What follows belongs to an exercise in optimizing a design on an open flow for small area; a production flow would make more cautious choices.
At most, simulation tests tie the RTL to the original design; equivalence was not proved.
Some runs may be left out. An edit can pass the tests and still lose a function that they never use.
Only the layout flow was run in runs 2, 3 and 7; the RTL was not checked for function there.

**Run 1: layout detail**

The bar under the picture is 5 µm long. Region (71, 71) to (91, 91) µm. Cells in gray, sequential cells in the stronger gray; small squares are vias.
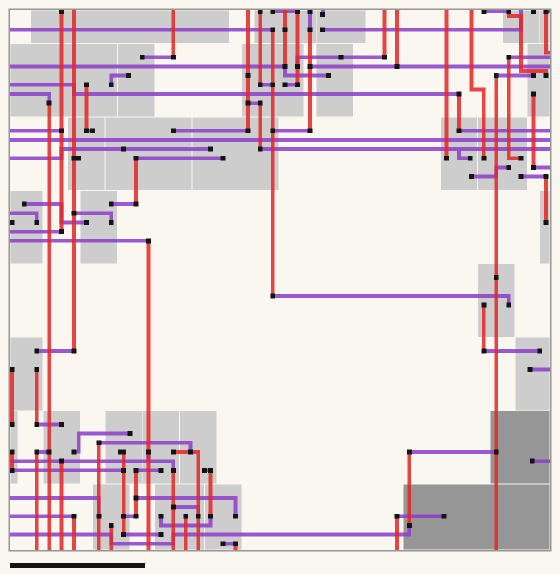
**Run 1: placement view**

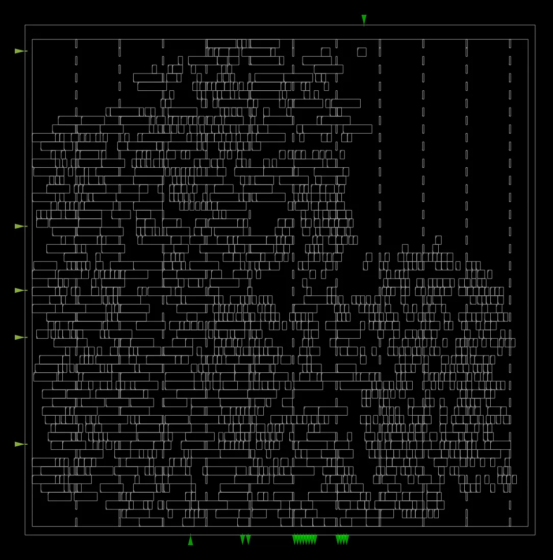
**Run 1: wiring by layer**

The bar under the picture is 50 µm long.
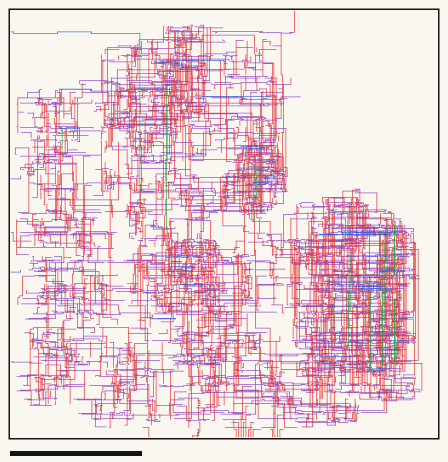
**Run 1: clock network drawn from the DEF**

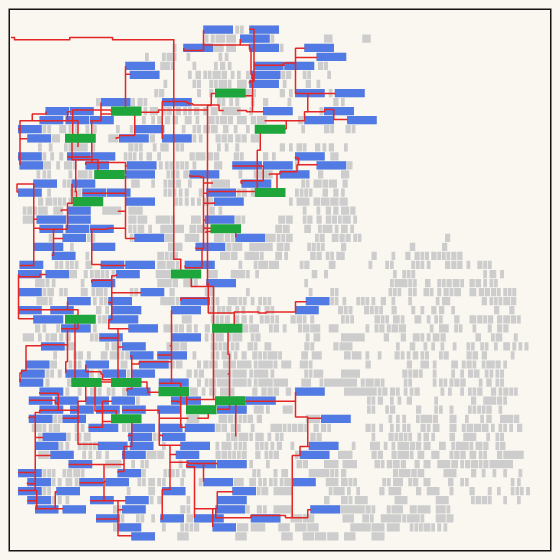
==> flow/config.mk <==
export PLATFORM = sky130hd
export DESIGN_NAME = tictactoe_vga
export DESIGN_NICKNAME = tictactoe_vga
export VERILOG_FILES = /design/flow/design.v
export SDC_FILE = /design/flow/constraint.sdc
export NUM_CORES = 4
export LEC_CHECK = 0
export ABC_AREA = 1
export CAP_MARGIN = 20
export CORE_MARGIN = 2
export CORE_UTILIZATION = 40
export SLEW_MARGIN = 20
export SYNTH_MEMORY_MAX_BITS = 1048576
==> flow/design.v <==
module lut(
    input  [1:0] s,
    input  [6:0] y,
    input  [6:0] x,
    output white
    );
    wire [6:0] px = x - 7'd65, py = y - 7'd65;
    wire [5:0] i = px[6] ? ~px[5:0] : px[5:0];
    wire [5:0] j = py[6] ? ~py[5:0] : py[5:0];
    localparam [8191:0] T = 8192'h3ff0000000000007fff000000000003ffff00000000000fffff00000000007fffff0000000001ffffff0000000007ffffff000000000fffffff000000003fffffff000000007ffffe0000000001ffffe00000000003ffff000000000007fff800000000000fffe000000000003fffc000000000007fff000000000000fffc000000000000fff8000000000001fff0000000000003ffc0000000000007ff8000000000000fff0000000000000ffe0000000000001ffc0000000000003ff80000000000003ff80000000000007ff0000000000000ffe0000000000000ffc0000000000001ffc0000000000001ff80000000000003ff80000000000003ff00000000000003fe00000000000007fe00000000000007fc0000000000000ffc0000000000000ffc0000000000000ff80000000000001ff80000000000001ff80000000000001ff00000000000001ff00000000000001ff00000000000003ff00000000000003fe00000000000003fe00000000000003fe00000000000003fe00000000000003fe00000000000003fe00000000000003fe00000000000003fe00000000000003fe00000000000000000000000000000000000000000000000000000000000000000000000000000000000000000000000000000000000000000000000000000000000000000000000000000000000007fe00000000000007ff00000000000007ff80000000000007ffc0000000000007ffe0000000000007fff0000000000007fff8000000000007fff8000000000007fffc000000000007fffe000000000003ffff000000000001ffff800000000000ffffc000000000007fffe000000000003ffff000000000001ffff8000000000007fffc000000000003fffe000000000001ffff000000000000ffff0000000000007fff8000000000003fffc000000000001fffe000000000000ffff0000000000007fff8000000000003fffc000000000001fffe0000000000007fff0000000000003fff8000000000001fffc000000000000fffe0000000000007ffe0000000000003fff0000000000001fff8000000000000fffc0000000000007ffe0000000000003fff0000000000001fff80000000000007ffc0000000000003ffe0000000000001fff0000000000000fff80000000000007ffc0000000000003ffc0000000000001ffe0000000000000fff00000000000007ff80000000000003ffc0000000000001ffe00000000000007ff00000000000003ff00000000000001ff00000000000000ff000000000000007f000000000000003f;
    wire blk = T[{s[1], j, i}];
    assign white = (s[0] | s[1]) & ~blk;
endmodule
module debouncer(
    input  clk,
    input  rst,
    input  I,
    output reg p
    );
    localparam [16:0] SEED = 17'h00001;
    localparam [16:0] TERM = 17'h00102;   
    localparam [16:0] POL  = 17'h0aaaa;   
    reg o, k;
    reg [16:0] q;                         
    wire [16:0] c = q ^ POL;
    wire m = I ^ o;                       
    wire term = (c == TERM);
    wire km = k & m;
    always @(posedge clk or posedge rst)
        if (rst) begin
            o <= 1'b0;
            k <= 1'b0;
        end else begin
            o <= o ^ (km & term);
            k <= m & ~(k & term);
        end
    always @(posedge clk) begin
        q <= (km ? {c[15:0], c[16] ^ c[13]} : SEED) ^ POL;
        p <= ~k & o & c[2];
    end
endmodule
`timescale 1ns / 1ps
module tictactoe_vga(
    input clk,
    input btnCpuReset,       
    input btnC,
    input btnR,
    input btnL,
    input btnU,
    input btnD,
    output HS,
    output VS,
    output [3:0] vgaR,
    output [3:0] vgaG,
    output [3:0] vgaB
    );
    wire rst = ~btnCpuReset;
    wire pC, pR, pL, pU, pD;
    debouncer dbC (.clk(clk), .rst(rst), .I(btnC), .p(pC));
    debouncer dbL (.clk(clk), .rst(rst), .I(btnL), .p(pL));
    debouncer dbR (.clk(clk), .rst(rst), .I(btnR), .p(pR));
    debouncer dbU (.clk(clk), .rst(rst), .I(btnU), .p(pU));
    debouncer dbD (.clk(clk), .rst(rst), .I(btnD), .p(pD));
    reg [1:0] col, row;      
    reg       wdo;           
    reg [8:0] mx, mo;        
    reg [8:0] vx, vo;        
    function [8:0] lines;    
        input [8:0] b;
        lines = {b[2] & b[4] & b[6], b[0] & b[4] & b[8],
                 b[2] & b[5] & b[8], b[1] & b[4] & b[7], b[0] & b[3] & b[6],
                 b[6] & b[7] & b[8], b[3] & b[4] & b[5], b[0] & b[1] & b[2]};
    endfunction
    wire xwon = |lines(mx);
    wire owon = |lines(mo);
    wire over = xwon | owon;
    wire [3:0] cidx = {row, 2'b00} - {2'b00, row} + {2'b00, col};   
    wire [8:0] csel = 9'd1 << cidx;
    wire cempty = ~|((mx | mo) & csel);
    always @(posedge clk or posedge rst)
        if (rst) begin
            col <= 2'd0;
            row <= 2'd0;
            wdo <= 1'b0;
            mx  <= 9'd0;
            mo  <= 9'd0;
        end else begin
            if (pR & ~pL)
                col <= (col == 2'd2) ? 2'd0 : col + 2'd1;
            else if (pL & ~pR)
                col <= (col == 2'd0) ? 2'd2 : col - 2'd1;
            if (pD & ~pU)
                row <= (row == 2'd2) ? 2'd0 : row + 2'd1;
            else if (pU & ~pD)
                row <= (row == 2'd0) ? 2'd0 : row - 2'd1;
            if (pC) begin
                if (over) begin
                    wdo <= ~owon;    
                    mx  <= 9'd0;
                    mo  <= 9'd0;
                end else begin
                    if (cempty)
                        wdo <= ~wdo;
                    mx <= (mx & ~csel) | (wdo ? 9'd0 : csel);
                    mo <= (mo & ~csel) | (wdo ? csel : 9'd0);
                end
            end
        end
    reg [1:0] cc;
    reg [9:0] hc, vc;
    reg [1:0] fc;
    wire ct = (cc == 2'd3);
    wire ht = (hc == 10'd799);
    wire vt = (vc == 10'd524);
    always @(posedge clk or posedge rst)
        if (rst) begin
            cc <= 2'd0;
            hc <= 10'd0;
            vc <= 10'd0;
            fc <= 2'd0;
            vx <= 9'd0;
            vo <= 9'd0;
        end else begin
            cc <= cc + 2'd1;
            if (ct) begin
                hc <= ht ? 10'd0 : hc + 10'd1;
                if (ht) begin
                    vc <= vt ? 10'd0 : vc + 10'd1;
                    if (vt)
                        fc <= fc + 2'd1;
                end
            end
            if (vt) begin
                vx <= mx;
                vo <= mo;
            end
        end
    wire [9:0] hx = hc - 10'd271;
    wire [9:0] vy = vc - 10'd82;
    wire [1:0] d = hx[8:7], u = vy[8:7];
    wire [6:0] x = hx[6:0], y = vy[6:0];
    wire on_screen = (hc > 10'd144) && (hc <= 10'd784) && (vc > 10'd35) && (vc <= 10'd515);
    wire in_range  = (hc >= 10'd271) && (hc <= 10'd654) && (vc >= 10'd82) && (vc <= 10'd465);
    wire grid = (hc == 10'd271) || (x == 7'd127) || (vc == 10'd82) || (y == 7'd127);
    wire [3:0] vidx = {u, 2'b00} - {2'b00, u} + {2'b00, d};    
    wire [8:0] vsel = 9'd1 << vidx;
    wire sx = |(vx & vsel);
    wire so = |(vo & vsel);
    wire [7:0] vl = lines(vx) | lines(vo);
    wire vover = |vl;
    wire [8:0] onl = {vl[2] | vl[5] | vl[6], vl[2] | vl[4], vl[2] | vl[3] | vl[7],
                      vl[1] | vl[5],         vl[1] | vl[4] | vl[6] | vl[7], vl[1] | vl[3],
                      vl[0] | vl[5] | vl[7], vl[0] | vl[4], vl[0] | vl[3] | vl[6]};
    wire green = |(onl & vsel);
    wire cur = (row == u) && (col == d) && ~fc[1] && ~vover;
    wire white;
    lut spr (.s({so, sx}), .y(y), .x(x), .white(white));
    reg dw;                  
    reg hs, vs, rb, g;
    always @(posedge clk) begin
        dw <= white;
        hs <= (hc <= 10'd96);
        vs <= (vc <= 10'd2);
        rb <= on_screen & (~in_range | (~grid & (cur | dw)));
        g  <= on_screen & (~in_range | (~grid & (cur | dw | green)));
    end
    assign HS = hs;
    assign VS = vs;
    assign vgaR = {4{rb}};
    assign vgaG = {4{g}};
    assign vgaB = {4{rb}};
endmodule
==> flow/run.sh <==
#!/bin/bash
# synth_recipe.tcl (not shown) runs the flow's synth.tcl, then flattens the netlist and writes it again
# the make line also repeats each setting of config.mk as NAME=value (left out here)
make -C /OpenROAD-flow-scripts/flow DESIGN_CONFIG=/design/flow/config.mk WORK_HOME=/design/flow/orfs CLKGATE_MAP_FILE= SYNTH_SCRIPT=/design/flow/synth_recipe.tcl finish
==> flow/constraint.sdc <==
create_clock -name core_clock -period 10.0 [get_ports {clk}]
set_input_delay 2.0000 -clock core_clock [delete_from_list [all_inputs] [get_ports {clk}]]
set_output_delay 2.0000 -clock core_clock [all_outputs]
set_load 0.01 [all_outputs]
==> impl_metrics.json, run 1 <==
{
  "grt_usage": 0.1915,
  "setup.worst_path.start_class": "flop",
  "worstReg2RegStart": "vc[1]",
  "layout.area.seq_um2": 3779,
  "diodes": 0,
  "crit_chain": "inv_1 -> ha_1 -> nand2_1 -> nand2_1 -> a21oi_1 -> inv_1 -> nand2_1 -> nand2_1 -> inv_1 -> ha_1 -> inv_1 -> fa_1 -> xnor2_1 -> inv_1 -> nor3_1 -> nand2_1 -> o21ai_0 -> a211oi_1 -> nand4_1 -> nand2_1 -> a21oi_1",
  "die_w_um": 162.3,
  "synth_nets": 1422,
  "synth_mux_area_frac": 0,
  "multi_input_area_share": 0.4878,
  "endpoint_kind": "flop",
  "coreArea_um2": 24460,
  "via_count": 8909,
  "critical_path.max_stage_delay_ns": 0.52,
  "synth_largest_type_area_fraction": 0.1897,
  "mostFrequentLayoutCells": "364 x nand2_1, 153 x nor2_1, 150 x inv_1",
  "drtAntennaViolNets": 0,
  "synth_enable_flop_cells": 0,
  "crit_path_frequent_cell": "nand2_1",
  "finalSetupViolations": 0,
  "final_common_cell": "nand2_1",
  "area_of_the_die_um2": 26350,
  "synth.top_cells.by_area": "dfxtp_1 19%, dfrtp_1 19%, nand2_1 14%",
  "worstSetupEndpoint": "g",
  "grt.met1_usage": 0.2644,
  "critPathMaxFanout": 8,
  "placement.io_buffers": 20,
  "initial_util": 0.4099,
  "top_area_cell_class": "multi-input combinational cells",
  "cts_resized": 0,
  "worstSkewPairLatency_ns": 0.43,
  "hold-worst-slack_ns": 0.3825,
  "fin_skew_ns": 0.01272,
  "routed_met1_length_mm": 11.47,
  "route.met2.wl_mm": 11.07,
  "netlist_instances": 1391,
  "cp.depth": 21,
  "ios": 21,
  "synth-adder-area-share": 0.03145,
  "reg2regPathDepth": 21,
  "place_inst": 1699,
  "multiInputGateArea_um2": 5373,
  "post-cts-setup-buffers": 0,
  "ys_seq_area_frac": 0.3769,
  "routed_wire_length_per_instance_um": 13.97,
  "largest_net_degree_at_the_start_of_global_routing": 70,
  "highest_layer": "met4",
  "slew_headroom": 0.3922,
  "detailed_place.area_um2": 10400,
  "synth_commonest_cells": "364 x nand2_1, 153 x nor2_1, 150 x inv_1, 132 x nand3_1, 95 x dfxtp_1",
  "synthesis.area_um2": 10030,
  "critical_path_class": "reg2reg",
  "drt_drc_violations_left": 0,
  "numClockSinks": 170,
  "rsz0062_at_grt": "no",
  "hold_depth": 1,
  "worst_path_bufs_invs": 5,
  "drv_slew": 0,
  "finalNetCount": 1425,
  "synth_xor_area_frac": 0.04268,
  "cp-startpoint": "vc[1]",
  "global_route.peak_usage_layer": "met2",
  "reg2reg_setup_slack_ns": 6.23,
  "syn-mean-instance-area_um2": 7.208,
  "postLayoutCellArea_um2": 11010,
  "post_drt_via_cell_ratio": 5.147,
  "tritoncts": "built",
  "path_clk_slew_ns": 0.08,
  "worst_path_dominant_cell_family": "simple AND/OR/NAND/NOR gates",
  "antenna_found_initial": 0,
  "detailed_placer_s_ending_hpwl_mm": 18.19,
  "ys.warnings.count": 2,
  "yosys_most_used_dff": "dfxtp_1",
  "cts_buffer_depth": 2,
  "grt.met3_usage": 0.02503,
  "nWellTaps": 324,
  "synthToLayoutAreaGrowth_pct": 9.847,
  "signal_buffer_area_fraction": 0.01931,
  "timing.final.crit_period_ns": 3.775,
  "grt_pass1_vias": 8487,
  "clock_tree.root_cell": "clkbuf_16",
  "die_height_um": 162.3,
  "drive_above_1_share": 0.08671,
  "synth-compound-area-share": 0.08998,
  "worst_r2r_endpoint": "g",
  "status": "complete, no violations",
  "critical_path.slowest_cell": "dfrtp_1",
  "h-tree-depth": 4,
  "max-cap-violations": 0,
  "fraction_of_registers_with_async_set_reset": 0.4412,
  "ctsHoldBuffers": 0,
  "totalWireLength_mm": 24.19,
  "inverters": 167,
  "min_to": "dbC.q[9]",
  "synth_top_family_by_area": "simple AND/OR/NAND/NOR gates",
  "yosysMostFrequentCell": "nand2_1",
  "place_ws_ns": 6.261,
  "grt_overflow_total": 0
}
About 'layout detail':
- red: met2
- purple: met1
- sequential cells in the window: 1
- most frequent: nand2_1 (8), inv_1 (6)
- netlist names of flops here include: `g` (1)
- cells with their middle in the window: 22

About 'placement view':
final cell count without fillers: 1731
fraction of standard cell area that is sequential: 0.3431
number of core rows: 57
end-of-flow core utilization: 0.4502
Fillers: 2448

About 'wiring by layer':
- red: met2 (wire length 11100 µm)
- blue: met3 (wire length 1070 µm)
- purple: met1 (wire length 11500 µm)
- green: met4 (wire length 581 µm)

About 'clock network drawn from the DEF':
- blue: flip-flops (count 170)
- green: cells driving clock nets (count 17)
- red: clock wires (length 1900 µm)
- routed clock nets: 18

**Run 1: drive-strength map**

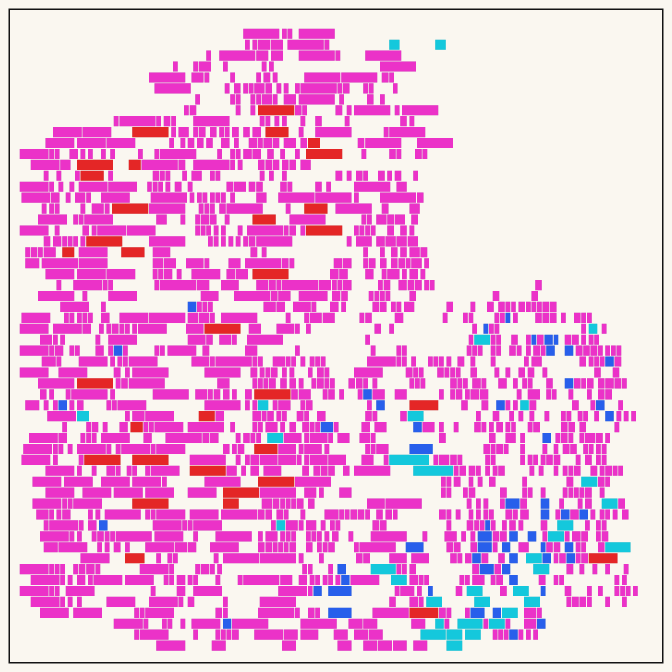

==> run 1 -> run 2 <==
--- a/flow/design.v
+++ b/flow/design.v
@@ -65,6 +65,7 @@
     reg       wdo;           
     reg [8:0] mx, mo;        
     reg [8:0] vx, vo;        
+    reg       vvalid;        
     function [8:0] lines;    
         input [8:0] b;
         lines = {b[2] & b[4] & b[6], b[0] & b[4] & b[8],
@@ -118,8 +119,7 @@
             hc <= 10'd0;
             vc <= 10'd0;
             fc <= 2'd0;
-            vx <= 9'd0;
-            vo <= 9'd0;
+            vvalid <= 1'b0;
         end else begin
             cc <= cc + 2'd1;
             if (ct) begin
@@ -130,10 +130,13 @@
                         fc <= fc + 2'd1;
                 end
             end
-            if (vt) begin
-                vx <= mx;
-                vo <= mo;
-            end
+            if (vt)
+                vvalid <= 1'b1;
+        end
+    always @(posedge clk)
+        if (vt) begin
+            vx <= mx;
+            vo <= mo;
         end
     wire [9:0] hx = hc - 10'd271;
     wire [9:0] vy = vc - 10'd82;
@@ -144,14 +147,14 @@
     wire grid = (hc == 10'd271) || (x == 7'd127) || (vc == 10'd82) || (y == 7'd127);
     wire [3:0] vidx = {u, 2'b00} - {2'b00, u} + {2'b00, d};    
     wire [8:0] vsel = 9'd1 << vidx;
-    wire sx = |(vx & vsel);
-    wire so = |(vo & vsel);
+    wire sx = vvalid & |(vx & vsel);
+    wire so = vvalid & |(vo & vsel);
     wire [7:0] vl = lines(vx) | lines(vo);
-    wire vover = |vl;
+    wire vover = vvalid & |vl;
     wire [8:0] onl = {vl[2] | vl[5] | vl[6], vl[2] | vl[4], vl[2] | vl[3] | vl[7],
                       vl[1] | vl[5],         vl[1] | vl[4] | vl[6] | vl[7], vl[1] | vl[3],
                       vl[0] | vl[5] | vl[7], vl[0] | vl[4], vl[0] | vl[3] | vl[6]};
-    wire green = |(onl & vsel);
+    wire green = vvalid & |(onl & vsel);
     wire cur = (row == u) && (col == d) && ~fc[1] && ~vover;
     wire white;
     lut spr (.s({so, sx}), .y(y), .x(x), .white(white));
--- a/flow/config.mk
+++ b/flow/config.mk
@@ -9,5 +9,6 @@
 export CAP_MARGIN = 20
 export CORE_MARGIN = 2
 export CORE_UTILIZATION = 40
+export CTS_BUF_LIST = sky130_fd_sc_hd__clkbuf_8
 export SLEW_MARGIN = 20
 export SYNTH_MEMORY_MAX_BITS = 1048576
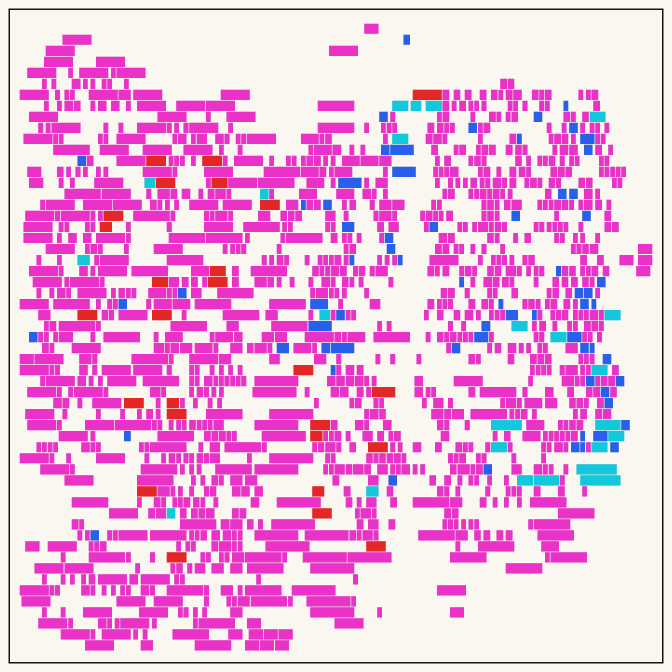
**Above:** run 2 (drive-strength map).
- cyan: drive 3 to 4 (cells 24; most used nand2_4)
- blue: drive 2 (cells 67; most used nand2_2)
- red: drive 6 and up (cells 26; most used clkbuf_8)
- magenta: drive 1 or less (cells 1249; most used nand2_1)

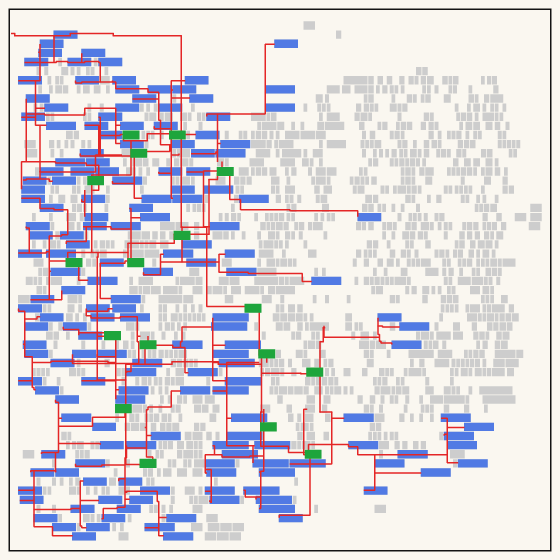
**Above:** run 2 (clock network drawn from the DEF).
- red: clock wires (length 2280 µm)
- green: cells driving clock nets (count 17)
- blue: flip-flops (count 171)
- routed clock nets: 18

==> impl_metrics.json, run 2 <==
{
  "routed_wire_length_per_instance_um": 14.68,
  "coreArea_um2": 24250,
  "synth.top_cells.by_area": "dfxtp_1 19%, dfrtp_1 15%, nand2_1 14%",
  "signal_buffer_area_fraction": 0.01984,
  "highest_layer": "met4",
  "crit_path_frequent_cell": "nand2_1",
  "placement.io_buffers": 20,
  "synth-adder-area-share": 0.03197,
  "worstSetupEndpoint": "dw",
  "synth_mux_area_frac": 0,
  "grt.met1_usage": 0.2463,
  "crit_chain": "inv_1 -> ha_1 -> nand2_1 -> nand2_1 -> a21oi_1 -> or2_2 -> nand2_2 -> ha_1 -> inv_1 -> fa_1 -> xor2_1 -> inv_2 -> nor4_1 -> nand2_1 -> o21ai_1 -> a21oi_1 -> nand3_1 -> nand2_1 -> inv_1 -> nand3_1 -> nand2_1 -> nor2_2",
  "global_route.peak_usage_layer": "met2",
  "min_to": "dbD.q[11]",
  "drv_slew": 0,
  "rows": 57,
  "cts_buffer_depth": 2,
  "clock_tree.root_cell": "clkbuf_8",
  "final.fill_count": 2517,
  "ctsHoldBuffers": 0,
  "ys.warnings.count": 2,
  "fin_skew_ns": 0.01745,
  "synthesis.area_um2": 9863,
  "finalNetCount": 1384,
  "rsz0062_at_grt": "no",
  "setup.worst_path.start_class": "flop",
  "synth_largest_type_area_fraction": 0.1928,
  "top_area_cell_class": "multi-input combinational cells",
  "antenna_found_initial": 0,
  "critical_path.slowest_cell": "nor4_1",
  "tightest_slew_ns": 0.8413,
  "place_ws_ns": 6.043,
  "diodes": 0,
  "max-cap-violations": 0,
  "cp-startpoint": "vc[1]",
  "initial_util": 0.4068,
  "synth_nets": 1379,
  "ios": 21,
  "clockBufferCount": 17,
  "layout.area.seq_um2": 3894,
  "nWellTaps": 324,
  "status": "complete, no violations",
  "yosys_most_used_dff": "dfxtp_1",
  "numClockSinks": 171,
  "totalWireLength_mm": 24.81,
  "reg2regPathDepth": 22,
  "gp_routability_congestion": 0.9594,
  "h-tree-depth": 4,
  "cts_resized": 0,
  "synth_commonest_cells": "357 x nand2_1, 150 x inv_1, 139 x nor2_1, 130 x nand3_1, 95 x dfxtp_1",
  "path_clk_slew_ns": 0.10,
  "finalSetupViolations": 0,
  "critPathMaxFanout": 8,
  "critical_path_class": "reg2reg",
  "drt_drc_violations_left": 0,
  "final_cell_count_without_fillers": 1690,
  "detailed_placer_s_ending_hpwl_mm": 18.45,
  "synth-compound-area-share": 0.09045,
  "reg2reg_setup_slack_ns": 6.03,
  "worstReg2RegStart": "vc[1]",
  "area_of_the_die_um2": 25930,
  "grt.met3_usage": 0.03210,
  "largest_net_degree_at_the_start_of_global_routing": 59,
  "critical_path.max_stage_delay_ns": 0.60,
  "synth_top_family_by_area": "simple AND/OR/NAND/NOR gates",
  "postLayoutCellArea_um2": 10600,
  "cp.depth": 22,
  "tritoncts": "built",
  "drtAntennaViolNets": 0,
  "worst_r2r_endpoint": "dw",
  "synthToLayoutAreaGrowth_pct": 7.434,
  "worst_path_bufs_invs": 4,
  "grt_usage": 0.1963,
  "synth_xor_area_frac": 0.04047,
  "end_of_flow_core_utilization": 0.4370,
  "die_w_um": 161.0,
  "inverters": 170,
  "slew_headroom": 0.4378,
  "fraction_of_registers_with_async_set_reset": 0.3392,
  "die_height_um": 161.0,
  "route.met2.wl_mm": 11.72,
  "syn-mean-instance-area_um2": 7.317,
  "netlist_instances": 1348,
  "yosysMostFrequentCell": "nand2_1",
  "seq_area_frac": 0.3675,
  "grt_pass1_vias": 8460,
  "via_count": 8833,
  "endpoint_kind": "flop"
}
**Run 2: placement view**

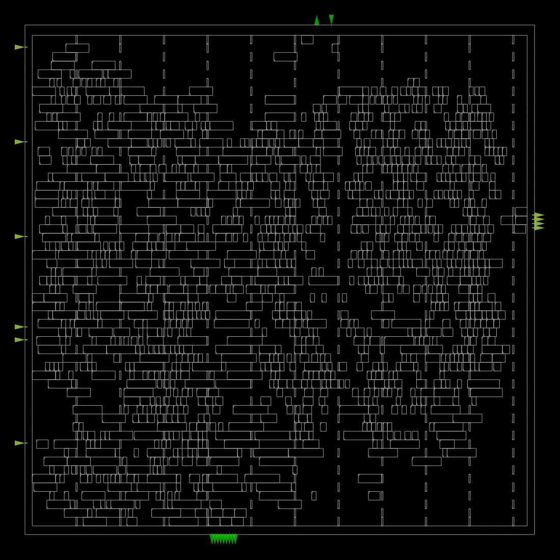

==> run 3: too many edits to list; what changed since run 2 <==
flow/design.v: 175 -> 455 lines; modules unchanged: 0
  counter: new, 26 lines
  shift_divider: new, 10 lines
  lut: edited, 13 -> 20 lines
  go_decode: new, 24 lines
  go_encode: new, 32 lines
  vga_color_sel: new, 64 lines
  VGA_AB: new, 40 lines
  debouncer: edited, 28 -> 31 lines
  pulser: new, 21 lines
  btn_flsm: new, 64 lines
  reg_array: new, 48 lines
  tictactoe_vga: edited, 133 -> 63 lines
==> module vga_color_sel as of run 3 <==
module vga_color_sel
#(parameter LEdge = 10'd144, 
  parameter REdge = 10'd784, 
  parameter UEdge = 10'd35, 
  parameter DEdge = 10'd515, 
  parameter ImgSize=10'd128,
  parameter HMin = LEdge + 10'd127, 
  parameter HMax = HMin + 3*ImgSize - 10'd1, 
  parameter VMin = UEdge + 10'd47, 
  parameter VMax = VMin + 3*ImgSize - 10'd1
  )
(
    input clk,
    input rst,
    input [9:0] HC,
    input [9:0] VC,
    input [5:0] FC,
    input [3:0] uaddr,
    input [1:0] sprite,
    input [9:0] gameover,
    output [11:0] vga_color,
    output [3:0] saddr
    );
    wire [11:0] color, go_color;
    wire [1:0] u, d;
    wire [9:0] uoffset, doffset;
    wire in_range, on_screen, grid;
    go_decode m1 (
        .gameover(gameover),
        .addr(saddr),
        .color(go_color)
    );
    assign on_screen = (HC > LEdge && HC <= REdge && VC > UEdge && VC <= DEdge) ? 1'b1 : 1'b0;
    assign in_range =  (HC >= HMin  && HC <= HMax  && VC >= VMin  && VC <= VMax ) ? 1'b1 : 1'b0;
    assign grid = (HC == HMin || doffset == 10'd127 || VC == VMin || uoffset == 10'd127) ? 1'b1 : 1'b0;
    assign vga_color = (on_screen) ? (in_range) ? (grid) ? 12'h000 : (uaddr == saddr && FC < 6'd2 && ~gameover[9]) ? 12'hfff : (color == 12'h000) ? go_color : color : 12'hfff : 12'h000;
    assign saddr = {u, d};
    lut #(
        .AW(16),  
        .DW(12),  
        .F("sprites.hex")  
    ) m0 (
        .clk(clk),
        .rst(rst),
        .A({sprite, uoffset[6:0], doffset[6:0]}), 
        .D(color)
    );
    shift_divider #(
        .DW(4)
    ) sdV (
        .I(VC - VMin),
        .S(4'd7),
        .Q(u),
        .R(uoffset)
    );
    shift_divider #(
        .DW(4)
    ) sdH (
        .I(HC - HMin),
        .S(4'd7), 
        .Q(d),
        .R(doffset)
    );
endmodule
==> module counter as of run 3 <==
module counter
#(parameter   N=1,         
  parameter   M=2**N-1)    
(
    input clk,
    input rst,
    input E,                 
    output reg [N-1:0] C,    
    output T                 
);
    always@(posedge clk or posedge rst)
    begin
        if (rst == 1'b1)  
           C <= 'b0;
        else if (E == 1'b1)
        begin
            if (T == 1'b1)
                C <= 'b0;  
            else
                C <= C + 1'b1;  
        end
        else
            C <= C;  
    end
    assign T = (C == M) ? 1'b1 : 1'b0;  
endmodule
==> module shift_divider as of run 3 <==
module shift_divider#(parameter DW=4)  
    (
    input [2**DW-1:0] I,
    input [DW-1:0] S,
    output [2**DW-1:0] Q,  
    output [2**DW-1:0] R   
    );
    assign Q = (I >> S);                    
    assign R = ~( {2**DW{1'b1}} << S) & I;  
endmodule
==> module pulser as of run 3 <==
module pulser
#(parameter PE = 1)(
    input       clk,
    input       rst,
    input       I,
    output wire Y
    );
    reg [1:0] ps;  
    always@(posedge clk or posedge rst)begin
        if (rst == 1'b1)
            ps <= 2'b0;
        else begin case (ps)  
            2'b00: ps <= (I) ? 2'b01 : 2'b00;    
            2'b01: ps <= 2'b11;                  
            2'b10: ps <= 2'b00;                  
            2'b11: ps <= (I) ? 2'b11 : 2'b10;    
        endcase
        end
    end
    assign Y = (ps == (PE ? 2'b01 : 2'b10)) ? 1'b1 : 1'b0;
endmodule
==> module btn_flsm as of run 3 <==
module btn_flsm(
    input clk,
    input rst,
    input btnC,  
    input btnR,  
    input btnL,  
    input btnU,  
    input btnD,  
    input [1:0] ud,          
    input [9:0] gameover,    
    output reg [3:0] addr,   
    output reg [1:0] wd,     
    output wire wen          
    );
    wire [4:0] p, db; 
    debouncer dbC (clk, rst, btnC, db[0]); 
    debouncer dbL (clk, rst, btnL, db[1]);
    debouncer dbR (clk, rst, btnR, db[2]);
    debouncer dbU (clk, rst, btnU, db[3]);
    debouncer dbD (clk, rst, btnD, db[4]);
    pulser pC (clk, rst, db[0], p[0]); 
    pulser pL (clk, rst, db[1], p[1]);
    pulser pR (clk, rst, db[2], p[2]);
    pulser pU (clk, rst, db[3], p[3]);
    pulser pD (clk, rst, db[4], p[4]);
    assign wen = p[0];
    always@(posedge clk or posedge rst)
    begin
        if(rst)
            addr[1:0] <= 2'b00;
        else if (p[2:1] == 2'b10) 
            addr[1:0] <= (addr[1:0] == 2'd2) ? 2'd0 : addr[1:0] + 1'b1;
        else if (p[2:1] == 2'b01)
            addr[1:0] <= (addr[1:0] == 2'd0) ? 2'd2 : addr[1:0] - 1'b1;
        else
            addr[1:0] <= addr[1:0];
    end        
    always@(posedge clk or posedge rst)
    begin
        if(rst)
            addr[3:2] <= 2'b0;
        else if (p[4:3] == 2'b10)
            addr[3:2] <= (addr[3:2] == 2'd2) ? 2'd0 : addr[3:2] + 1'b1;
        else if (p[4:3] == 2'b01)
            addr[3:2] <= (addr[3:2] == 2'd0) ? 2'd0 : addr[3:2] - 1'b1;
        else
            addr[3:2] <= addr[3:2];
    end        
    always@(posedge clk or posedge rst)
    begin
        if(rst)
            wd <= 2'b01;
        else if (p[0] == 1'b1)begin
            if (gameover[9])
                wd <= {~gameover[8] , gameover[8]};   
            else if (ud == 2'b00)
                wd <= ~wd;
            else
                wd <= wd;
                end
        else
            wd <= wd;
       end     
endmodule
==> module go_decode as of run 3 <==
module go_decode(
    input [9:0] gameover,
    input [3:0] addr,
    output reg [11:0] color
    );
    always@(gameover or addr)
    begin
        if (~gameover[9])
            color = 12'h000;
        else begin case (addr)  
            4'h0: color = (gameover[0] | gameover[3] | gameover[6]              ) ? 12'h0f0 : 12'h000; 
            4'h1: color = (gameover[0] | gameover[4]                            ) ? 12'h0f0 : 12'h000;
            4'h2: color = (gameover[0] | gameover[5] | gameover[7]              ) ? 12'h0f0 : 12'h000;
            4'h4: color = (gameover[1] | gameover[3]                            ) ? 12'h0f0 : 12'h000;
            4'h5: color = (gameover[1] | gameover[4] | gameover[6] | gameover[7]) ? 12'h0f0 : 12'h000;
            4'h6: color = (gameover[1] | gameover[5]                            ) ? 12'h0f0 : 12'h000;
            4'h8: color = (gameover[2] | gameover[3] | gameover[7]              ) ? 12'h0f0 : 12'h000;
            4'h9: color = (gameover[2] | gameover[4]                            ) ? 12'h0f0 : 12'h000;
            4'ha: color = (gameover[2] | gameover[5] | gameover[6]              ) ? 12'h0f0 : 12'h000;
            default: color = 12'h000;
        endcase
        end
    end     
endmodule
==> module debouncer as of run 3 <==
module debouncer
#(parameter N=16'hffff)
    (
    input clk,
    input rst,
    input I,
    output Y
    );
    reg [15:0] C;            
    reg [1:0] ps;            
    always@(posedge clk or posedge rst)begin
        if (rst == 1'b1)
                C <= 'b0;
        else if (ps == 2'b01 || ps == 2'b10)
            C <= C + 1'b1;  
        else
            C <= 'b0;  
    end
    always@(posedge clk or posedge rst) begin  
        if (rst == 1'b1)
                ps <= 'b0;
        else begin case (ps)
            2'b00: ps <= (I) ? 2'b01 : 2'b00;                        
            2'b01: ps <= (I) ? (C == N) ? 2'b11 : 2'b01 : 2'b00;     
            2'b11: ps <= (I) ? 2'b11 : 2'b10;                        
            2'b10: ps <= (I) ? 2'b11 : (C == N) ? 2'b00 : 2'b10;     
        endcase
        end
    end
    assign Y = ps[1];  
endmodule
==> module VGA_AB as of run 3 <==
module VGA_AB(
    input clk,
    input rst,
    input [1:0] sprite,          
    input [3:0] uaddr,           
    input [9:0] gameover,        
    output reg HS,               
    output reg VS,               
    output reg [11:0] vgaRGB,    
    output wire [3:0] saddr,     
    output wire save             
    );
    wire [11:0] color;
    wire [9:0] HC, VC;   
    wire [5:0] FC;       
    wire [1:0] CC;
    wire CT, HT, VT;
    assign save = VT; 
    counter #( 2,   3) cc (clk,rst, 1'b1        , CC, CT); 
    counter #(10, 799) hc (clk,rst, CT          , HC, HT);
    counter #(10, 524) vc (clk,rst, CT & HT     , VC, VT); 
    counter #( 6,   3) fc (clk,rst, CT & HT & VT, FC,   );
    vga_color_sel m0 (
        .clk(clk),
        .rst(rst),
        .HC(HC),
        .VC(VC),
        .FC(FC),                 
        .uaddr(uaddr),
        .sprite(sprite),
        .gameover(gameover),
        .vga_color(color),
        .saddr(saddr)
    );
    always@(posedge clk) begin
        vgaRGB <= color;
        HS <= (HC <= 96) ? 1'b1 : 1'b0;
        VS <= (VC <=  2) ? 1'b1 : 1'b0;
    end
endmodule
==> module lut as of run 3 <==
module lut#(
    parameter AW=1, 
    parameter DW=1, 
    parameter F="sprites.hex")
    (
    input clk,
    input rst,
    input [AW-1:0] A,
    output reg [DW-1:0] D
    );
    reg [DW-1:0] mem [2**AW-1:0];    
    initial $readmemh("sprites.hex", mem);       
    always@(posedge clk or posedge rst)
    begin
        if (rst == 1'b1)
            D <= 'b0;
        else        
            D <= mem[A];  
    end        
endmodule
==> module tictactoe_vga as of run 3 <==
module tictactoe_vga(
    input clk,
    input btnCpuReset,       
    input btnC,
    input btnR,
    input btnL,
    input btnU,
    input btnD,
    output HS,
    output VS,
    output [3:0] vgaR,
    output [3:0] vgaG,
    output [3:0] vgaB
    );
    wire [9:0] gameover;
    wire [9:0] gameover_vga;
    wire [3:0] uaddr;
    wire [3:0] vgaaddr;
    wire [1:0] wd;
    wire [1:0] rd;
    wire [1:0] ud;
    wire wen, rst, save;
    assign rst = ~btnCpuReset;
    btn_flsm m0 (
        .clk(clk),
        .rst(rst),
        .btnC(btnC),
        .btnR(btnR),
        .btnL(btnL),
        .btnU(btnU),
        .btnD(btnD),
        .ud(ud),
        .gameover(gameover),
        .addr(uaddr),
        .wd(wd),
        .wen(wen)
    );
    reg_array m1 (
        clk,
        rst,
        wen,
        wd,
        uaddr,
        vgaaddr,
        save,
        rd,
        ud,
        gameover,
        gameover_vga
    );
    VGA_AB m2 (
        clk,
        rst,
        rd,
        uaddr,
        gameover_vga,
        HS,
        VS,
        {vgaR, vgaG, vgaB},
        vgaaddr,
        save
    );
endmodule
==> module reg_array as of run 3 <==
module reg_array(
    input clk,
    input rst,
    input wen,           
    input [1:0] I,       
    input [3:0] waddr,   
    input [3:0] raddr,   
    input save,          
    output [1:0] Y,      
    output [1:0] wY,     
    output [9:0] gameover,       
    output [9:0] gameover_vga   
    );
    reg [31:0] mem, memO; 
    always@(posedge clk or posedge rst)
    begin
        if (rst == 1'b1)
                mem <= 'b0;
        else  
        if(wen)begin
            if (|gameover)
                mem <= 'b0;  
            else
                mem <= (mem & ~(32'd3 << ({1'b0, waddr} << 1))) | ({30'd0, I} << ({1'b0, waddr} << 1));
            end
        else
            mem <= mem;
    end    
    always@(posedge clk or posedge rst)
    begin
        if (rst == 1'b1)
            memO <= 'b0;
        else if (save)
            memO <= mem;
        else
            memO <= memO;
    end
    assign  Y = memO >> ({1'b0, raddr} << 1);
    assign wY = mem  >> ({1'b0, waddr} << 1);  
    go_encode m0 (
        .mem(mem),
        .gameover(gameover)
    );
    go_encode m1 (
        .mem(memO),
        .gameover(gameover_vga)
    );
endmodule
==> module go_encode as of run 3 <==
module go_encode(
    input [31:0] mem,
    output [9:0] gameover
    );
    wire [15:0] line;
    assign line[0] = (mem[0] & mem[2] & mem[4]);
    assign line[1] = (mem[8] & mem[10] & mem[12]);
    assign line[2] = (mem[16] & mem[18] & mem[20]);
    assign line[3] = (mem[0] & mem[8] & mem[16]);
    assign line[4] = (mem[2] & mem[10] & mem[18]);
    assign line[5] = (mem[4] & mem[12] & mem[20]);
    assign line[6] = (mem[0] & mem[10] & mem[20]);
    assign line[7] = (mem[4] & mem[10] & mem[16]);
    assign line[8] = (mem[1] & mem[3] & mem[5]);
    assign line[9] = (mem[9] & mem[11] & mem[13]);
    assign line[10] = (mem[17] & mem[19] & mem[21]);
    assign line[11] = (mem[1] & mem[9] & mem[17]);
    assign line[12] = (mem[3] & mem[11] & mem[19]);
    assign line[13] = (mem[5] & mem[13] & mem[21]);
    assign line[14] = (mem[1] & mem[11] & mem[21]);
    assign line[15] = (mem[5] & mem[11] & mem[17]);
    assign gameover[0] = line[0] | line[8];
    assign gameover[1] = line[1] | line[9];
    assign gameover[2] = line[2] | line[10];
    assign gameover[3] = line[3] | line[11];
    assign gameover[4] = line[4] | line[12];
    assign gameover[5] = line[5] | line[13];
    assign gameover[6] = line[6] | line[14];
    assign gameover[7] = line[7] | line[15];
    assign gameover[8] = gameover[9] & |line[15:8];  
    assign gameover[9] = |gameover[7:0];  
endmodule
new, not shown: flow/sprites.hex
--- a/flow/config.mk
+++ b/flow/config.mk
@@ -6,9 +6,7 @@
 export NUM_CORES = 4
 export LEC_CHECK = 0
-export ABC_AREA = 1
 export CAP_MARGIN = 20
 export CORE_MARGIN = 2
 export CORE_UTILIZATION = 40
-export CTS_BUF_LIST = sky130_fd_sc_hd__clkbuf_8
 export SLEW_MARGIN = 20
 export SYNTH_MEMORY_MAX_BITS = 1048576
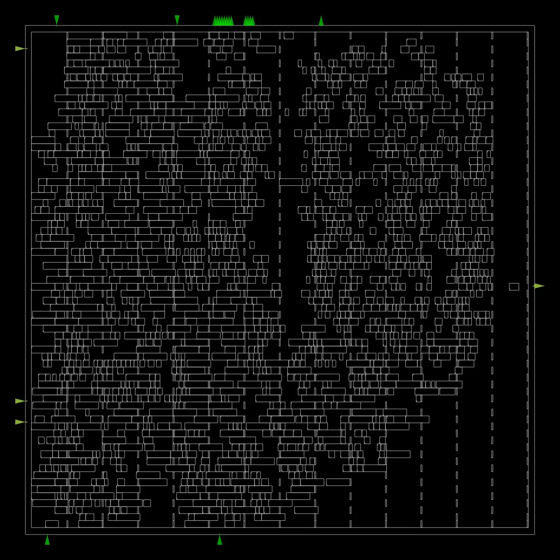
**Above:** run 3 (placement view).
number of flip-flops and latches: 203
Core ar.: 37400 µm²
fraction of standard cell area that is sequential: 0.3098
end-of-flow core utilization: 0.4369
number of core rows: 71

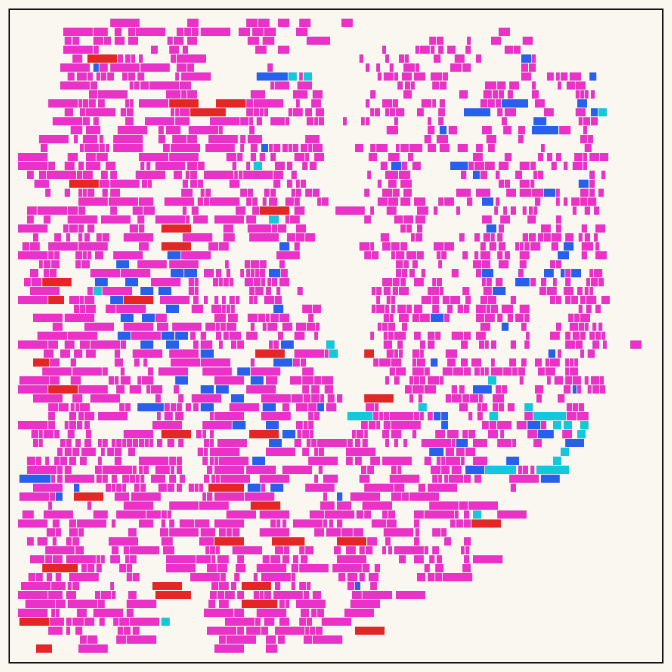
**Above:** run 3 (drive-strength map).
- cyan: drive 3 to 4 (cells 24; most used buf_4)
- red: drive 6 and up (cells 33; most used clkbuf_16)
- blue: drive 2 (cells 89; most used mux2_2)
- magenta: drive 1 or less (cells 1582; most used dfrtp_1)

==> impl_metrics.json, run 3 <==
{
  "critPathMaxFanout": 41,
  "final_common_cell": "dfrtp_1",
  "initial_util": 0.4042,
  "largest_net_degree_at_the_start_of_global_routing": 82,
  "routed_met1_length_mm": 20.87,
  "cts_buffer_depth": 3,
  "place_inst": 2199,
  "crit_chain": "and3_1 -> xor2_4 -> buf_4 -> inv_2 -> nor2_1 -> o22ai_1 -> o21ai_0 -> o21ai_0 -> nor4b_1 -> nor4_1 -> a211oi_1 -> o32ai_1",
  "nWellTaps": 511,
  "synth_xor_area_frac": 0.04792,
  "worstSkewPairLatency_ns": 0.53,
  "yosysMostFrequentCell": "dfrtp_1",
  "hold-worst-slack_ns": 0.3784,
  "synth_mux_area_frac": 0.05223,
  "diodes": 0,
  "cts_resized": 0,
  "synth_top_cell_by_area": "dfrtp_1",
  "synth-adder-area-share": 0.04221,
  "route.met2.wl_mm": 22.15,
  "grt.met3_usage": 0.04188,
  "critical_path.slowest_cell": "dfrtp_1",
  "reg2regPathDepth": 12,
  "post_synth_num_cell_types": 100,
  "synth_enable_flop_cells": 0,
  "routed_wire_length_per_instance_um": 22.12,
  "synth.top_cells.by_area": "dfrtp_1 33%, o21ai_0 4.3%, ha_1 4.2%",
  "slew_headroom": 0.2844,
  "crit_path_frequent_cell": "o21ai_0",
  "tcrit_tclk_final": 0.4708,
  "reg2reg_setup_slack_ns": 5.29,
  "yosys_register_bits": 203,
  "hold_depth": 0,
  "totalWireLength_mm": 49.52,
  "clock_tree.root_cell": "clkbuf_16",
  "met3_routed_length_mm": 4.452,
  "drive_above_1_share": 0.08449,
  "detailed_place.area_um2": 15500,
  "first_pass_iters": 9,
  "finalNetCount": 1772,
  "die_height_um": 198.4,
  "top_area_cell_class": "multi-input combinational cells",
  "detailed_placer_s_ending_hpwl_mm": 34.77,
  "multi_input_cells": 1407,
  "cp.depth": 12,
  "fin_skew_ns": 0.02294,
  "multiInputGateArea_um2": 9316,
  "synth_commonest_cells": "198 x dfrtp_1, 153 x nand2_1, 129 x o21ai_0, 126 x nor2_1, 114 x nand3_1",
  "worst_r2r_endpoint": "m2.m0.m0.D[10]",
  "place_ws_ns": 5.497,
  "worstSetupEndpoint": "m2.m0.m0.D[10]",
  "ios": 21,
  "type_of_the_most_critical_hold_path": "reg2reg",
  "synth_largest_type_area_fraction": 0.3278,
  "min_to": "m0.pC.ps[1]",
  "signal_buffer_area_fraction": 0.02243,
  "worst_ep_required_time_ns": 10.40,
  "synth_nets": 1835,
  "grt.met1_usage": 0.3518,
  "clockBufferCount": 27,
  "drt_drc_violations_left": 0,
  "path_clk_slew_ns": 0.06,
  "inverters": 40,
  "yosys.area_share.simple": 0.2333,
  "final_cell_count_without_fillers": 2239,
  "global_route.peak_usage_layer": "met2",
  "crit_arrival_ns": 5.11,
  "synthesis.area_um2": 15120,
  "grt_pass1_vias": 13510,
  "via_count": 14290,
  "post_drt_via_cell_ratio": 6.381,
  "layout.area.seq_um2": 5062,
  "tightest_slew_ns": 1.069,
  "endpoint_kind": "flop",
  "timing.final.crit_period_ns": 4.708,
  "rsz0062_at_grt": "no",
  "antenna_found_initial": 1,
  "h-tree-depth": 1,
  "numClockSinks": 203,
  "ctsHoldBuffers": 0,
  "setup.worst_path.start_class": "flop",
  "worst_path_bufs_invs": 2,
  "grt_overflow_total": 0,
  "netlist_instances": 1777,
  "fraction_of_registers_with_async_set_reset": 0.9803,
  "area_of_the_die_um2": 39360,
  "startpoint_of_the_most_critical_hold_path": "m0.pC.ps[0]",
  "yosys_most_used_dff": "dfrtp_1",
  "worstReg2RegStart": "m2.hc.C[2]",
  "critical_path.max_stage_delay_ns": 0.64,
  "drtAntennaViolNets": 0,
  "mostFrequentLayoutCells": "197 x dfrtp_1, 153 x nand2_1, 129 x o21ai_0",
  "tritoncts": "built",
  "cp-startpoint": "m2.hc.C[2]",
  "die_w_um": 198.4,
  "top_registers": "m1.memO: 32 flops, m1.mem: 32 flops",
  "final.fill_count": 3716,
  "fin_ws_ns": 5.292,
  "final.signal_buffer_count": 39,
  "achievable-frequency_mhz": 212.4,
  "highest_layer": "met5",
  "ys_seq_area_frac": 0.3348,
  "max-cap-violations": 0,
  "final-hold-violation-count": 0,
  "syn-mean-instance-area_um2": 8.507,
  "first_pass_grt_wire_length_mm": 78.59,
  "synth-compound-area-share": 0.2385,
  "synthToLayoutAreaGrowth_pct": 8.095,
  "status": "complete, no violations",
  "clock_cell_area_share": 0.04931,
  "multi_input_area_share": 0.5701,
  "worst_path_dominant_cell_family": "simple AND/OR/NAND/NOR gates",
  "synth_top_family_by_area": "compound AO/OA/AOI/OAI gates",
  "numCtsBuffers": 23,
  "fin_setup_tns_ns": 0,
  "critical_path_class": "reg2reg",
  "post-cts-setup-buffers": 0,
  "ys.warnings.count": 17,
  "gp_routability_congestion": 1.040,
  "grtUsageMet2": 0.3957,
  "placement.io_buffers": 20,
  "drv_slew": 0,
  "grt_usage": 0.2540,
  "finalSetupViolations": 0,
  "initialDrtViolationCount": 1871,
  "postLayoutCellArea_um2": 16340
}
**Run 3: layout detail**

The bar under the picture is 5 µm long. Region (89, 89) to (109, 109) µm. Cells in gray, sequential cells in the stronger gray; small squares are vias.
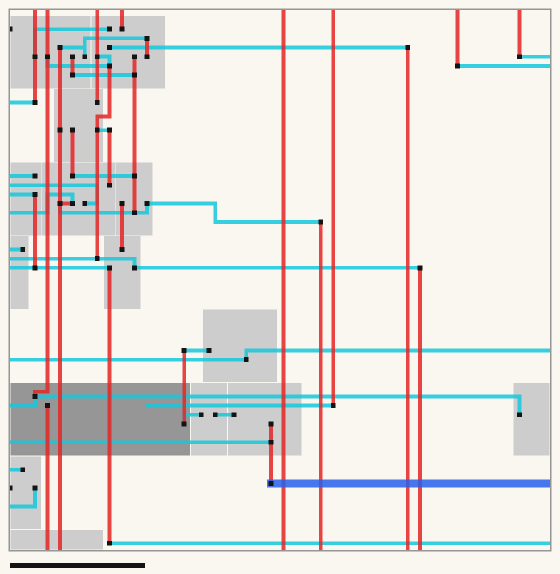

--- run 4: outline of the changes from run 3 ---
flow/design.v: 455 -> 3977 lines; modules unchanged: 0
  tictactoe_vga: edited, 63 -> 3977 lines
  removed: counter, shift_divider, lut, go_decode, go_encode, vga_color_sel, VGA_AB, debouncer, pulser, btn_flsm, reg_array
--- a/flow/config.mk
+++ b/flow/config.mk
@@ -6,7 +6,9 @@
 export NUM_CORES = 4
 export LEC_CHECK = 0
+export ABC_AREA = 1
 export CAP_MARGIN = 20
 export CORE_MARGIN = 2
 export CORE_UTILIZATION = 40
+export CTS_BUF_LIST = sky130_fd_sc_hd__clkbuf_8
 export SLEW_MARGIN = 20
 export SYNTH_MEMORY_MAX_BITS = 1048576
removed: flow/sprites.hex
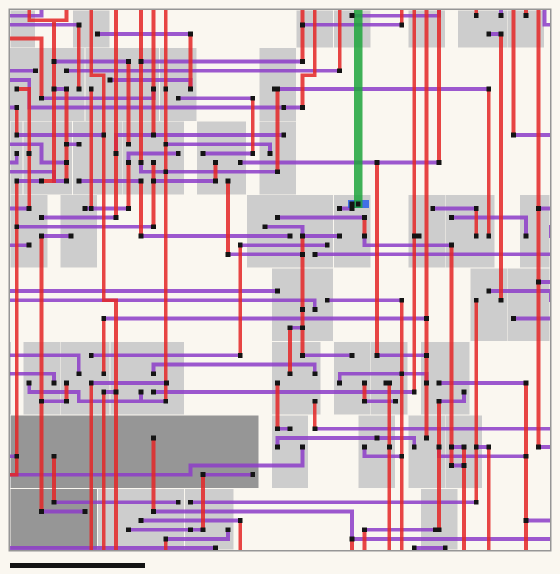
**Above:** run 4 (layout detail).
The bar under the picture is 5 µm long. Region (63, 63) to (83, 83) µm. Cells in gray, sequential cells in the stronger gray; small squares are vias.

==> impl_metrics.json, run 4 <==
{
  "tightest_slew_ns": 0.9848,
  "routed_met1_length_mm": 8.046,
  "tritoncts": "built",
  "worstReg2RegStart": "hc[4]",
  "final.signal_buffer_count": 23,
  "post_synth_num_cell_types": 57,
  "synth_xor_area_frac": 0.02618,
  "grt.met1_usage": 0.2205,
  "grt.met3_usage": 0.02790,
  "layout.area.seq_um2": 3908,
  "endpoint_kind": "primary output",
  "cp-startpoint": "px.rb",
  "clock_tree.root_cell": "clkbuf_8",
  "numClockSinks": 171,
  "seq_area_frac": 0.4423,
  "drv_slew": 0,
  "routed_wire_length_per_instance_um": 13.34,
  "synth_commonest_cells": "216 x nand2_1, 114 x inv_1, 113 x nor2_1, 95 x dfxtp_1, 56 x nand3_1",
  "min_to": "dbD.q[11]",
  "synthToLayoutAreaGrowth_pct": 10.05,
  "max-cap-violations": 0,
  "gp_routability_congestion": 0.9007,
  "ios": 21,
  "drt_drc_violations_left": 0,
  "finalNetCount": 1035,
  "multi_input_cells": 656,
  "fraction_of_registers_with_async_set_reset": 0.3392,
  "synth_largest_type_area_fraction": 0.2369,
  "hold_depth": 1,
  "finalSetupViolations": 0,
  "syn-mean-instance-area_um2": 8.217,
  "cp.depth": 1,
  "postLayoutCellArea_um2": 8835,
  "worst_r2r_endpoint": "px.dw",
  "placement.io_buffers": 20,
  "fin_ws_ns": 6.534,
  "die_w_um": 145.7,
  "hold-worst-slack_ns": 0.3798,
  "grt_overflow_total": 0,
  "final-hold-violation-count": 0,
  "via_count": 6372,
  "crit_arrival_ns": 1.47,
  "critical_path_class": "reg2out",
  "yosysMostFrequentCell": "nand2_1",
  "slew_headroom": 0.3411,
  "fin_skew_ns": 0.01534,
  "synth_nets": 1014,
  "ys.warnings.count": 1,
  "top_area_cell_class": "sequential cells",
  "achievable-frequency_mhz": 288.5,
  "reg2reg_setup_slack_ns": 6.97,
  "synth_mux_area_frac": 0,
  "totalWireLength_mm": 17.01,
  "signal_buffer_area_fraction": 0.02464,
  "netlist_instances": 977,
  "area_of_the_die_um2": 21220,
  "yosys_register_bits": 171,
  "critPathMaxFanout": 8,
  "mostFrequentLayoutCells": "216 x nand2_1, 114 x inv_1, 113 x nor2_1",
  "synthesis.area_um2": 8028,
  "cts_buffer_depth": 2,
  "path_clk_slew_ns": 0.09,
  "detailed_place.area_um2": 8433,
  "ctsHoldBuffers": 0,
  "inverters": 129,
  "critical_path.max_stage_delay_ns": 0.58,
  "initialDrtViolationCount": 429,
  "type_of_the_most_critical_hold_path": "reg2reg",
  "timing.final.crit_period_ns": 3.466,
  "numCtsBuffers": 17,
  "yosys_most_used_dff": "dfxtp_1",
  "global_route.peak_usage_layer": "met2",
  "largest_net_degree_at_the_start_of_global_routing": 59,
  "final_common_cell": "nand2_1",
  "drive_above_1_share": 0.08317,
  "multiInputGateArea_um2": 3487,
  "synth.top_cells.by_area": "dfxtp_1 24%, dfrtp_1 15%, nand2_1 10%",
  "synth_top_cell_by_area": "dfxtp_1",
  "clock_cell_area_share": 0.04546,
  "coreArea_um2": 19590,
  "met3_routed_length_um": 714,
  "grt_usage": 0.1673,
  "post-cts-setup-buffers": 0,
  "tcrit_tclk_final": 0.3466,
  "cts_resized": 0,
  "drtAntennaViolNets": 0,
  "route.met2.wl_mm": 7.887,
  "critical_path.slowest_cell": "clkdlybuf4s50_1",
  "grt_pass1_vias": 6132,
  "grtUsageMet2": 0.2778,
  "ys_seq_area_frac": 0.4868,
  "worst_ep_required_time_ns": 8.00,
  "worstSkewPairLatency_ns": 0.46,
  "post_drt_via_cell_ratio": 4.998,
  "startpoint_of_the_most_critical_hold_path": "dbD.c[10]",
  "crit_chain": "clkdlybuf4s50_1",
  "place_ws_ns": 6.155,
  "synth-compound-area-share": 0.1033,
  "synth_enable_flop_cells": 18,
  "rsz0062_at_grt": "no",
  "worst_path_dominant_cell_family": "buffers and inverters",
  "multi_input_area_share": 0.3947,
  "first_pass_iters": 5,
  "die_height_um": 145.7,
  "diodes": 0,
  "status": "complete, no violations",
  "clockBufferCount": 19,
  "synth-adder-area-share": 0.04676,
  "worst_path_bufs_invs": 1,
  "nFlopsAndLatches": 171,
  "highest_layer": "met4",
  "reg2regPathDepth": 14,
  "fin_setup_tns_ns": 0,
  "place_inst": 1244,
  "antenna_found_initial": 0,
  "synth_top_family_by_area": "simple AND/OR/NAND/NOR gates",
  "worstSetupEndpoint": "vgaB[2]",
  "setup.worst_path.start_class": "flop",
  "initial_util": 0.4098,
  "detailed_placer_s_ending_hpwl_mm": 12.65,
  "yosys.area_share.simple": 0.2581,
  "first_pass_grt_wire_length_mm": 29.42,
  "h-tree-depth": 4
}
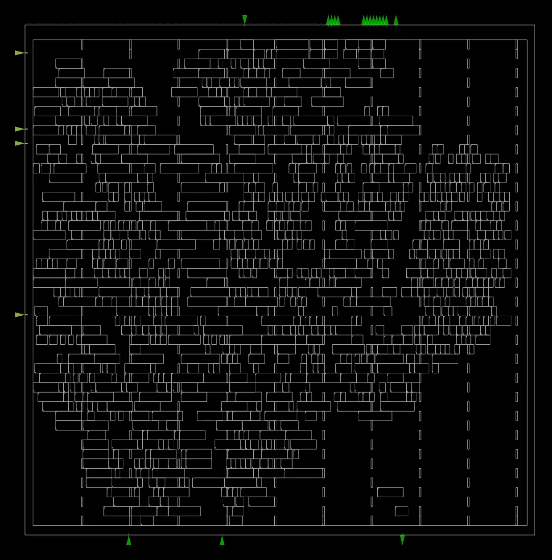
**Above:** run 4 (placement view).
final cell count without fillers: 1275
number of core rows: 51
Tap Cells: 265
end-of-flow core utilization: 0.4510
Fillers: 1949

**Run 4: drive-strength map**

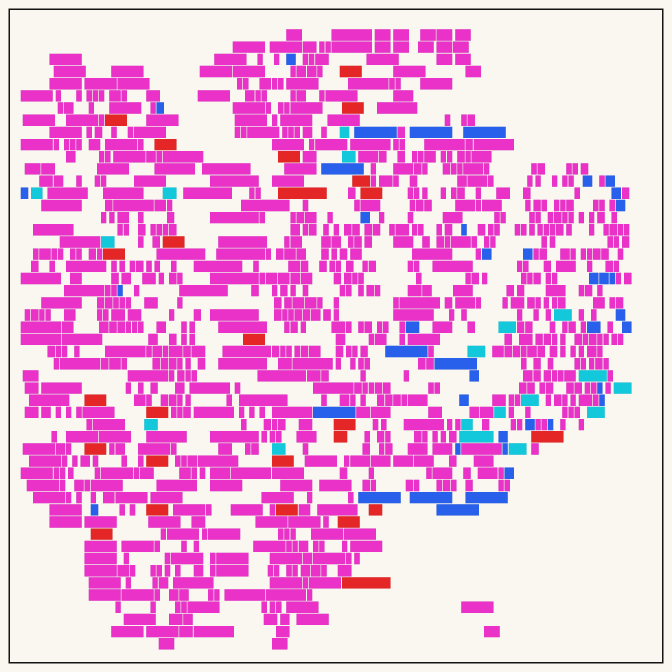

==> run 4 -> run 5 <==
==> flow/flow/run.sh (new file) <==
#!/bin/bash
set -euo pipefail
W=$(pwd)
R=$W/orfs/results/$FLOW_PLATFORM/tictactoe_vga/base
YOSYS=$FLOW_HOME/../tools/install/yosys/bin/yosys
[ -x "$YOSYS" ] || YOSYS=yosys

bash standard.sh synth > "$W/log_1_standard_synth.log" 2>&1

cp "$R/1_2_yosys.v" "$W/netlist_standard.v"
# ABC's dont-use list: the one the standard synthesis gave ABC
DONT=$(grep -o -- '-dont_use [^ ]*' "$W/orfs/logs/$FLOW_PLATFORM/tictactoe_vga/base/1_2_yosys.log" | sort -u | tr '\n' ' ' || true)
export REMAP_LIB=$FLOW_HOME/platforms/$FLOW_PLATFORM/lib/sky130_fd_sc_hd__tt_025C_1v80.lib
export REMAP_IN=$W/netlist_standard.v REMAP_OUT=$W/netlist_remapped.v
export REMAP_SCRIPT=$W/flow/area.abc REMAP_TOP=$FLOW_TOP REMAP_DONT="$DONT"
"$YOSYS" -c "$W/flow/remap.tcl" > "$W/log_2_remap.log" 2>&1

cp "$W/netlist_remapped.v" "$R/1_2_yosys.v"
rm -f "$R/1_synth.odb" "$R/1_synth.sdc"
bash standard.sh "BUFFER_PORTS_ARGS=-buffer_cell sky130_fd_sc_hd__buf_1" \
  "CTS_ARGS=-sink_clustering_enable -repair_clock_nets -buf_list sky130_fd_sc_hd__clkbuf_8 -dont_use_dummy_load" \
  finish > "$W/log_3_standard_layout.log" 2>&1
test -s "$W/out/final.def"
==> flow/flow/area.abc (new file) <==
strash
balance -l
resub -K 6 -l
rewrite -l
resub -K 6 -N 2 -l
refactor -l
resub -K 8 -l
balance -l
resub -K 8 -N 2 -l
rewrite -l
resub -K 10 -l
rewrite -z -l
resub -K 10 -N 2 -l
balance -l
resub -K 12 -l
refactor -z -l
resub -K 12 -N 2 -l
rewrite -z -l
balance -l
balance -l
resub -K 6 -l
rewrite -l
resub -K 6 -N 2 -l
refactor -l
resub -K 8 -l
balance -l
resub -K 8 -N 2 -l
rewrite -l
resub -K 10 -l
rewrite -z -l
resub -K 10 -N 2 -l
balance -l
resub -K 12 -l
refactor -z -l
resub -K 12 -N 2 -l
rewrite -z -l
balance -l
balance -l
resub -K 6 -l
rewrite -l
resub -K 6 -N 2 -l
refactor -l
resub -K 8 -l
balance -l
resub -K 8 -N 2 -l
rewrite -l
resub -K 10 -l
rewrite -z -l
resub -K 10 -N 2 -l
balance -l
resub -K 12 -l
refactor -z -l
resub -K 12 -N 2 -l
rewrite -z -l
balance -l
balance -l
resub -K 6 -l
rewrite -l
resub -K 6 -N 2 -l
refactor -l
resub -K 8 -l
balance -l
resub -K 8 -N 2 -l
rewrite -l
resub -K 10 -l
rewrite -z -l
resub -K 10 -N 2 -l
balance -l
resub -K 12 -l
refactor -z -l
resub -K 12 -N 2 -l
rewrite -z -l
balance -l
&get -n
&deepsyn -T 300
&dch -f
&nf -R 1000
&put
topo
stime -c
==> flow/flow/remap.tcl (new file) <==
# Re-map the combinational logic of the standard synthesis netlist for area.
# Registers (sequential cells) stay as they are: same instances, names and cell types.
yosys -import
set lib $::env(REMAP_LIB)
read_liberty -ignore_miss_func $lib
read_verilog $::env(REMAP_IN)
hierarchy -top $::env(REMAP_TOP)
set seq {sky130_fd_sc_hd__df* sky130_fd_sc_hd__edf* sky130_fd_sc_hd__sdf* sky130_fd_sc_hd__dl*}
foreach p $seq { catch { setattr -mod -set keep_hierarchy 1 $p } }
tee -o /dev/stdout stat -liberty $lib
flatten
# the flattened cells' port wires get private names, so the netlist keeps its own net names
yosys rename -hide w:_*_.*
# the registers' cell models are not needed any more: only their instances are kept
foreach p $seq { catch { blackbox $p } }
opt_clean
abc -liberty $lib -script $::env(REMAP_SCRIPT) {*}$::env(REMAP_DONT)
opt_clean
setundef -zero
hilomap -singleton -hicell sky130_fd_sc_hd__conb_1 HI -locell sky130_fd_sc_hd__conb_1 LO
insbuf -buf sky130_fd_sc_hd__buf_1 A X
splitnets
tee -o /dev/stdout stat -liberty $lib
yosys check
write_verilog -noattr $::env(REMAP_OUT)
==> flow/standard.sh (new file) <==
#!/bin/bash
# synth_recipe.tcl (not shown) runs the flow's synth.tcl, then flattens the netlist and writes it again
# the make line also repeats each setting of config.mk as NAME=value (left out here)
make -C /OpenROAD-flow-scripts/flow DESIGN_CONFIG=/design/flow/config.mk WORK_HOME=/design/flow/orfs CLKGATE_MAP_FILE= SYNTH_SCRIPT=/design/flow/synth_recipe.tcl "${@:-finish}"
--- a/flow/config.mk
+++ b/flow/config.mk
@@ -9,6 +9,5 @@
 export CAP_MARGIN = 20
 export CORE_MARGIN = 2
 export CORE_UTILIZATION = 40
-export CTS_BUF_LIST = sky130_fd_sc_hd__clkbuf_8
 export SLEW_MARGIN = 20
 export SYNTH_MEMORY_MAX_BITS = 1048576
removed: flow/run.sh
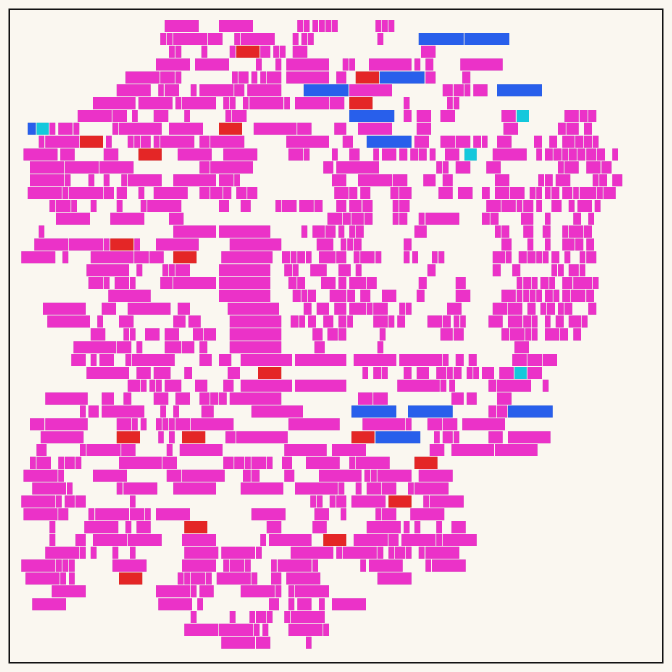
**Above:** run 5 (drive-strength map).
- blue: drive 2 (cells 12; most used dfstp_2)
- red: drive 6 and up (cells 17; most used clkbuf_8)
- magenta: drive 1 or less (cells 751; most used nand2_1)
- cyan: drive 3 to 4 (cells 4; most used buf_4)

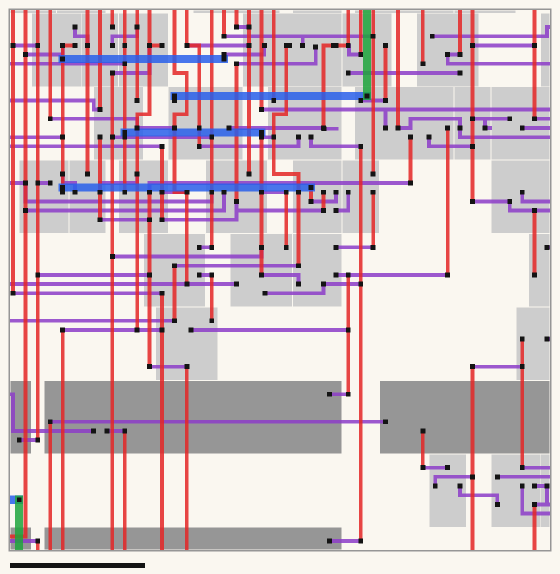
**Above:** run 5 (layout detail).
The bar under the picture is 5 µm long. Region (59, 59) to (79, 79) µm. Cells in gray, sequential cells in the stronger gray; small squares are vias.

==> impl_metrics.json, run 5 <==
{
  "status": "complete, no violations",
  "ctsHoldBuffers": 0,
  "max-cap-violations": 0,
  "cts_buffer_depth": 2,
  "grtUsageMet2": 0.2470,
  "worstSkewPairLatency_ns": 0.45,
  "tritoncts": "built",
  "critical_path_class": "reg2reg",
  "ios": 21,
  "top_area_cell_class": "sequential cells",
  "totalWireLength_mm": 15.21,
  "mostFrequentLayoutCells": "119 x nand2_1, 112 x nor2_1, 95 x dfxtp_1",
  "postLayoutCellArea_um2": 7769,
  "numClockSinks": 171,
  "global_route.peak_usage_layer": "met2",
  "first_pass_grt_wire_length_mm": 25.74,
  "path_clk_slew_ns": 0.08,
  "synth_nets": 762,
  "via_count": 5550,
  "placement.io_buffers": 20,
  "routed_wire_length_per_instance_um": 15.02,
  "grt.met3_usage": 0.03533,
  "min_to": "dbL.q[1]",
  "layout.area.seq_um2": 3908,
  "grt_pass1_vias": 5255,
  "signal_buffer_area_fraction": 0.01369,
  "nFlopsAndLatches": 171,
  "h-tree-depth": 4,
  "grt_overflow_total": 0,
  "fin_skew_ns": 0.02001,
  "type_of_the_most_critical_hold_path": "reg2reg",
  "critical_path.slowest_cell": "dfstp_2",
  "final_cell_count_without_fillers": 1013,
  "routed_met1_length_mm": 7.248,
  "highest_layer": "met4",
  "place_ws_ns": 6.331,
  "slew_headroom": 0.4064,
  "worst_path_dominant_cell_family": "compound AO/OA/AOI/OAI gates",
  "multi_input_cells": 560,
  "route.met2.wl_mm": 6.757,
  "rsz0062_at_grt": "no",
  "multiInputGateArea_um2": 3189,
  "numCtsBuffers": 17,
  "fin_setup_tns_ns": 0,
  "met3_routed_length_um": 834,
  "worst_ep_required_time_ns": 10.38,
  "cp.depth": 13,
  "final.fill_count": 1759,
  "drv_slew": 0,
  "ys.warnings.count": 1,
  "cts_resized": 0,
  "initial_util": 0.4042,
  "worstSetupEndpoint": "px.dw",
  "clock_tree.root_cell": "clkbuf_8",
  "worstReg2RegStart": "px.spr.py[6]",
  "first_pass_iters": 6,
  "timing.final.crit_period_ns": 3.776,
  "final-hold-violation-count": 0,
  "hold_depth": 1,
  "crit_arrival_ns": 4.16,
  "synthToLayoutAreaGrowth_pct": 8.095,
  "finalSetupViolations": 0,
  "post-cts-setup-buffers": 0,
  "coreArea_um2": 17780,
  "cp-startpoint": "px.spr.py[6]",
  "reg2regPathDepth": 13,
  "inverters": 12,
  "detailed_placer_s_ending_hpwl_mm": 10.73,
  "grt_usage": 0.1628,
  "critPathMaxFanout": 16,
  "final.signal_buffer_count": 24,
  "rows": 49,
  "worst_path_bufs_invs": 0,
  "antenna_found_initial": 0,
  "setup.worst_path.start_class": "flop"
}
**Run 5: clock network drawn from the DEF**

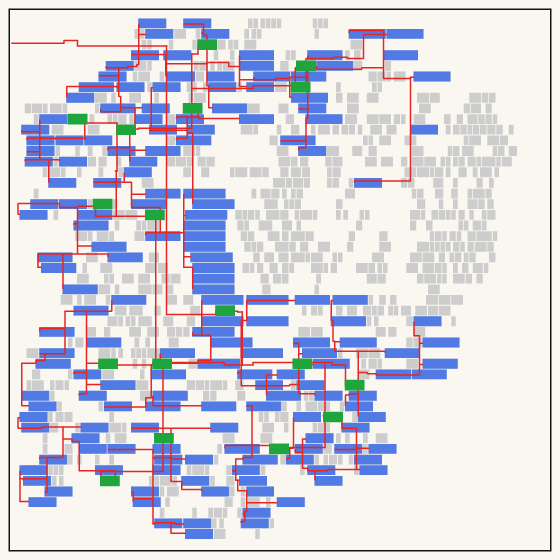

==> run 5 -> run 6 <==
--- a/flow/flow/run.sh
+++ b/flow/flow/run.sh
@@ -12,7 +12,7 @@
 DONT=$(grep -o -- '-dont_use [^ ]*' "$W/orfs/logs/$FLOW_PLATFORM/tictactoe_vga/base/1_2_yosys.log" | sort -u | tr '\n' ' ' || true)
 export REMAP_LIB=$FLOW_HOME/platforms/$FLOW_PLATFORM/lib/sky130_fd_sc_hd__tt_025C_1v80.lib
 export REMAP_IN=$W/netlist_standard.v REMAP_OUT=$W/netlist_remapped.v
-export REMAP_SCRIPT=$W/flow/area.abc REMAP_TOP=$FLOW_TOP REMAP_DONT="$DONT"
+export REMAP_DIR=$W/flow REMAP_WORK=$W REMAP_DEEPSYN=30 REMAP_TOP=$FLOW_TOP REMAP_DONT="$DONT"
 "$YOSYS" -c "$W/flow/remap.tcl" > "$W/log_2_remap.log" 2>&1
 
 cp "$W/netlist_remapped.v" "$R/1_2_yosys.v"
==> flow/flow/map1.abc (new file) <==
strash
&get -n
&dch -f
&nf -R 1000
&put
topo
==> flow/flow/map2.abc (new file) <==
strash
&get -n
&dch -f
&nf -R 1000 -p
&put
topo
==> flow/flow/map3.abc (new file) <==
strash
dch -f
map -a
topo
==> flow/flow/map4.abc (new file) <==
strash
&get -n
&nf -R 1000
&put
topo
==> flow/flow/map5.abc (new file) <==
strash
dch -f
amap
topo
==> flow/flow/map6.abc (new file) <==
strash
&get -n
&nf -R 1000 -F 8 -A 8
&put
topo
==> flow/flow/map7.abc (new file) <==
strash
&get -n
&dch
&nf -R 1000
&put
topo
==> flow/flow/opt.abc.in (new file) <==
strash
balance -l
resub -K 6 -l
rewrite -l
resub -K 6 -N 2 -l
refactor -l
resub -K 8 -l
balance -l
resub -K 8 -N 2 -l
rewrite -l
resub -K 10 -l
rewrite -z -l
resub -K 10 -N 2 -l
balance -l
resub -K 12 -l
refactor -z -l
resub -K 12 -N 2 -l
rewrite -z -l
balance -l
balance -l
resub -K 6 -l
rewrite -l
resub -K 6 -N 2 -l
refactor -l
resub -K 8 -l
balance -l
resub -K 8 -N 2 -l
rewrite -l
resub -K 10 -l
rewrite -z -l
resub -K 10 -N 2 -l
balance -l
resub -K 12 -l
refactor -z -l
resub -K 12 -N 2 -l
rewrite -z -l
balance -l
balance -l
resub -K 6 -l
rewrite -l
resub -K 6 -N 2 -l
refactor -l
resub -K 8 -l
balance -l
resub -K 8 -N 2 -l
rewrite -l
resub -K 10 -l
rewrite -z -l
resub -K 10 -N 2 -l
balance -l
resub -K 12 -l
refactor -z -l
resub -K 12 -N 2 -l
rewrite -z -l
balance -l
balance -l
resub -K 6 -l
rewrite -l
resub -K 6 -N 2 -l
refactor -l
resub -K 8 -l
balance -l
resub -K 8 -N 2 -l
rewrite -l
resub -K 10 -l
rewrite -z -l
resub -K 10 -N 2 -l
balance -l
resub -K 12 -l
refactor -z -l
resub -K 12 -N 2 -l
rewrite -z -l
balance -l
&get -n
&deepsyn -T $DS
&put
map
==> flow/flow/remap.tcl (replaced) <==
# Re-map the combinational logic of the standard synthesis netlist for area.
# Registers (sequential cells) stay as they are: same instances, names and cell types.
# The logic is optimised once (opt.abc, with ABC's &deepsyn), then mapped to the
# library with each of map*.abc; the smallest mapping is kept.
yosys -import
set lib $::env(REMAP_LIB)
set dir $::env(REMAP_DIR)
read_liberty -ignore_miss_func $lib
read_verilog $::env(REMAP_IN)
hierarchy -top $::env(REMAP_TOP)
set seq {sky130_fd_sc_hd__df* sky130_fd_sc_hd__edf* sky130_fd_sc_hd__sdf* sky130_fd_sc_hd__dl*}
foreach p $seq { catch { setattr -mod -set keep_hierarchy 1 $p } }
tee -o $::env(REMAP_WORK)/stat_standard.txt stat -liberty $lib
flatten
# the flattened cells' port wires get private names, so the netlist keeps its own net names
yosys rename -hide w:_*_.*
# the registers' cell models are not needed any more: only their instances are kept
foreach p $seq { catch { blackbox $p } }
opt_clean
# optimise the logic (AND/NOT gates)
set f [open $dir/opt.abc.in r]; set s [read $f]; close $f
set f [open $::env(REMAP_WORK)/opt.abc w]; puts -nonewline $f [string map [list {$DS} $::env(REMAP_DEEPSYN)] $s]; close $f
abc -g AND -script $::env(REMAP_WORK)/opt.abc
opt_clean
design -save optimised
set best_area 1e12
set best ""
foreach m [lsort [glob $dir/map*.abc]] {
  design -load optimised
  abc -liberty $lib -script $m {*}$::env(REMAP_DONT)
  opt_clean
  set sf $::env(REMAP_WORK)/stat_[file rootname [file tail $m]].txt
  tee -q -o $sf stat -liberty $lib
  set f [open $sf r]; set txt [read $f]; close $f
  regexp {Chip area for module '[^']*': ([0-9.]+)} $txt -> area
  puts "REMAP $m area $area"
  if {$area < $best_area} { set best_area $area; set best $m; design -save best }
}
puts "REMAP best $best area $best_area"
design -load best
setundef -zero
hilomap -singleton -hicell sky130_fd_sc_hd__conb_1 HI -locell sky130_fd_sc_hd__conb_1 LO
insbuf -buf sky130_fd_sc_hd__buf_1 A X
splitnets
tee -o $::env(REMAP_WORK)/stat_remapped.txt stat -liberty $lib
yosys check
write_verilog -noattr $::env(REMAP_OUT)
removed: flow/flow/area.abc
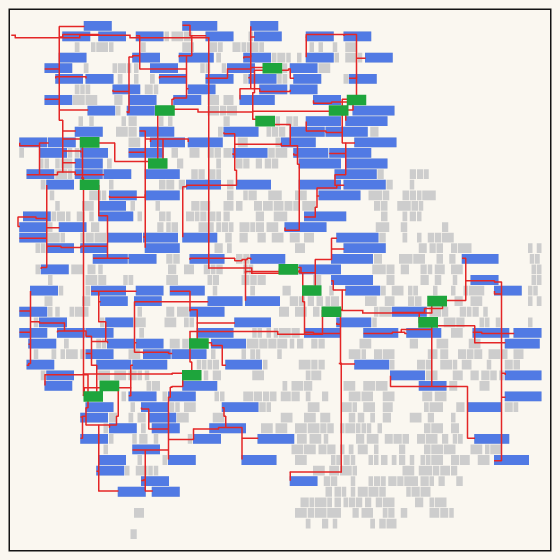
**Above:** run 6 (clock network drawn from the DEF).
- red: clock wires (length 1840 µm)
- green: cells driving clock nets (count 17)
- blue: flip-flops (count 171)
- routed clock nets: 18

==> impl_metrics.json, run 6 <==
{
  "final-hold-violation-count": 0,
  "critical_path_class": "reg2reg",
  "seq_area_frac": 0.4980,
  "synth_nets": 776,
  "global_route.peak_usage_layer": "met2",
  "drv_slew": 0,
  "die_w_um": 138.7,
  "coreArea_um2": 17900,
  "crit_arrival_ns": 4.36,
  "detailed_place.area_um2": 7607,
  "crit_chain": "and2_0 -> and3_1 -> a31oi_1 -> nor2b_1 -> xnor2_1 -> nand2b_1 -> nor2_1 -> clkinv_1 -> a221oi_1 -> o21ai_0 -> a2111oi_0 -> a31o_1",
  "worstReg2RegStart": "hc[4]",
  "initialDrtViolationCount": 518,
  "place_inst": 1010,
  "ios": 21,
  "multiInputGateArea_um2": 3263,
  "finalNetCount": 807,
  "netlist_instances": 769,
  "status": "complete, no violations",
  "numCtsBuffers": 17,
  "critical_path.slowest_cell": "a2111oi_0",
  "slew_headroom": 0.3229,
  "type_of_the_most_critical_hold_path": "reg2reg",
  "synthesis.area_um2": 7259,
  "critPathMaxFanout": 10,
  "hold-worst-slack_ns": 0.3741,
  "signal_buffer_area_fraction": 0.01355,
  "grtUsageMet2": 0.2525,
  "worst_path_bufs_invs": 1,
  "routed_met1_length_mm": 7.671,
  "antenna_found_initial": 0,
  "largest_net_degree_at_the_start_of_global_routing": 59,
  "multi_input_cells": 573,
  "finalSetupViolations": 0,
  "detailed_placer_s_ending_hpwl_mm": 11.24,
  "tritoncts": "built",
  "critical_path.max_stage_delay_ns": 0.68,
  "totalWireLength_mm": 15.95,
  "endpoint_kind": "flop",
  "drtAntennaViolNets": 0,
  "gp_routability_congestion": 0.9443,
  "ys.warnings.count": 1,
  "cp.depth": 12,
  "met3_routed_length_um": 855,
  "tcrit_tclk_final": 0.4002,
  "path_clk_slew_ns": 0.08,
  "layout.area.seq_um2": 3908,
  "placement.io_buffers": 20,
  "final_cell_count_without_fillers": 1027,
  "cts_buffer_depth": 2,
  "top_area_cell_class": "sequential cells",
  "route.met2.wl_mm": 7.170,
  "grt.met1_usage": 0.2407,
  "worst_ep_required_time_ns": 10.36,
  "synthToLayoutAreaGrowth_pct": 8.083,
  "fin_setup_tns_ns": 0,
  "clockBufferCount": 17,
  "routed_wire_length_per_instance_um": 15.53,
  "final.fill_count": 1772,
  "mostFrequentLayoutCells": "108 x nand2_1, 102 x nor2_1, 95 x dfxtp_1",
  "post_drt_via_cell_ratio": 5.548,
  "die_height_um": 138.7,
  "worst_r2r_endpoint": "g",
  "postLayoutCellArea_um2": 7846,
  "tightest_slew_ns": 1.012,
  "nFlopsAndLatches": 171,
  "final.signal_buffer_count": 24,
  "cts_resized": 0,
  "min_to": "dbC.q[13]",
  "hold_depth": 1,
  "rsz0062_at_grt": "no",
  "end_of_flow_core_utilization": 0.4383,
  "grt.met3_usage": 0.03867
}
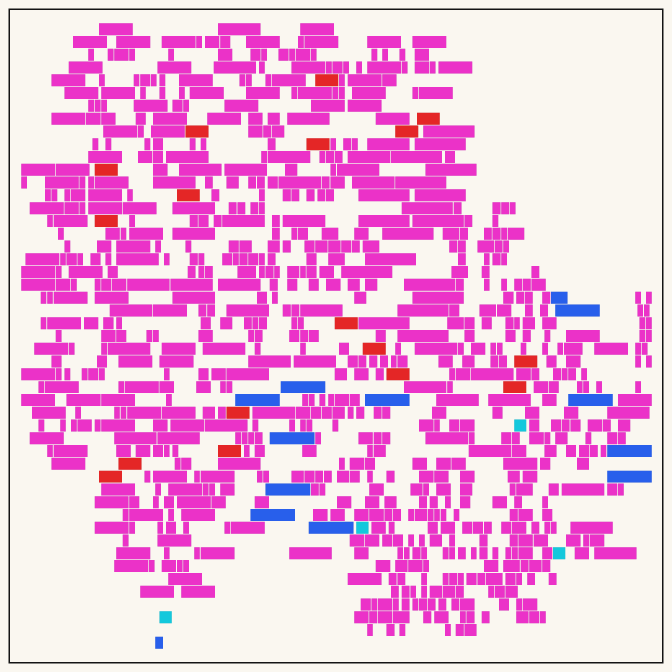
**Above:** run 6 (drive-strength map).
- cyan: drive 3 to 4 (cells 4; most used buf_4)
- red: drive 6 and up (cells 17; most used clkbuf_8)
- magenta: drive 1 or less (cells 764; most used nand2_1)
- blue: drive 2 (cells 13; most used dfstp_2)

**Run 6: wiring by layer**

The bar under the picture is 50 µm long.
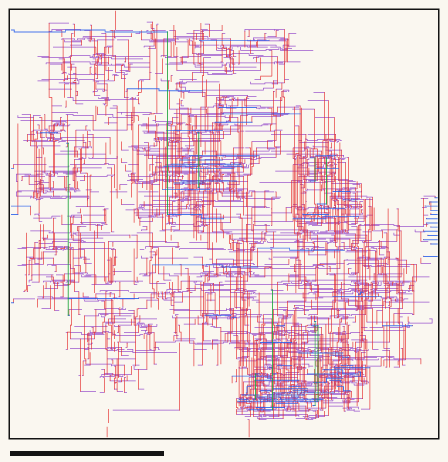

--- run 7: outline of the changes from run 6 ---
flow/design.v: 3977 -> 4031 lines; modules unchanged: 0
  tictactoe_vga: edited, 3977 -> 4031 lines
--- a/flow/flow/run.sh
+++ b/flow/flow/run.sh
@@ -13,5 +13,5 @@
 export REMAP_LIB=$FLOW_HOME/platforms/$FLOW_PLATFORM/lib/sky130_fd_sc_hd__tt_025C_1v80.lib
 export REMAP_IN=$W/netlist_standard.v REMAP_OUT=$W/netlist_remapped.v
-export REMAP_DIR=$W/flow REMAP_WORK=$W REMAP_DEEPSYN=30 REMAP_TOP=$FLOW_TOP REMAP_DONT="$DONT"
+export REMAP_SCRIPT=$W/flow/area.abc REMAP_TOP=$FLOW_TOP REMAP_DONT="$DONT"
 "$YOSYS" -c "$W/flow/remap.tcl" > "$W/log_2_remap.log" 2>&1
 
==> flow/flow/area.abc (new file) <==
strash
balance -l
resub -K 6 -l
rewrite -l
resub -K 6 -N 2 -l
refactor -l
resub -K 8 -l
balance -l
resub -K 8 -N 2 -l
rewrite -l
resub -K 10 -l
rewrite -z -l
resub -K 10 -N 2 -l
balance -l
resub -K 12 -l
refactor -z -l
resub -K 12 -N 2 -l
rewrite -z -l
balance -l
balance -l
resub -K 6 -l
rewrite -l
resub -K 6 -N 2 -l
refactor -l
resub -K 8 -l
balance -l
resub -K 8 -N 2 -l
rewrite -l
resub -K 10 -l
rewrite -z -l
resub -K 10 -N 2 -l
balance -l
resub -K 12 -l
refactor -z -l
resub -K 12 -N 2 -l
rewrite -z -l
balance -l
balance -l
resub -K 6 -l
rewrite -l
resub -K 6 -N 2 -l
refactor -l
resub -K 8 -l
balance -l
resub -K 8 -N 2 -l
rewrite -l
resub -K 10 -l
rewrite -z -l
resub -K 10 -N 2 -l
balance -l
resub -K 12 -l
refactor -z -l
resub -K 12 -N 2 -l
rewrite -z -l
balance -l
balance -l
resub -K 6 -l
rewrite -l
resub -K 6 -N 2 -l
refactor -l
resub -K 8 -l
balance -l
resub -K 8 -N 2 -l
rewrite -l
resub -K 10 -l
rewrite -z -l
resub -K 10 -N 2 -l
balance -l
resub -K 12 -l
refactor -z -l
resub -K 12 -N 2 -l
rewrite -z -l
balance -l
&get -n
&deepsyn -T 600
&dch -f
&nf -R 1000
&put
topo
stime -c
==> flow/flow/remap.tcl (replaced) <==
# Re-map the combinational logic of the standard synthesis netlist for area.
# Registers (sequential cells) stay as they are: same instances, names and cell types.
yosys -import
set lib $::env(REMAP_LIB)
read_liberty -ignore_miss_func $lib
read_verilog $::env(REMAP_IN)
hierarchy -top $::env(REMAP_TOP)
set seq {sky130_fd_sc_hd__df* sky130_fd_sc_hd__edf* sky130_fd_sc_hd__sdf* sky130_fd_sc_hd__dl*}
foreach p $seq { catch { setattr -mod -set keep_hierarchy 1 $p } }
tee -o /dev/stdout stat -liberty $lib
flatten
# the flattened cells' port wires get private names, so the netlist keeps its own net names
yosys rename -hide w:_*_.*
# the registers' cell models are not needed any more: only their instances are kept
foreach p $seq { catch { blackbox $p } }
opt_clean
abc -liberty $lib -script $::env(REMAP_SCRIPT) {*}$::env(REMAP_DONT)
opt_clean
setundef -zero
hilomap -singleton -hicell sky130_fd_sc_hd__conb_1 HI -locell sky130_fd_sc_hd__conb_1 LO
insbuf -buf sky130_fd_sc_hd__buf_1 A X
splitnets
tee -o /dev/stdout stat -liberty $lib
yosys check
write_verilog -noattr $::env(REMAP_OUT)
removed: flow/flow/map1.abc
removed: flow/flow/map2.abc
removed: flow/flow/map3.abc
removed: flow/flow/map4.abc
removed: flow/flow/map5.abc
removed: flow/flow/map6.abc
removed: flow/flow/map7.abc
removed: flow/flow/opt.abc.in
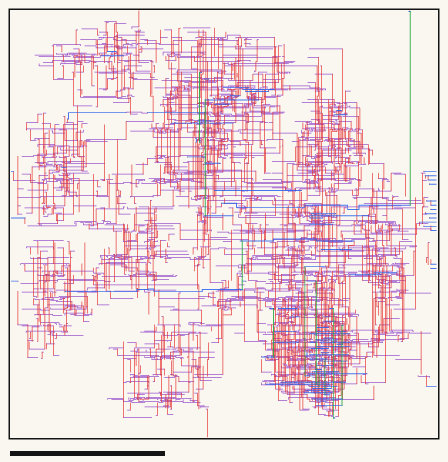
**Above:** run 7 (wiring by layer).
The bar under the picture is 50 µm long.
Total Routing Usage GR: 0.1682
routed wire length per instance: 15.23 µm
via count: 5488
wire length reported by the detailed router: 15.48 mm

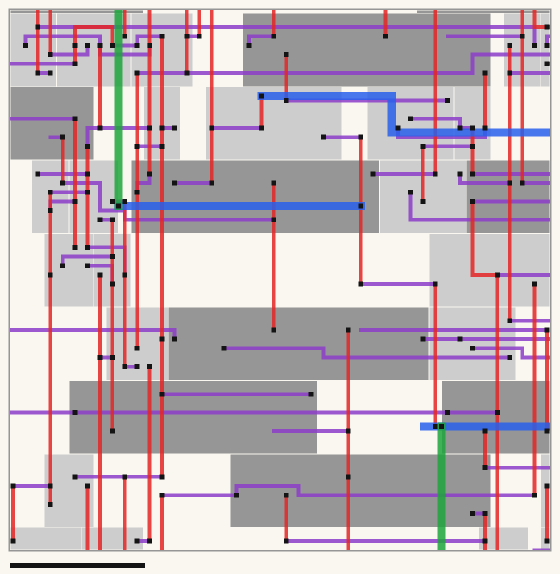
**Above:** run 7 (layout detail).
The bar under the picture is 5 µm long. Region (59, 59) to (79, 79) µm. Cells in gray, sequential cells in the stronger gray; small squares are vias.
- purple: met1
- blue: met3
- red: met2
- green: met4
- sequential cells in the window: 5
- netlist names of flops here include: `hc` (2)
- cells with their middle in the window: 22
- most frequent: dfrtp_1 (3)

==> impl_metrics.json, run 7 <==
{
  "status": "complete, no violations",
  "inverters": 13,
  "synthToLayoutAreaGrowth_pct": 7.869,
  "syn-mean-instance-area_um2": 9.478,
  "startpoint_of_the_most_critical_hold_path": "dbC.c[8]",
  "grt.met1_usage": 0.2313,
  "tightest_slew_ns": 0.9197,
  "die_w_um": 138.2,
  "grt_overflow_total": 0,
  "critical_path.max_stage_delay_ns": 0.76,
  "drtAntennaViolNets": 0,
  "achievable-frequency_mhz": 282.4,
  "max-cap-violations": 0,
  "ctsHoldBuffers": 0,
  "gp_routability_congestion": 0.9187,
  "final_common_cell": "nor2_1",
  "highest_layer": "met4",
  "top_area_cell_class": "sequential cells",
  "endpoint_kind": "flop",
  "routed_met1_length_mm": 7.388,
  "place_ws_ns": 6.468,
  "reg2reg_setup_slack_ns": 6.46,
  "detailed_placer_s_ending_hpwl_mm": 11.12,
  "nWellTaps": 229,
  "antenna_found_initial": 0,
  "type_of_the_most_critical_hold_path": "reg2reg",
  "grt.met3_usage": 0.04226,
  "hold-worst-slack_ns": 0.3808,
  "die_height_um": 138.2,
  "fin_setup_tns_ns": 0,
  "placement.io_buffers": 20,
  "grtUsageMet2": 0.2579,
  "worstReg2RegStart": "hc[6]",
  "cp-startpoint": "hc[6]",
  "multi_input_cells": 564,
  "fin_skew_ns": 0.03668,
  "signal_buffer_area_fraction": 0.01176,
  "drive_above_1_share": 0.04066,
  "final-hold-violation-count": 0,
  "first_pass_grt_wire_length_mm": 26.39,
  "met3_routed_length_um": 735,
  "rsz0062_at_grt": "no",
  "finalSetupViolations": 0,
  "hold_depth": 1,
  "initialDrtViolationCount": 525,
  "cts_resized": 0,
  "worstSetupEndpoint": "g",
  "global_route.peak_usage_layer": "met2",
  "drt_drc_violations_left": 0,
  "multi_input_area_share": 0.4121,
  "synthesis.area_um2": 7203,
  "multiInputGateArea_um2": 3202,
  "path_clk_slew_ns": 0.07,
  "place_inst": 999,
  "clock_cell_area_share": 0.03011,
  "layout.area.seq_um2": 3908,
  "numCtsBuffers": 17,
  "rows": 49,
  "synth_nets": 767,
  "worst_r2r_endpoint": "g",
  "slew_headroom": 0.3824,
  "critPathMaxFanout": 15,
  "largest_net_degree_at_the_start_of_global_routing": 59,
  "ys.warnings.count": 1,
  "clock_tree.root_cell": "clkbuf_8",
  "finalNetCount": 796,
  "post_drt_via_cell_ratio": 5.402,
  "critical_path_class": "reg2reg",
  "tritoncts": "built",
  "tcrit_tclk_final": 0.3541,
  "crit_arrival_ns": 3.91,
  "nFlopsAndLatches": 171,
  "critical_path.slowest_cell": "xnor2_1",
  "final.fill_count": 1710,
  "worst_path_dominant_cell_family": "XOR/XNOR gates",
  "initial_util": 0.4037,
  "crit_chain": "xor2_1 -> nand2_1 -> nor2_1 -> a21oi_1 -> xnor2_1 -> nor2_1 -> a2111oi_0 -> a21oi_1 -> o21ai_0 -> o2111a_1 -> or2_0",
  "netlist_instances": 760,
  "postLayoutCellArea_um2": 7770,
  "coreArea_um2": 17840,
  "grt_pass1_vias": 5268,
  "post-cts-setup-buffers": 0,
  "cts_buffer_depth": 2,
  "end_of_flow_core_utilization": 0.4355,
  "worstSkewPairLatency_ns": 0.45,
  "numClockSinks": 171,
  "timing.final.crit_period_ns": 3.541,
  "seq_area_frac": 0.5029,
  "min_to": "dbC.q[9]",
  "fin_ws_ns": 6.459,
  "ios": 21,
  "drv_slew": 0
}

what the ideal ports hide:
Ports are ideal in the flow. The routed layouts listed here were re-timed in OpenROAD. Step 1 sets driving cells, clkbuf_16 on the clock port and buf_2 on the other inputs (assumed; they add their load-dependent delay and slew). Step 2, shift: input delay + t, output delay - t, t = (earliest + latest rising clock arrival at the registers) / 2. This alone moves slack from input paths to output paths. Slacks: ideal / step 1 / step 2; pairs: ideal / step 1.
run	t, ns	setup slack, ns	slew at the worst register clock pin (ns)
run 1	0.468	6.225 / 6.225 / 6.225	0.08 / 0.08
run 2	0.500	6.026 / 6.026 / 6.026	0.11 / 0.11
run 3	0.567	5.292 / 5.292 / 5.292	0.07 / 0.07
run 4	0.484	6.534 / 6.499 / 6.161	0.10 / 0.10
run 5	0.475	6.224 / 6.224 / 6.224	0.08 / 0.08
run 6	0.470	5.998 / 5.998 / 5.998	0.10 / 0.10
run 7	0.474	6.459 / 6.459 / 6.454	0.11 / 0.11
After both steps setup and hold are still met in every run listed. The setup slack of run 4, which loses most, moves by -0.035 ns with the drivers and by -0.373 ns with both steps.
